Context: an optimization exercise on an open-source flow, tuned for small area and a short achievable clock period. The choices shown serve that exercise and are no tape-out recipe. At most, simulation tests tie the RTL to the original design; equivalence was not proved. Not every run is shown, and edits may drop behaviour that the tests do not exercise. Only the layout flow was run in runs 1 to 5; the RTL was not checked for function there.

Figure 1. The worst timing path (run 1).
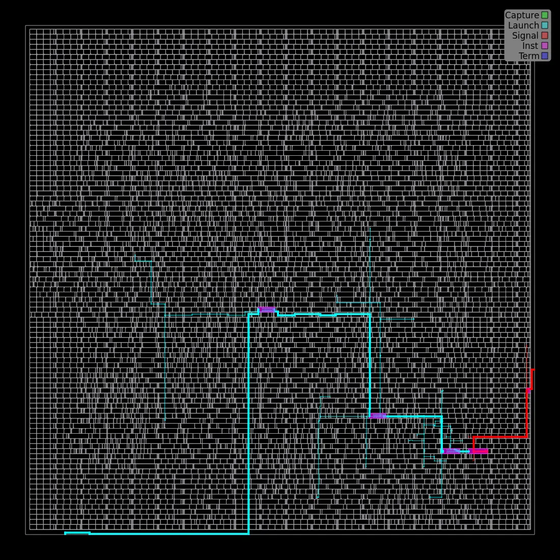
Figure 2. Port wiring (run 1).
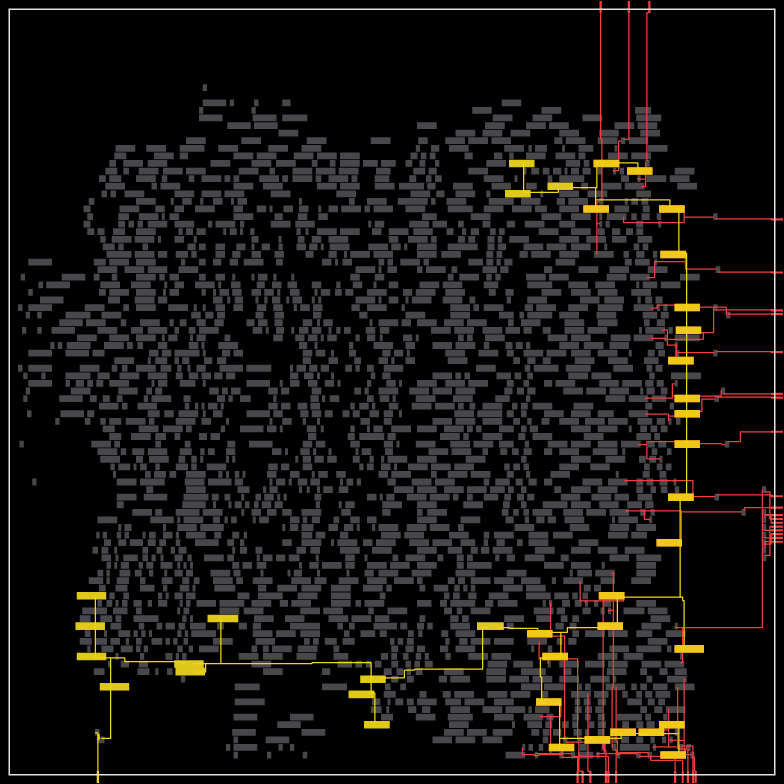
Figure 3. Wire density map (run 1).
27 x 27 tiles, from black (low) to pale yellow (high), scaled to the fullest tile. Values are wire area over tile area, all layers added.
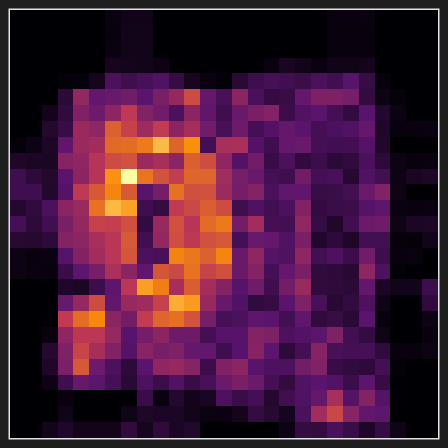
Figure 4. The clock tree on the layout (run 1).
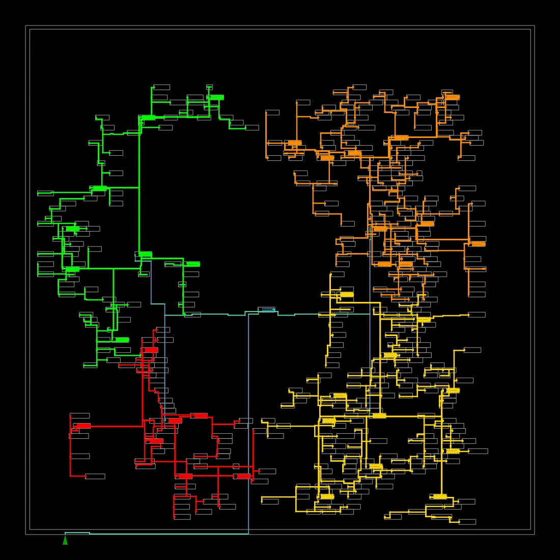
## flow/design.v in outline (module list and top-level ports)
// module FIRLPF: 1083 lines
// module FIRLPF_fa: 4 lines
// module FIRLPF_ha: 4 lines
// module FIRLPF_gp: 4 lines
module FIRLPF(
       input                     Clock,
       input                     Rst_n,
       input      signed  [31:0] InputData1,
       output     signed  [31:0] OutputData
);
  // ...
==> flow/flow/run.sh <==
#!/bin/bash
# The standard layout (standard.sh) with two changes to how it is made:
# - the port buffers that global placement inserts use buf_2 instead of the
#   flow's default pick, a slow delay buffer;
# - after placement resizing (repair_design), cells that drive many loads
#   get a stronger drive strength of the same cell (post_resize.tcl);
#   detailed placement then legalizes them as usual.
# Everything else, including synthesis, is the standard flow's. The tools'
# full output goes to standard.log in the work folder (and to the ORFS logs
# under orfs/logs).
set -euo pipefail
here=$(cd "$(dirname "$0")" && pwd)
export BUFFER_PORTS_ARGS="-buffer_cell sky130_fd_sc_hd__buf_2"
export POST_RESIZE_TCL="$here/post_resize.tcl"
bash standard.sh > standard.log 2>&1
==> flow/flow/post_resize.tcl <==
# Sourced by ORFS after repair_design in the placement resizing step.
# Cells whose output drives more than 6 pins get the _4 drive strength of the
# same cell, more than 3 pins the _2 one, where the library has it (same
# function; flip-flops stay the same type of flip-flop).
set n_up 0
foreach inst [get_cells *] {
  set master [get_property $inst ref_name]
  if {![regexp {^(sky130_fd_sc_hd__[a-z0-9]+)_([0-9]+)$} $master -> base drive]} { continue }
  if {[string match "*clkbuf*" $base] || [string match "*dly*" $base] || [string match "*tap*" $base]} { continue }
  set fo 0
  foreach pin [get_pins -of_objects $inst -filter "direction == output"] {
    set net [get_nets -of_objects $pin]
    if {$net eq ""} { continue }
    incr fo [llength [get_pins -of_objects $net -filter "direction == input"]]
  }
  if {$fo > 6} { set want 4 } elseif {$fo > 3} { set want 2 } else { continue }
  if {$drive >= $want} { continue }
  if {[llength [get_lib_cells -quiet ${base}_$want]] == 0} { continue }
  replace_cell $inst ${base}_$want
  incr n_up
}
puts "post_resize.tcl: upsized $n_up cells"
==> flow/standard.sh <==
#!/bin/bash
# synth_recipe.tcl (not shown) runs the flow's synth.tcl, then flattens the netlist and writes it again
# the make line also repeats each setting of config.mk as NAME=value (left out here)
make -C /OpenROAD-flow-scripts/flow DESIGN_CONFIG=/design/flow/config.mk WORK_HOME=/design/flow/orfs CLKGATE_MAP_FILE= SYNTH_SCRIPT=/design/flow/synth_recipe.tcl "${@:-finish}"
==> flow/config.mk <==
export PLATFORM = sky130hd
export DESIGN_NAME = FIRLPF
export DESIGN_NICKNAME = FIRLPF
export VERILOG_FILES = /design/flow/design.v
export SDC_FILE = /design/flow/constraint.sdc
export NUM_CORES = 4
export LEC_CHECK = 0
export CAP_MARGIN = 20
export CELL_PAD_IN_SITES_DETAIL_PLACEMENT = 1
export CORE_MARGIN = 2
export CORE_UTILIZATION = 30
export CTS_CLUSTER_DIAMETER = 60
export CTS_CLUSTER_SIZE = 30
export PLACE_DENSITY = 0.5
export SLEW_MARGIN = 20
export SYNTH_HIERARCHICAL = 1
export SYNTH_MINIMUM_KEEP_SIZE = 0
==> flow/constraint.sdc <==
create_clock -name core_clock -period 11.0 [get_ports {Clock}]
set_input_delay 2.2000 -clock core_clock [delete_from_list [all_inputs] [get_ports {Clock}]]
set_output_delay 2.2000 -clock core_clock [all_outputs]
set_load 0.01 [all_outputs]
==> summary.txt, run 1 <==
Crit Path Max Fanout=10; Final min period=3480 ps; Hold WS=319 ps; maximum buffer depth of the clock tree=3; RSZ-0062 raised after global routing=no; Critical Path Sink Type=output pin; n_diodes=1; Initial Util=30.1%; Core Box Area=0.0726 mm^2; FMAX=287 MHz; most frequent cells in the layout=dfxtp_1 (317), fa_1 (221), mux2i_1 (128); DRT iter0 DRCs=996; fraction of area in multi-input gates=51.9%; Biggest Area Class=multi-input combinational cells; final setup fails=0; Die H=274 um; Final HPWL DP=39.8 mm; Syn Nets=2289; largest net degree at the start of global routing=62; sequential cell area share=33.9%; vias in the first global route=16000; antenna violation net count after detailed routing=0; clock skew=55.9 ps; CTS tree=done; Worst path max stage delay=540 ps; clock input transition at the sequential cells of the worst setup and hold paths=100 ps; R2R depth=7; max_slew headroom=52.8%; Mapped Cells=1937; layout cells sized above 1=16.5%; kind of critical path=reg2out; DRC=0; inverter count=97; Layout Nets=2248; Clock buf/inv share=5.93%; clock latency on the worst-skew pair=600 ps; crit-path leading delay family=flip-flops; crit start category=flip-flop; signal buffers share of area=1.87%; dpl cells=2816; Synth Area per Inst=11.3 um^2; commonest non-fill, non-tap cell in the layout=dfxtp_1; WP buf/inv=1; Multi-input gate area=0.0128 mm^2; Slew Viols, Final=0; Multi-In Gates=1280; Worst EP required=8800 ps; GPL Wtd Cong=0.803; Area Growth Syn to Fin=12.4%; Fillers=7947; Post-CTS Setup Inserts=0; cts repair resizes=0; Die Area=0.0751 mm^2; Final TNS setup=0 ps; total grt overflow=0; Yosys warnings=7; status=finished clean; Via density=4.94; Worst Hold Class=reg2reg; layout clock buffer count=38; mapped cell area=0.0219 mm^2; Slew @ Worst Pin=708 ps; Non-clk bufs=83; global-route wire length before repair=90.9 mm; floorplan row count=99; # Taps=959; Reg area=0.00832 mm^2; Fin. Hold Viols=0; R2R setup slack=7730 ps; hold depth=0; WP data arrival=1280 ps; CP Cell Sequence=buf_2; initial antenna violation count=1; CTS Hold Bufs=0; Die W=274 um; CP max stage cell=dfrtp_4; max_cap viols=0; drt pass-1 iters=10; Critical Path Stages=1; Tcrit/Tclk final=31.7%
About Figure 1:
Util after Layout: 33.9%
Non-Filler Instances: 2885

About Figure 2:
- red: OutputData (bits 32; direction output; end cells 25; buffers 32; wire 1580 um)
- yellow: Rst_n (bits 1; direction input; end cells 39; buffers 2; wire 695 um)
port bufs: 65
Ports: 66

About Figure 3:
- emptiest ninth of the die: upper right
- fullest tile: 0.57
- tiles over half the peak: 10%
Total GRT Usage: 15.1%
drt total wl: 54.9 mm
routed length per instance: 19.0 um
via count: 14200

About Figure 4:
Clock Sinks: 397
num sequential: 397
Inserted Clock Buffers: 37
H-tree depth: 2
CTS Root Cell: clkbuf_16

run 1: worst reg2reg max path: stages (launching register included):
cell and delay (ps):
dfxtp_2 310, buf_4 540, inv_2 160, o211ai_1 310
fa_1 490, fa_1 420, fa_1 510, fa_1 400
run 1: layer usage:
| metal | track usage (%) | routed length, um | vias up |
|---|---|---|---|
| met1 | 20.8 | 25800 | 7253 |
| met5 | 0 | 0 | - |
| met4 | 4.89 | 1320 | 0 |
| li1 | - | - | 6563 |
| met3 | 2.00 | 2270 | 82 |
| met2 | 24.5 | 25600 | 348 |
run 1: stage by stage:
step	worst slack [ps]	utilization [%]	cell area, um^2
3_3_place_gp	7490	31.3	22700
3_5_place_dp	7720	31.8	23100
6_report	7520	33.9	24600
5_1_grt	7450	33.9	24600
4_1_cts	7450	33.9	24600
2_1_floorplan	8140	-	21900
--- run 2 (diff from run 1) ---
--- a/flow/flow/run.sh
+++ b/flow/flow/run.sh
@@ -4,5 +4,6 @@
 #   flow's default pick, a slow delay buffer;
 # - after placement resizing (repair_design), cells that drive many loads
-#   get a stronger drive strength of the same cell (post_resize.tcl);
+#   get a stronger drive strength of the same cell, adder cells excepted
+#   (post_resize.tcl);
 #   detailed placement then legalizes them as usual.
 # Everything else, including synthesis, is the standard flow's. The tools'
--- a/flow/flow/post_resize.tcl
+++ b/flow/flow/post_resize.tcl
@@ -2,5 +2,6 @@
 # Cells whose output drives more than 6 pins get the _4 drive strength of the
 # same cell, more than 3 pins the _2 one, where the library has it (same
-# function; flip-flops stay the same type of flip-flop).
+# function; flip-flops stay the same type of flip-flop). Adder cells are
+# left alone.
 set n_up 0
 foreach inst [get_cells *] {
@@ -8,4 +9,6 @@
   if {![regexp {^(sky130_fd_sc_hd__[a-z0-9]+)_([0-9]+)$} $master -> base drive]} { continue }
   if {[string match "*clkbuf*" $base] || [string match "*dly*" $base] || [string match "*tap*" $base]} { continue }
+  # the adders' cells (half adders and prefix cells) are left as they are
+  if {[regexp {__(ha|fa|a21o)$} $base]} { continue }
   set fo 0
   foreach pin [get_pins -of_objects $inst -filter "direction == output"] {
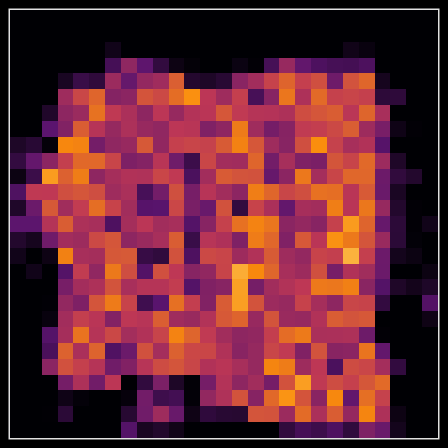
Figure 5: run 2, cell area per tile.
27 x 27 tiles, from black (low) to pale yellow (high), 0 to 100% covered.
- emptiest ninth of the die: upper left
- mean over tiles: 31%
- densest ninth of the die: center
- tiles over 75% full: 1.5%
- fullest tile: 83%
Util after Layout: 33.5%
Initial Util: 30.1%

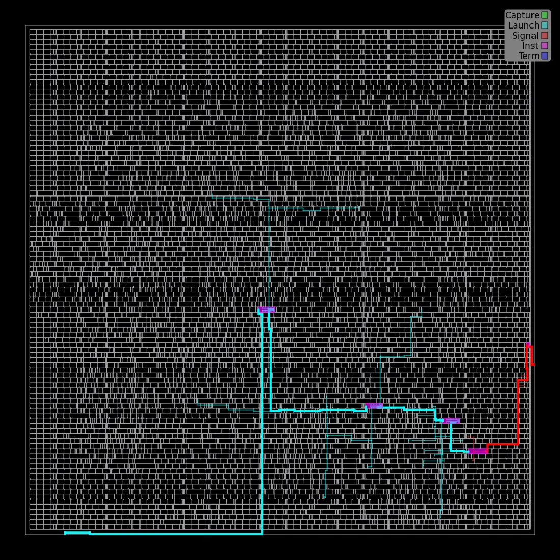
Figure 6: run 2, the worst timing path.
Non-Filler Instances: 2886
setup slack after layout: 7520 ps
Final TNS setup: 0 ps

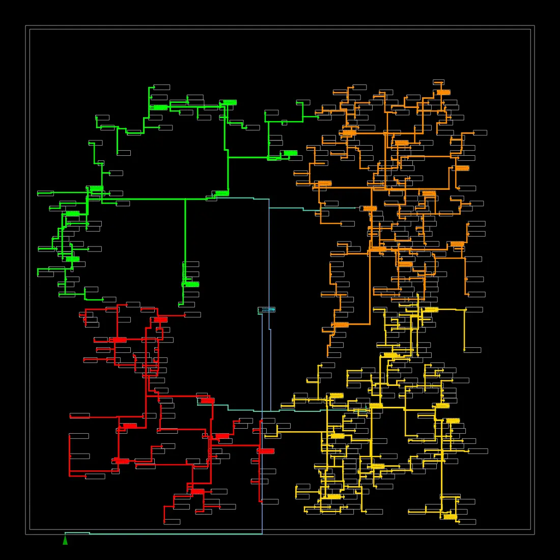
Figure 7: run 2, the clock tree on the layout.
Inserted Clock Buffers: 38

==> run 2 against run 1 <==
  * Clock skew fell by 14 ps
  * Count of clock-buffer cells in the layout grew 5
  * Flip-flop and latch count is the same
  * Final cell count is essentially flat
  * Largest cell class unchanged
  * Hold slack worse by 34 ps
  * Die area did not move
  * Still clean on timing, DRC and antenna
  * Sequential share of layout area grew 0.32 points
  * Critical endpoint is now OutputData[30]
  * Worst setup slack better by 3.7 ps
  * Area after synthesis unchanged
  * Fmax is 0.11% higher
==> summary.txt, run 2 <==
DRC=0 (unchanged); antenna violation net count after detailed routing=0 (unchanged); fraction of area in multi-input gates=51.6% (-0.26 points); WP buf/inv=1 (unchanged); GPL Wtd Cong=0.803 (unchanged); CP Cell Sequence=buf_2; sequential cell area share=34.2% (+0.32 points); initial antenna violation count=3 (+2); CTS Hold Bufs=0 (unchanged); vias in the first global route=15900 (-0.98%); Mapped Cells=1937 (unchanged); hold depth=0 (unchanged); Die W=274 um (unchanged); max_slew headroom=50.7% (-2.1 points); clock skew=42.0 ps (-14.0 ps); # Taps=959 (unchanged); CP max stage cell=dfrtp_4; layout cells sized above 1=13.2% (-3.3 points); via count=14300 (+0.091%); commonest non-fill, non-tap cell in the layout=dfxtp_1; status=finished clean; cts repair resizes=0 (unchanged); port bufs=65 (unchanged); inverter count=97 (unchanged); Reg area=0.00832 mm^2 (unchanged); RSZ-0062 raised after global routing=no; final setup fails=0 (unchanged); Core Box Area=0.0726 mm^2 (unchanged); Clock buf/inv share=5.80% (-0.13 points); Fin. Hold Viols=0 (unchanged); Crit Path Max Fanout=10 (unchanged); largest net degree at the start of global routing=62 (unchanged); routed length per instance=19.0 um (-0.21%); signal buffers share of area=1.89% (+0.018 points); Worst Hold Class=reg2reg; Final HPWL DP=39.7 mm (-0.23%); Multi-input gate area=0.0126 mm^2 (-1.4%); kind of critical path=reg2out; clock input transition at the sequential cells of the worst setup and hold paths=90 ps (about the same); crit-path leading delay family=flip-flops; Fillers=7974 (+0.34%); Worst EP required=8800 ps (about the same); layout clock buffer count=43 (+13%); Via density=4.94 (about the same); Die Area=0.0751 mm^2 (unchanged); most frequent cells in the layout=dfxtp_1 (317), fa_1 (221), mux2i_1 (128); CTS tree=done; R2R setup slack=7700 ps (-30 ps); Tcrit/Tclk final=31.6% (-0.033 points); Critical Path Stages=1 (unchanged); Non-clk bufs=83 (unchanged); clock latency on the worst-skew pair=590 ps (about the same); Slew @ Worst Pin=739 ps (+31.0 ps); num sequential=397 (unchanged); Critical Path Sink Type=output pin; Post-CTS Setup Inserts=0 (unchanged); DRT iter0 DRCs=952 (-4.4%); drt pass-1 iters=10 (unchanged); WP data arrival=1280 ps (about the same); H-tree depth=2 (unchanged); n_diodes=0 (-1); Multi-In Gates=1280 (unchanged); Die H=274 um (unchanged); FMAX=287 MHz (+0.11%); R2R depth=7 (unchanged); max_cap viols=0 (unchanged); Synth Area per Inst=11.3 um^2 (unchanged); crit start category=flip-flop; total grt overflow=0 (unchanged); Total GRT Usage=15.1% (-0.015 points); Ports=66 (unchanged); Area Growth Syn to Fin=11.3%; Slew Viols, Final=0 (unchanged); Final min period=3480 ps (-3.67 ps); Worst path max stage delay=540 ps (about the same); Yosys warnings=7 (unchanged); maximum buffer depth of the clock tree=3 (unchanged); Syn Nets=2289 (unchanged); drt total wl=54.8 mm (-0.17%); Biggest Area Class=multi-input combinational cells; CTS Root Cell=clkbuf_16; Layout Nets=2249 (+0.044%); floorplan row count=99 (unchanged)
[run 2: cell count changes in the layout (fill, tap and decap cells not counted), moves of 3 or more]
| cell | previous run | this run |
|---|---|---|
| a21o_4 | 4 | 0 |
| a21o_2 | 7 | 0 |
| a21o_1 | 116 | 127 |
| ha_2 | 53 | 0 |
| clkinv_16 | 4 | 1 |
| ha_1 | 43 | 97 |
[run 2: through the flow]
| stage | area (um^2) | setup WS [ps] | cells | hold slack (ps) |
|---|---|---|---|---|
| 2_1_floorplan | 21900 | 8140 | 1937 | 310 |
| 3_3_place_gp | 22700 | 7490 | 2816 | 310 |
| 3_5_place_dp | 22900 | 7710 | 2816 | 313 |
| 4_1_cts | 24300 | 7470 | 2886 | 285 |
| 5_1_grt | 24300 | 7460 | 2886 | 299 |
| 6_report | 24300 | 7520 | 2886 | 286 |
[run 2: routing by layer]
layer,vias up,track usage [%],part of all wire (%)
met3,80,2.21,4.3
met5,-,0,0
li1,6571,-,-
met4,0,4.39,2.5
met1,7289,20.8,47
met2,319,24.5,46
--- run 3: outline of the changes from run 2 ---
flow/design.v: 1095 -> 1113 lines; modules unchanged: 3
  FIRLPF: edited, 1083 -> 1101 lines
--- a/flow/flow/run.sh
+++ b/flow/flow/run.sh
@@ -4,6 +4,6 @@
 #   flow's default pick, a slow delay buffer;
 # - after placement resizing (repair_design), cells that drive many loads
-#   get a stronger drive strength of the same cell, adder cells excepted
-#   (post_resize.tcl);
+#   and flip-flops that feed output ports get a stronger drive strength of
+#   the same cell (post_resize.tcl);
 #   detailed placement then legalizes them as usual.
 # Everything else, including synthesis, is the standard flow's. The tools'
==> flow/flow/post_resize.tcl (replaced) <==
# Sourced by ORFS after repair_design in the placement resizing step.
# Cells whose output drives more than 6 pins, and flip-flops that drive an
# output port's buffer, get the _4 drive strength of the same cell; cells
# driving more than 3 pins the _2 one, where the library has it (same
# function; flip-flops stay the same type of flip-flop).
set n_up 0
foreach inst [get_cells *] {
  set master [get_property $inst ref_name]
  if {![regexp {^(sky130_fd_sc_hd__[a-z0-9]+)_([0-9]+)$} $master -> base drive]} { continue }
  if {[string match "*clkbuf*" $base] || [string match "*dly*" $base] || [string match "*tap*" $base]} { continue }
  set fo 0
  foreach pin [get_pins -of_objects $inst -filter "direction == output"] {
    set net [get_nets -of_objects $pin]
    if {$net eq ""} { continue }
    incr fo [llength [get_pins -of_objects $net -filter "direction == input"]]
  }
  # flip-flops that feed an output port's buffer get the strongest drive
  set to_port 0
  if {[regexp {^sky130_fd_sc_hd__df} $base]} {
    foreach pin [get_pins -of_objects $inst -filter "direction == output"] {
      set net [get_nets -of_objects $pin]
      if {$net eq ""} { continue }
      foreach ld [get_pins -of_objects $net -filter "direction == input"] {
        if {[string match "output*" [get_name [get_cells -of_objects $ld]]]} { set to_port 1 }
      }
    }
  }
  if {$fo > 6 || $to_port} { set want 4 } elseif {$fo > 3} { set want 2 } else { continue }
  if {$drive >= $want} { continue }
  if {[llength [get_lib_cells -quiet ${base}_$want]] == 0} { continue }
  replace_cell $inst ${base}_$want
  incr n_up
}
puts "post_resize.tcl: upsized $n_up cells"
--- a/flow/config.mk
+++ b/flow/config.mk
@@ -10,6 +10,4 @@
 export CORE_MARGIN = 2
 export CORE_UTILIZATION = 30
-export CTS_CLUSTER_DIAMETER = 60
-export CTS_CLUSTER_SIZE = 30
 export PLACE_DENSITY = 0.5
 export SLEW_MARGIN = 20
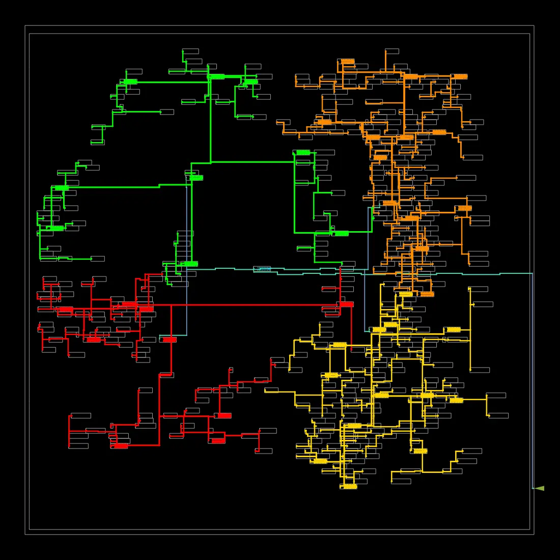
Figure 8: run 3, the clock tree on the layout.
Clock Sinks: 396
Inserted Clock Buffers: 45
num sequential: 396

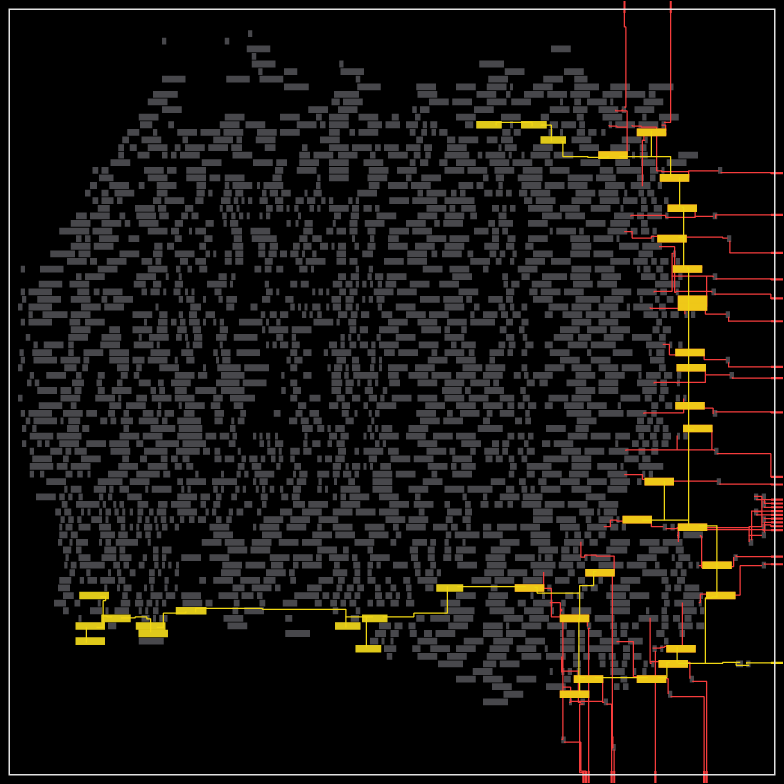
Figure 9: run 3, port wiring.

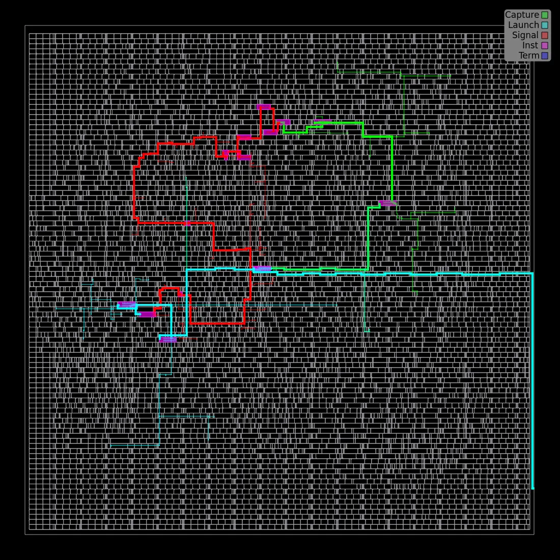
Figure 10: run 3, the worst timing path.
Util after Layout: 34.5%
setup slack after layout: 7440 ps

==> run 3 against run 2 <==
  * Clock skew is 16 ps lower
  * Core utilization increased by 0.94 points
  * Non-clock buffer count unchanged
  * Design area rose by 1.6%
  * Fmax is 2.3% lower
  * First-iteration DRC count fell by 1.3%
  * Worst setup slack worse by 82 ps
  * Routed wire length rose by 3.8%
  * Global-route usage rose by 0.47 points
  * Hold slack improved by 30 ps
  * Critical endpoint is now Sc[18]
==> summary.txt, run 3 <==
Mapped Cells=1956 (+0.98%); dpl cell area=0.0232 mm^2 (+1.2%); hold depth=0 (unchanged); DRT iter0 DRCs=940 (-1.3%); GPL Wtd Cong=0.819 (+2.0%); RSZ-0062 raised after global routing=no; Final HPWL DP=40.7 mm (+2.5%); clock latency on the worst-skew pair=590 ps (about the same); Post-CTS Setup Inserts=0 (unchanged); max_slew headroom=59.1% (+8.3 points); Worst EP required=11440 ps (+2640 ps); vias in the first global route=16000 (+0.89%); most frequent cells in the layout=dfxtp_1 (320), fa_1 (229), a21o_1 (114); Reg area=0.00838 mm^2 (+0.66%); Ports=66 (unchanged); CP max stage cell=fa_1; Synth Area per Inst=11.2 um^2 (-1.2%); Area Growth Syn to Fin=13.4%; initial antenna violation count=1 (-2); crit-path leading delay family=adder cells; dpl cells=2822 (+0.21%); maximum buffer depth of the clock tree=3 (unchanged); FMAX=281 MHz (-2.3%); Tcrit/Tclk final=32.4% (+0.75 points); via count=14700 (+3.1%); crit start category=flip-flop; n_diodes=0 (unchanged); Initial Util=30.4% (+0.28 points); Slew Viols, Final=0 (unchanged); antenna violation net count after detailed routing=0 (unchanged); CP Cell Sequence=inv_4 > buf_4 > o21ai_0 > a221oi_1 > o21ai_0 > fa_1 > fa_1 > fa_1 > fa_1; Setup WS pre-CTS=7440 ps (-268 ps); WP buf/inv=2 (+1); Critical Path Stages=9 (+8); CTS Hold Bufs=0 (unchanged); status=finished clean; routed length per instance=19.6 um (+3.2%); CTS Root Cell=clkbuf_16; H-tree depth=2 (unchanged); clock skew=26.0 ps (-16.0 ps); WP data arrival=4000 ps (+2720 ps); Die W=274 um (-0.12%); max_cap viols=0 (unchanged); kind of critical path=reg2reg; Die H=274 um (-0.12%); Yosys warnings=7 (unchanged); Total GRT Usage=15.6% (+0.47 points); Worst Hold Class=reg2reg; Final TNS setup=0 ps (unchanged); R2R depth=9 (+2); cts repair resizes=0 (unchanged); Critical Path Sink Type=flip-flop; DRC=0 (unchanged); Layout Nets=2282 (+1.5%); final setup fails=0 (unchanged); Fillers=7798 (-2.2%); commonest non-fill, non-tap cell in the layout=dfxtp_1; Fin. Hold Viols=0 (unchanged); R2R setup slack=7440 ps (-260 ps); largest net degree at the start of global routing=56 (-9.7%); CTS tree=done; Crit Path Max Fanout=30 (+20); layout cells sized above 1=21.2% (+8.1 points); port bufs=65 (unchanged); Non-Filler Instances=2904 (+0.62%); Worst path max stage delay=540 ps (about the same); fin area=0.0247 mm^2 (+1.6%)
run 3: cell count changes in the layout (fill, tap and decap cells not counted), moves of 28 or more:
cell	before	now
mux2i_1	128	39
ha_2	0	53
a222oi_1	56	4
inv_1	87	35
o21ai_0	46	98
ha_1	97	46
o221ai_1	30	79
mux2_2	9	47
a221oi_1	0	29
a22o_1	54	26
run 3: area by class of cell:
cell class	count	area share, %
clock inverter	22	0.931
sequential	396	33.9
inverter	76	1.28
tap	950	4.81
clock buffer	60	5.19
multi-input combinational	1317	52.0
timing repair buffer	83	1.86
run 3: routing by layer:
layer / vias up / track usage [%] / wire, um
li1: 6688 / - / -
met1: 7503 / 22.1 / 26700
met2: 425 / 24.0 / 25500
met3: 90 / 2.97 / 3460
met4: 0 / 4.62 / 1240
met5: - / 0 / 0
run 3: stage by stage:
| stage | utilization [%] |
|---|---|
| floorplan | - |
| finish | 34.5 |
| global placement | 31.7 |
| detailed placement | 32.4 |
| CTS | 34.5 |
| global route | 34.5 |
--- run 4 (diff from run 3) ---
--- a/flow/design.v
+++ b/flow/design.v
@@ -822,9 +822,9 @@
   if (!Rst_n) upd <= 1'b0;
   else        upd <= (Count == 6'd39);
-reg  [27:0] U;
-wire [27:0] Unext;
-wire [27:0] ua = U;
-wire [27:0] ub = {{3{R2[24]}}, R2};
-wire [27:0] uc = ~{{3{R7[24]}}, R7};
+reg  [29:0] U;
+wire [29:0] Unext;
+wire [29:0] ua = U;
+wire [29:0] ub = {{5{R2[24]}}, R2};
+wire [29:0] uc = ~{{5{R7[24]}}, R7};
 wire us0, uk0;
 FIRLPF_fa uu0 (.a(ua[0]), .b(ub[0]), .c(uc[0]), .s(us0), .co(uk0));
@@ -883,4 +883,8 @@
 wire us27, uk27;
 FIRLPF_fa uu27 (.a(ua[27]), .b(ub[27]), .c(uc[27]), .s(us27), .co(uk27));
+wire us28, uk28;
+FIRLPF_fa uu28 (.a(ua[28]), .b(ub[28]), .c(uc[28]), .s(us28), .co(uk28));
+wire us29, uk29;
+FIRLPF_fa uu29 (.a(ua[29]), .b(ub[29]), .c(uc[29]), .s(us29), .co(uk29));
 wire uap0, uag0;
 FIRLPF_ha uuah0 (.a(us0), .b(1'b1), .s(uap0), .co(uag0));
@@ -939,4 +943,8 @@
 wire uap27, uag27;
 FIRLPF_ha uuah27 (.a(us27), .b(uk26), .s(uap27), .co(uag27));
+wire uap28, uag28;
+FIRLPF_ha uuah28 (.a(us28), .b(uk27), .s(uap28), .co(uag28));
+wire uap29, uag29;
+FIRLPF_ha uuah29 (.a(us29), .b(uk28), .s(uap29), .co(uag29));
 wire uaG0_1g, uaG0_1p;
 FIRLPF_gp uuaG0_1 (.gh(uag1), .ph(uap1), .gl(uag0), .pl(uap0), .g(uaG0_1g), .p(uaG0_1p));
@@ -967,4 +975,6 @@
 wire uaG0_27g, uaG0_27p;
 FIRLPF_gp uuaG0_27 (.gh(uag27), .ph(uap27), .gl(uag26), .pl(uap26), .g(uaG0_27g), .p(uaG0_27p));
+wire uaG0_29g, uaG0_29p;
+FIRLPF_gp uuaG0_29 (.gh(uag29), .ph(uap29), .gl(uag28), .pl(uap28), .g(uaG0_29g), .p(uaG0_29p));
 wire uaG1_2g, uaG1_2p;
 FIRLPF_gp uuaG1_2 (.gh(uag2), .ph(uap2), .gl(uaG0_1g), .pl(uaG0_1p), .g(uaG1_2g), .p(uaG1_2p));
@@ -1019,4 +1029,8 @@
 wire uaG2_23g, uaG2_23p;
 FIRLPF_gp uuaG2_23 (.gh(uaG1_23g), .ph(uaG1_23p), .gl(uaG1_19g), .pl(uaG1_19p), .g(uaG2_23g), .p(uaG2_23p));
+wire uaG2_28g, uaG2_28p;
+FIRLPF_gp uuaG2_28 (.gh(uag28), .ph(uap28), .gl(uaG1_27g), .pl(uaG1_27p), .g(uaG2_28g), .p(uaG2_28p));
+wire uaG2_29g, uaG2_29p;
+FIRLPF_gp uuaG2_29 (.gh(uaG0_29g), .ph(uaG0_29p), .gl(uaG1_27g), .pl(uaG1_27p), .g(uaG2_29g), .p(uaG2_29p));
 wire uaG3_8g, uaG3_8p;
 FIRLPF_gp uuaG3_8 (.gh(uag8), .ph(uap8), .gl(uaG2_7g), .pl(uaG2_7p), .g(uaG3_8g), .p(uaG3_8p));
@@ -1043,4 +1057,8 @@
 wire uaG3_27g, uaG3_27p;
 FIRLPF_gp uuaG3_27 (.gh(uaG1_27g), .ph(uaG1_27p), .gl(uaG2_23g), .pl(uaG2_23p), .g(uaG3_27g), .p(uaG3_27p));
+wire uaG3_28g, uaG3_28p;
+FIRLPF_gp uuaG3_28 (.gh(uaG2_28g), .ph(uaG2_28p), .gl(uaG2_23g), .pl(uaG2_23p), .g(uaG3_28g), .p(uaG3_28p));
+wire uaG3_29g, uaG3_29p;
+FIRLPF_gp uuaG3_29 (.gh(uaG2_29g), .ph(uaG2_29p), .gl(uaG2_23g), .pl(uaG2_23p), .g(uaG3_29g), .p(uaG3_29p));
 wire uaG4_16g, uaG4_16p;
 FIRLPF_gp uuaG4_16 (.gh(uag16), .ph(uap16), .gl(uaG3_15g), .pl(uaG3_15p), .g(uaG4_16g), .p(uaG4_16p));
@@ -1067,4 +1085,8 @@
 wire uaG4_27g, uaG4_27p;
 FIRLPF_gp uuaG4_27 (.gh(uaG3_27g), .ph(uaG3_27p), .gl(uaG3_15g), .pl(uaG3_15p), .g(uaG4_27g), .p(uaG4_27p));
+wire uaG4_28g, uaG4_28p;
+FIRLPF_gp uuaG4_28 (.gh(uaG3_28g), .ph(uaG3_28p), .gl(uaG3_15g), .pl(uaG3_15p), .g(uaG4_28g), .p(uaG4_28p));
+wire uaG4_29g, uaG4_29p;
+FIRLPF_gp uuaG4_29 (.gh(uaG3_29g), .ph(uaG3_29p), .gl(uaG3_15g), .pl(uaG3_15p), .g(uaG4_29g), .p(uaG4_29p));
 wire uas1 = uap1 ^ uag0;
 wire uas2 = uap2 ^ uaG0_1g;
@@ -1094,9 +1116,11 @@
 wire uas26 = uap26 ^ uaG4_25g;
 wire uas27 = uap27 ^ uaG4_26g;
-assign Unext = {uas27, uas26, uas25, uas24, uas23, uas22, uas21, uas20, uas19, uas18, uas17, uas16, uas15, uas14, uas13, uas12, uas11, uas10, uas9, uas8, uas7, uas6, uas5, uas4, uas3, uas2, uas1, uap0};
+wire uas28 = uap28 ^ uaG4_27g;
+wire uas29 = uap29 ^ uaG4_28g;
+assign Unext = {uas29, uas28, uas27, uas26, uas25, uas24, uas23, uas22, uas21, uas20, uas19, uas18, uas17, uas16, uas15, uas14, uas13, uas12, uas11, uas10, uas9, uas8, uas7, uas6, uas5, uas4, uas3, uas2, uas1, uap0};
 always @(posedge Clock or negedge Rst_n)
-  if (!Rst_n)   U <= 28'd0;
+  if (!Rst_n)   U <= 30'd0;
   else if (upd) U <= Unext;
-assign OutputData = {U[27], U[27], U[27], U[27], U[27], U[27], U[27], U[27], U[26:3]};
+assign OutputData = {U[29], U[29], U[28], U[28], U[28], U[27], U[27], U[27], U[26:3]};
 endmodule
 module FIRLPF_fa(input a, input b, input c, output s, output co);
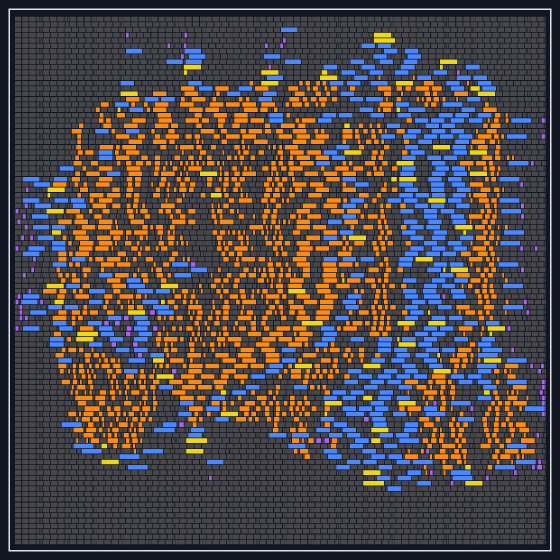
Figure 11: run 4, cell classes on the final placement.
Fill, decap, tap and diode cells in gray.
- purple: remaining buffers and delay cells (cells 82; share of their area 1.9%)
- blue: sequential cells (cells 398; share of their area 35%)
- yellow: clock drivers and dummy loads (cells 78; share of their area 6.3%)
- orange: combinational and other logic (cells 1408; share of their area 56%)
sequential cell area share: 33.8%
fin area: 0.0250 mm^2
floorplan row count: 99
Util after Layout: 34.2%
Core Box Area: 0.0730 mm^2

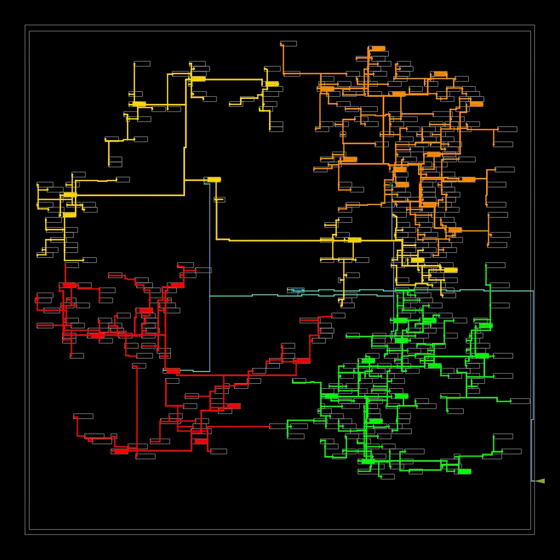
Figure 12: run 4, the clock tree on the layout.
Clock Sinks: 398
num sequential: 398
Inserted Clock Buffers: 43

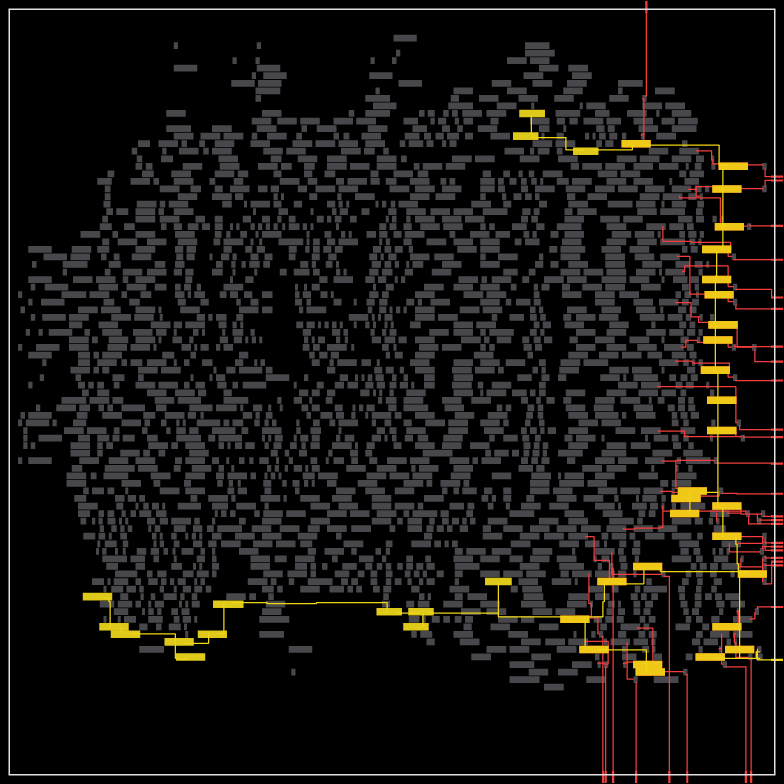
Figure 13: run 4, port wiring.

==> run 4 against run 3 <==
  * Still clean on timing, DRC and antenna
  * Count of clock-buffer cells in the layout shrank 6
  * Synthesized cell count grew 0.87%
  * Clock skew fell by 0.71 ps
  * Global-route usage about the same
  * Flip-flop and latch count is 2 higher
  * Critical path type unchanged
==> summary.txt, run 4 <==
Setup WS pre-CTS=7420 ps (-27.4 ps); most frequent cells in the layout=dfxtp_1 (321), fa_1 (231), a21o_1 (123); Mapped Cells=1973 (+0.87%); R2R depth=9 (unchanged); WP data arrival=4040 ps (+40 ps); CTS Root Cell=clkbuf_16; RSZ-0062 raised after global routing=no; global-route wire length before repair=93.6 mm; Ports=66 (unchanged); Final min period=3590 ps; drt total wl=57.9 mm; Area Growth Syn to Fin=13.1%; initial antenna violation count=1 (unchanged); Worst Hold Class=reg2reg; n_diodes=0 (unchanged); Die H=275 um (+0.60%); GPL Wtd Cong=0.811 (-0.89%); Fin. Hold Viols=0 (unchanged); crit start category=flip-flop; commonest non-fill, non-tap cell in the layout=dfxtp_1; CTS Hold Bufs=0 (unchanged); Worst EP required=11460 ps (+20 ps); dpl cell area=0.0235 mm^2 (+1.1%); Slew Viols, Final=0 (unchanged); Final TNS setup=0 ps (unchanged); Non-Filler Instances=2925 (+0.72%); Post-CTS Setup Inserts=0 (unchanged); drt pass-1 iters=5; CTS tree=done; port bufs=65 (unchanged); H-tree depth=2 (unchanged); Synth Area per Inst=11.2 um^2 (+0.34%); dpl cells=2847 (+0.89%); clock skew=25.3 ps (-0.706 ps); Yosys warnings=7 (unchanged); setup slack after layout=7410 ps (-24.1 ps); Total GRT Usage=15.6% (-0.025 points); Layout Nets=2300 (+0.79%); via count=14900 (+1.4%); R2R setup slack=7410 ps (-20 ps); Die W=275 um (+0.60%); layout cells sized above 1=21.4% (+0.12 points); DRT iter0 DRCs=917 (-2.4%); DRC=0 (unchanged); Via density=5.10; mapped cell area=0.0221 mm^2; cts repair resizes=0 (unchanged); clock latency on the worst-skew pair=580 ps (about the same); vias in the first global route=16500 (+3.0%); Initial Util=30.3% (-0.15 points); hold depth=0 (unchanged); status=finished clean; final setup fails=0 (unchanged); clock input transition at the sequential cells of the worst setup and hold paths=60 ps; Hold WS=318 ps; max_cap viols=0 (unchanged); max_slew headroom=57.6% (-1.5 points); FMAX=279 MHz (-0.67%); kind of critical path=reg2reg; Syn Nets=2340; routed length per instance=19.8 um (+0.91%); Final HPWL DP=41.1 mm (+1.0%); Critical Path Sink Type=flip-flop; Tcrit/Tclk final=32.6% (+0.22 points); Crit Path Max Fanout=41 (+37%); maximum buffer depth of the clock tree=3 (unchanged); Slew @ Worst Pin=636 ps; antenna violation net count after detailed routing=0 (unchanged); total grt overflow=0; largest net degree at the start of global routing=60 (+7.1%); Die Area=0.0758 mm^2
[run 4: worst max-delay path, stage by stage, from the launching register on]
cell,delay [ps]
dfxtp_1,300
buf_4,260
inv_4,290
o21ai_0,120
a221oi_1,280
o21ai_0,220
fa_1,540
fa_1,490
fa_1,550
fa_1,400
[run 4: area by class of cell]
| class | count | area (um^2) |
|---|---|---|
| fill | 7881 | 48000 |
| clock buffer | 54 | 1210 |
| sequential | 398 | 8440 |
| clock inverter | 24 | 298 |
| tap | 959 | 1200 |
| multi-input combinational | 1332 | 13100 |
| timing repair buffer | 82 | 453 |
| inverter | 76 | 315 |
[run 4: layer usage]
metal	track usage (%)	routed length [um]	up-vias
met4	4.77	1180	0
met5	0	0	-
met2	24.6	26500	461
li1	-	-	6734
met1	21.6	26800	7614
met3	2.79	3430	100
--- run 5: outline of the changes from run 4 ---
flow/design.v: 1137 -> 1139 lines; modules unchanged: 3
  FIRLPF: edited, 1125 -> 1127 lines
--- a/flow/flow/run.sh
+++ b/flow/flow/run.sh
@@ -4,6 +4,6 @@
 #   flow's default pick, a slow delay buffer;
 # - after placement resizing (repair_design), cells that drive many loads
-#   and flip-flops that feed output ports get a stronger drive strength of
-#   the same cell (post_resize.tcl);
+#   get a stronger drive strength of the same cell, adder cells excepted
+#   (post_resize.tcl);
 #   detailed placement then legalizes them as usual.
 # Everything else, including synthesis, is the standard flow's. The tools'
==> flow/flow/post_resize.tcl (replaced) <==
# Sourced by ORFS after repair_design in the placement resizing step.
# Cells whose output drives more than 6 pins get the _4 drive strength of the
# same cell, more than 3 pins the _2 one, where the library has it (same
# function; flip-flops stay the same type of flip-flop). Adder cells are
# left alone.
set n_up 0
foreach inst [get_cells *] {
  set master [get_property $inst ref_name]
  if {![regexp {^(sky130_fd_sc_hd__[a-z0-9]+)_([0-9]+)$} $master -> base drive]} { continue }
  if {[string match "*clkbuf*" $base] || [string match "*dly*" $base] || [string match "*tap*" $base]} { continue }
  # the adders' cells (half adders and prefix cells) are left as they are
  if {[regexp {__(ha|fa|a21o)$} $base]} { continue }
  set fo 0
  foreach pin [get_pins -of_objects $inst -filter "direction == output"] {
    set net [get_nets -of_objects $pin]
    if {$net eq ""} { continue }
    incr fo [llength [get_pins -of_objects $net -filter "direction == input"]]
  }
  if {$fo > 6} { set want 4 } elseif {$fo > 3} { set want 2 } else { continue }
  if {$drive >= $want} { continue }
  if {[llength [get_lib_cells -quiet ${base}_$want]] == 0} { continue }
  replace_cell $inst ${base}_$want
  incr n_up
}
puts "post_resize.tcl: upsized $n_up cells"
--- a/flow/config.mk
+++ b/flow/config.mk
@@ -10,4 +10,6 @@
 export CORE_MARGIN = 2
 export CORE_UTILIZATION = 30
+export CTS_CLUSTER_DIAMETER = 60
+export CTS_CLUSTER_SIZE = 30
 export PLACE_DENSITY = 0.5
 export SLEW_MARGIN = 20
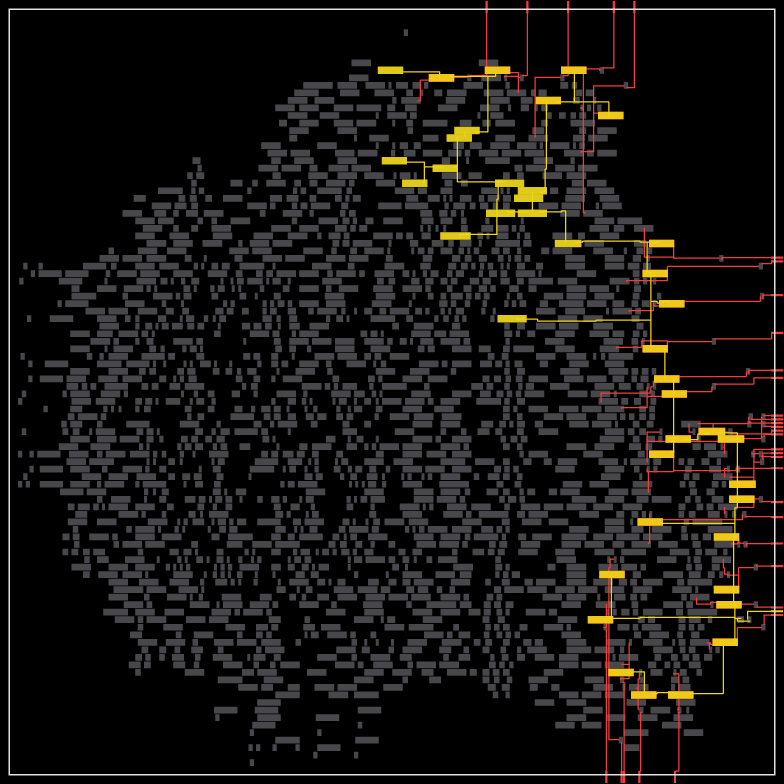
Figure 14: run 5, port wiring.

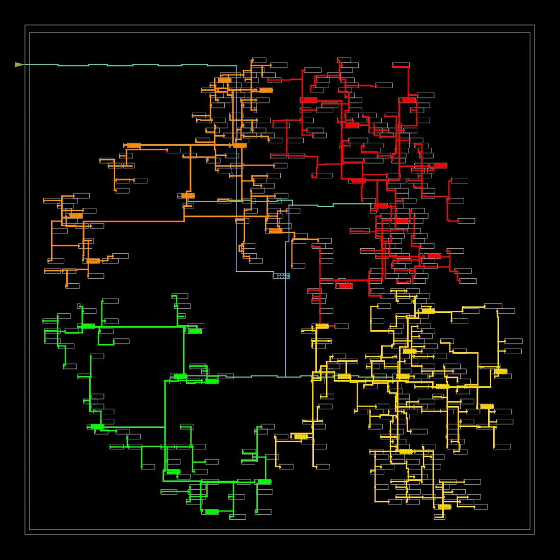
Figure 15: run 5, the clock tree on the layout.
Clock Sinks: 400
num sequential: 400
Inserted Clock Buffers: 37

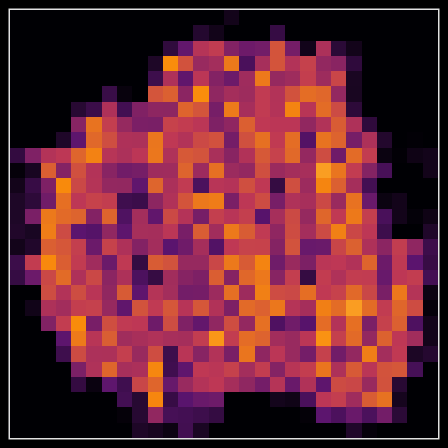
Figure 16: run 5, cell area per tile.
28 x 28 tiles, from black (low) to pale yellow (high), 0 to 100% covered.
- densest ninth of the die: center
- mean over tiles: 31%
- fullest tile: 79%
- tiles over 75% full: 0.80%
- emptiest ninth of the die: upper left
Core Box Area: 0.0731 mm^2
Util after Layout: 33.7%
Initial Util: 30.4%

==> run 5 against run 4 <==
  * Register-to-register slack gained 170 ps
  * Core utilization shrank 0.54 points
  * Die area grew 0.61%
  * Worst setup slack gained 160 ps
  * Critical endpoint is now OutputData[14]
  * Highest routed layer unchanged
==> summary.txt, run 5 <==
status=finished clean; most frequent cells in the layout=dfxtp_1 (324), fa_1 (234), a21o_1 (133); Mapped Cells=2037 (+3.2%); CTS tree=done; GPL Wtd Cong=0.811 (about the same); crit-path leading delay family=flip-flops; Via density=5.14 (+0.81%); Fin. Hold Viols=0 (unchanged); max_slew headroom=55.8% (-1.8 points); Syn Nets=2402 (+2.6%); Worst EP required=8800 ps (-2660 ps); RSZ-0062 raised after global routing=no; kind of critical path=reg2out; drt total wl=60.9 mm (+5.2%); WP data arrival=1230 ps (-2810 ps); total grt overflow=0 (unchanged); Worst Hold Class=reg2reg; Ports=66 (unchanged); Crit Path Max Fanout=3 (-93%); clock latency on the worst-skew pair=600 ps (+20 ps); DRT iter0 DRCs=865 (-5.7%); port bufs=65 (unchanged); CTS Root Cell=clkbuf_16; floorplan row count=99 (unchanged); crit start category=flip-flop; Critical Path Stages=1 (-8); layout cells sized above 1=13.3% (-8.0 points); Layout Nets=2339 (+1.7%); global-route wire length before repair=98.3 mm (+5.1%); CTS Hold Bufs=0 (unchanged); Die Area=0.0762 mm^2 (+0.61%); Synth Area per Inst=10.9 um^2 (-2.5%); drt pass-1 iters=5 (unchanged); Yosys warnings=7 (unchanged); n_diodes=0 (unchanged); commonest non-fill, non-tap cell in the layout=dfxtp_1; Slew Viols, Final=0 (unchanged); clock input transition at the sequential cells of the worst setup and hold paths=100 ps (+40 ps); Slew @ Worst Pin=663 ps (+27.2 ps); routed length per instance=20.6 um (+3.9%); Setup WS pre-CTS=7640 ps (+225 ps); Final TNS setup=0 ps (unchanged); Critical Path Sink Type=output pin; Worst path max stage delay=460 ps (-90 ps); FMAX=292 MHz (+4.6%); antenna violation net count after detailed routing=0 (unchanged); setup slack after layout=7570 ps (+159 ps); H-tree depth=2 (unchanged); mapped cell area=0.0222 mm^2 (+0.62%); initial antenna violation count=0 (-1); WP buf/inv=1 (-1); cts repair resizes=0 (unchanged); final setup fails=0 (unchanged); Total GRT Usage=16.1% (+0.55 points); DRC=0 (unchanged); R2R setup slack=7580 ps (+170 ps); clock skew=55.7 ps (+30.4 ps); Final HPWL DP=41.5 mm (+0.95%); via count=15200 (+2.1%); hold depth=0 (unchanged); Die W=276 um (+0.31%); Hold WS=309 ps (-9.54 ps); largest net degree at the start of global routing=60 (unchanged); CP max stage cell=dfrtp_1; Tcrit/Tclk final=31.2% (-1.4 points); Die H=276 um (+0.31%); Area Growth Syn to Fin=10.9%; vias in the first global route=16900 (+2.4%); Post-CTS Setup Inserts=0 (unchanged); R2R depth=8 (-1); maximum buffer depth of the clock tree=3 (unchanged); CP Cell Sequence=buf_2; Final min period=3430 ps (-159 ps); max_cap viols=0 (unchanged)
run 5: cell types whose count changed in the layout (fill, tap and decap cells not counted), sizes merged, moves of 15 or more:
cell and change:
a221oi -17, a22oi +57, inv -17, mux2 -33, mux2i -23, nand2 +48
nand3 +15, o211ai +36, o221ai -43
run 5: final cells by class:
type	count	area, um^2
clock inverters	27	449
inverters	51	204
clock buffers	41	972
repair buffers	88	498
well taps	959	1200
multi-input cells	1396	12900
fillers	8056	48500
flip-flops and latches	400	8370
run 5: metal layers:
metal / GRT usage (%) / wire (um) / up-vias
li1: - / - / 6857
met1: 21.4 / 27300 / 7806
met2: 26.8 / 29000 / 480
met3: 2.95 / 3530 / 77
met4: 4.57 / 1110 / 0
met5: 0 / 0 / -
run 5: metrics by stage:
stage / cell area [um^2] / cells
global route: 24600 / 2962
floorplan: 22200 / 2037
global placement: 23000 / 2894
finish: 24600 / 2962
CTS: 24600 / 2962
detailed placement: 23200 / 2894
--- run 6 (diff from run 5) ---
--- a/flow/design.v
+++ b/flow/design.v
@@ -824,9 +824,9 @@
   if (!Rst_n) upd <= 1'b0;
   else        upd <= (Count == 6'd39);
-reg  [29:0] U;
-wire [29:0] Unext;
-wire [29:0] ua = U;
-wire [29:0] ub = {{5{R2[24]}}, R2};
-wire [29:0] uc = ~{{5{R7[24]}}, R7};
+reg  [27:0] U;
+wire [27:0] Unext;
+wire [27:0] ua = U;
+wire [27:0] ub = {{3{R2[24]}}, R2};
+wire [27:0] uc = ~{{3{R7[24]}}, R7};
 wire us0, uk0;
 FIRLPF_fa uu0 (.a(ua[0]), .b(ub[0]), .c(uc[0]), .s(us0), .co(uk0));
@@ -885,8 +885,4 @@
 wire us27, uk27;
 FIRLPF_fa uu27 (.a(ua[27]), .b(ub[27]), .c(uc[27]), .s(us27), .co(uk27));
-wire us28, uk28;
-FIRLPF_fa uu28 (.a(ua[28]), .b(ub[28]), .c(uc[28]), .s(us28), .co(uk28));
-wire us29, uk29;
-FIRLPF_fa uu29 (.a(ua[29]), .b(ub[29]), .c(uc[29]), .s(us29), .co(uk29));
 wire uap0, uag0;
 FIRLPF_ha uuah0 (.a(us0), .b(1'b1), .s(uap0), .co(uag0));
@@ -945,8 +941,4 @@
 wire uap27, uag27;
 FIRLPF_ha uuah27 (.a(us27), .b(uk26), .s(uap27), .co(uag27));
-wire uap28, uag28;
-FIRLPF_ha uuah28 (.a(us28), .b(uk27), .s(uap28), .co(uag28));
-wire uap29, uag29;
-FIRLPF_ha uuah29 (.a(us29), .b(uk28), .s(uap29), .co(uag29));
 wire uaG0_1g, uaG0_1p;
 FIRLPF_gp uuaG0_1 (.gh(uag1), .ph(uap1), .gl(uag0), .pl(uap0), .g(uaG0_1g), .p(uaG0_1p));
@@ -977,6 +969,4 @@
 wire uaG0_27g, uaG0_27p;
 FIRLPF_gp uuaG0_27 (.gh(uag27), .ph(uap27), .gl(uag26), .pl(uap26), .g(uaG0_27g), .p(uaG0_27p));
-wire uaG0_29g, uaG0_29p;
-FIRLPF_gp uuaG0_29 (.gh(uag29), .ph(uap29), .gl(uag28), .pl(uap28), .g(uaG0_29g), .p(uaG0_29p));
 wire uaG1_2g, uaG1_2p;
 FIRLPF_gp uuaG1_2 (.gh(uag2), .ph(uap2), .gl(uaG0_1g), .pl(uaG0_1p), .g(uaG1_2g), .p(uaG1_2p));
@@ -1031,8 +1021,4 @@
 wire uaG2_23g, uaG2_23p;
 FIRLPF_gp uuaG2_23 (.gh(uaG1_23g), .ph(uaG1_23p), .gl(uaG1_19g), .pl(uaG1_19p), .g(uaG2_23g), .p(uaG2_23p));
-wire uaG2_28g, uaG2_28p;
-FIRLPF_gp uuaG2_28 (.gh(uag28), .ph(uap28), .gl(uaG1_27g), .pl(uaG1_27p), .g(uaG2_28g), .p(uaG2_28p));
-wire uaG2_29g, uaG2_29p;
-FIRLPF_gp uuaG2_29 (.gh(uaG0_29g), .ph(uaG0_29p), .gl(uaG1_27g), .pl(uaG1_27p), .g(uaG2_29g), .p(uaG2_29p));
 wire uaG3_8g, uaG3_8p;
 FIRLPF_gp uuaG3_8 (.gh(uag8), .ph(uap8), .gl(uaG2_7g), .pl(uaG2_7p), .g(uaG3_8g), .p(uaG3_8p));
@@ -1059,8 +1045,4 @@
 wire uaG3_27g, uaG3_27p;
 FIRLPF_gp uuaG3_27 (.gh(uaG1_27g), .ph(uaG1_27p), .gl(uaG2_23g), .pl(uaG2_23p), .g(uaG3_27g), .p(uaG3_27p));
-wire uaG3_28g, uaG3_28p;
-FIRLPF_gp uuaG3_28 (.gh(uaG2_28g), .ph(uaG2_28p), .gl(uaG2_23g), .pl(uaG2_23p), .g(uaG3_28g), .p(uaG3_28p));
-wire uaG3_29g, uaG3_29p;
-FIRLPF_gp uuaG3_29 (.gh(uaG2_29g), .ph(uaG2_29p), .gl(uaG2_23g), .pl(uaG2_23p), .g(uaG3_29g), .p(uaG3_29p));
 wire uaG4_16g, uaG4_16p;
 FIRLPF_gp uuaG4_16 (.gh(uag16), .ph(uap16), .gl(uaG3_15g), .pl(uaG3_15p), .g(uaG4_16g), .p(uaG4_16p));
@@ -1087,8 +1069,4 @@
 wire uaG4_27g, uaG4_27p;
 FIRLPF_gp uuaG4_27 (.gh(uaG3_27g), .ph(uaG3_27p), .gl(uaG3_15g), .pl(uaG3_15p), .g(uaG4_27g), .p(uaG4_27p));
-wire uaG4_28g, uaG4_28p;
-FIRLPF_gp uuaG4_28 (.gh(uaG3_28g), .ph(uaG3_28p), .gl(uaG3_15g), .pl(uaG3_15p), .g(uaG4_28g), .p(uaG4_28p));
-wire uaG4_29g, uaG4_29p;
-FIRLPF_gp uuaG4_29 (.gh(uaG3_29g), .ph(uaG3_29p), .gl(uaG3_15g), .pl(uaG3_15p), .g(uaG4_29g), .p(uaG4_29p));
 wire uas1 = uap1 ^ uag0;
 wire uas2 = uap2 ^ uaG0_1g;
@@ -1118,11 +1096,9 @@
 wire uas26 = uap26 ^ uaG4_25g;
 wire uas27 = uap27 ^ uaG4_26g;
-wire uas28 = uap28 ^ uaG4_27g;
-wire uas29 = uap29 ^ uaG4_28g;
-assign Unext = {uas29, uas28, uas27, uas26, uas25, uas24, uas23, uas22, uas21, uas20, uas19, uas18, uas17, uas16, uas15, uas14, uas13, uas12, uas11, uas10, uas9, uas8, uas7, uas6, uas5, uas4, uas3, uas2, uas1, uap0};
+assign Unext = {uas27, uas26, uas25, uas24, uas23, uas22, uas21, uas20, uas19, uas18, uas17, uas16, uas15, uas14, uas13, uas12, uas11, uas10, uas9, uas8, uas7, uas6, uas5, uas4, uas3, uas2, uas1, uap0};
 always @(posedge Clock or negedge Rst_n)
-  if (!Rst_n)   U <= 30'd0;
+  if (!Rst_n)   U <= 28'd0;
   else if (upd) U <= Unext;
-assign OutputData = {U[29], U[29], U[28], U[28], U[28], U[27], U[27], U[27], U[26:3]};
+assign OutputData = {U[27], U[27], U[27], U[27], U[27], U[27], U[27], U[27], U[26:3]};
 endmodule
 module FIRLPF_fa(input a, input b, input c, output s, output co);
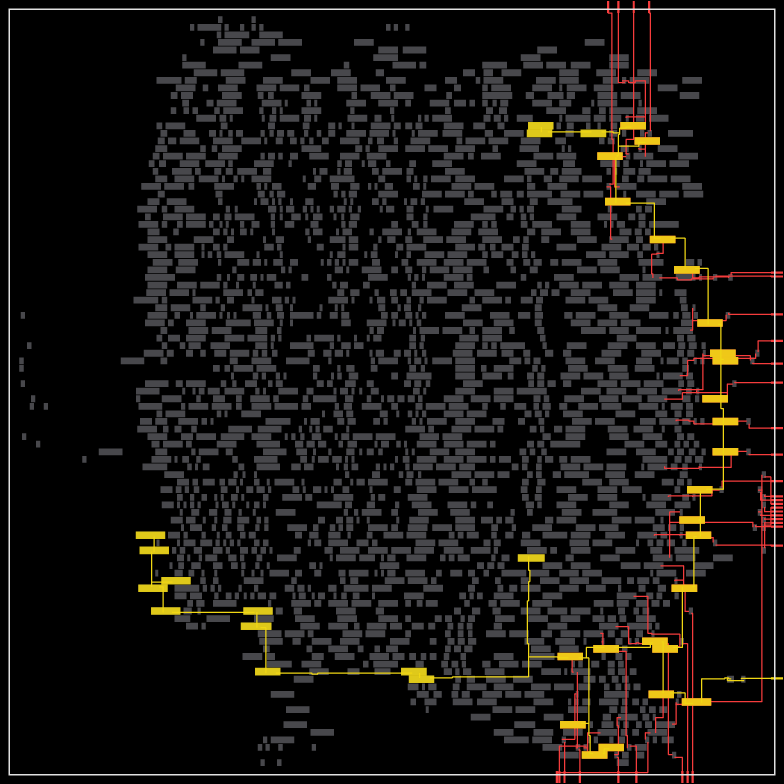
Figure 17: run 6, port wiring.
- yellow: Rst_n (bits 1; direction input; end cells 39; buffers 2; wire 638 um)
- red: OutputData (bits 32; direction output; end cells 25; buffers 32; wire 1490 um)

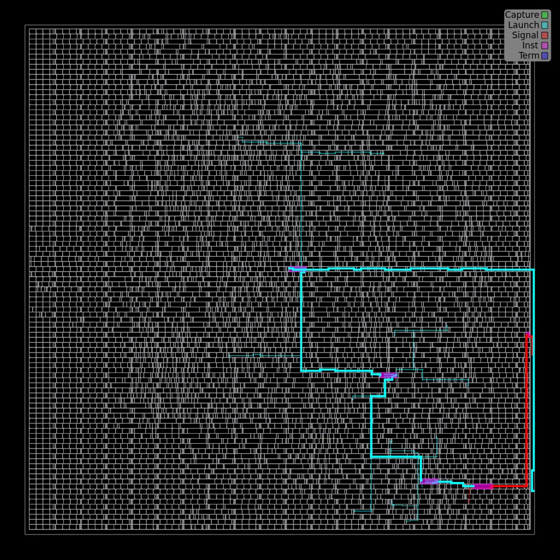
Figure 18: run 6, the worst timing path.
setup slack after layout: 7530 ps
Util after Layout: 33.4%

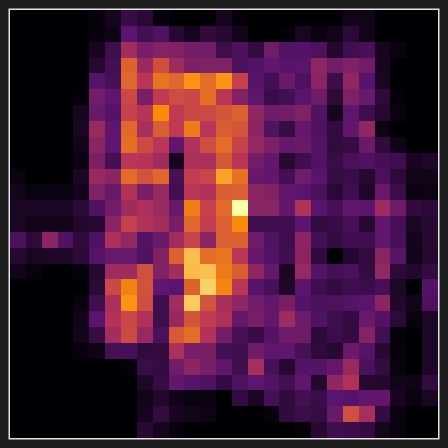
Figure 19: run 6, wire density map.
27 x 27 tiles, from black (low) to pale yellow (high), scaled to the fullest tile. Values are wire area over tile area, all layers added.
- mean over tiles: 0.11
- tiles over half the peak: 11%
- emptiest ninth of the die: lower left
- nearly empty tiles: 24%
- fullest tile: 0.54
Total GRT Usage: 15.0%
routed length per instance: 18.6 um
via count: 14600

==> run 6 against run 5 <==
  * Final cell count shrank 0.10%
  * Fmax decreased by 1.2%
  * Die area down 1.5%
  * Flip-flop and latch count down 2
  * Clock skew decreased by 27 ps
  * Hold slack improved by 12 ps
  * Non-clock buffer count shrank 6
  * Design area shrank 1.6%
  * First-iteration DRC count down 20%
  * Global-route usage fell by 1.1 points
==> summary.txt, run 6 <==
cts repair resizes=0 (unchanged); kind of critical path=reg2out; DRT iter0 DRCs=695 (-20%); total grt overflow=0 (unchanged); Final HPWL DP=39.2 mm (-5.5%); clock latency on the worst-skew pair=570 ps (-30 ps); Worst Hold Class=reg2reg; Setup WS pre-CTS=7710 ps (+63.8 ps); hold depth=0 (unchanged); GPL Wtd Cong=0.783 (-3.5%); Final TNS setup=0 ps (unchanged); Die Area=0.0751 mm^2 (-1.5%); mapped cell area=0.0219 mm^2 (-1.5%); Tcrit/Tclk final=31.5% (+0.38 points); commonest non-fill, non-tap cell in the layout=dfxtp_1; Slew @ Worst Pin=1070 ps (+407 ps); drt total wl=54.9 mm (-9.8%); Final min period=3470 ps (+41.8 ps); dpl cell area=0.0228 mm^2 (-1.6%); status=finished clean; Fin. Hold Viols=0 (unchanged); CTS tree=done; DRC=0 (unchanged); n_diodes=0 (unchanged); Post-CTS Setup Inserts=0 (unchanged); crit start category=flip-flop; largest net degree at the start of global routing=56 (-6.7%); Syn Nets=2404 (+0.083%); port bufs=65 (unchanged); Mapped Cells=2043 (+0.29%); clock input transition at the sequential cells of the worst setup and hold paths=90 ps (about the same); CTS Root Cell=clkbuf_16; RSZ-0062 raised after global routing=no; Crit Path Max Fanout=10 (+7); Yosys warnings=7 (unchanged); FMAX=288 MHz (-1.2%); Critical Path Sink Type=output pin; Die H=274 um (-0.73%); dpl cells=2894 (unchanged); max_slew headroom=28.7% (-27 points); Area Growth Syn to Fin=10.7%; Via density=4.94 (-3.9%); final setup fails=0 (unchanged); CP max stage cell=dfrtp_4; Slew Viols, Final=0 (unchanged); WP data arrival=1270 ps (+40 ps); Inserted Clock Buffers=36 (-2.7%); Reg area=0.00834 mm^2 (-0.42%); drt pass-1 iters=5 (unchanged); R2R depth=7 (-1); Non-Filler Instances=2959 (-0.10%); floorplan row count=99 (unchanged); Synth Area per Inst=10.7 um^2 (-1.8%); Multi-input gate area=0.0127 mm^2 (-2.1%); vias in the first global route=16200 (-4.2%); Clock Sinks=398 (-0.50%); clock skew=28.7 ps (-27.0 ps); CTS Hold Bufs=0 (unchanged); Die W=274 um (-0.73%); Initial Util=30.2% (-0.24 points); H-tree depth=2 (unchanged); Hold WS=321 ps (+11.7 ps); Layout Nets=2334 (-0.21%); CP Cell Sequence=buf_2; WP buf/inv=1 (unchanged); initial antenna violation count=1 (+1); fin area=0.0242 mm^2 (-1.6%); Worst path max stage delay=540 ps (+80 ps); antenna violation net count after detailed routing=0 (unchanged); max_cap viols=0 (unchanged); Core Box Area=0.0726 mm^2 (-0.68%); Critical Path Stages=1 (unchanged); maximum buffer depth of the clock tree=3 (unchanged); crit-path leading delay family=flip-flops; most frequent cells in the layout=dfxtp_1 (320), fa_1 (232), nand2_1 (172); R2R setup slack=7680 ps (+100 ps); Ports=66 (unchanged); global-route wire length before repair=91.0 mm (-7.4%); layout cells sized above 1=12.3% (-1.1 points); Fillers=8019 (-0.46%); Worst EP required=8800 ps (about the same)
==> run 6: metal layers <==
layer	vias up	GRT usage, %	wire (um)
li1	6814	-	-
met1	7433	19.9	25000
met2	285	25.4	26700
met3	72	2.43	2140
met4	2	3.98	1060
met5	-	0	13
==> run 6: final cells by class <==
class                           count  share of cell area [%]
Timing Repair Buffer               82                    1.87
Clock inverter                     29                    2.00
Tap cell                          959                    4.95
Sequential cell                   398                    34.4
Clock buffer                       36                    3.72
Multi-Input combinational cell   1407                    52.2
Inverter                           48                   0.816

static timing again, ports no longer ideal:
In the flow no input, the clock included, has a driving cell. The finished layouts below were timed again as built, in two steps. Step 1 assumes that a clkbuf_16 drives the clock port and a buf_2 every other input. Step 2 adds t to the input delays and takes it off the output delays; t is the mean of the earliest and latest rising clock arrival at the registers after step 1. Input paths then give back, and output paths get back, about the clock's delay inside the block. Three values: ideal, step 1, step 2; two values: the first two.
| run | t (ns) | setup WS [ns] | slew at the worst register clock pin (ns) | pins driven straight from the clock port |
|---|---|---|---|---|
| run 1 | 0.623 | 7.516 / 7.462 / 7.734 | 0.10 / 0.10 | 1 |
| run 2 | 0.619 | 7.520 / 7.467 / 7.704 | 0.10 / 0.10 | 1 |
| run 3 | 0.633 | 7.438 / 7.438 / 7.438 | 0.07 / 0.07 | 1 |
| run 4 | 0.627 | 7.414 / 7.414 / 7.414 | 0.06 / 0.06 | 1 |
| run 5 | 0.635 | 7.573 / 7.512 / 7.584 | 0.10 / 0.10 | 1 |
| run 6 | 0.616 | 7.531 / 7.474 / 7.684 | 0.10 / 0.10 | 1 |
After both steps setup and hold are still met in every run listed.
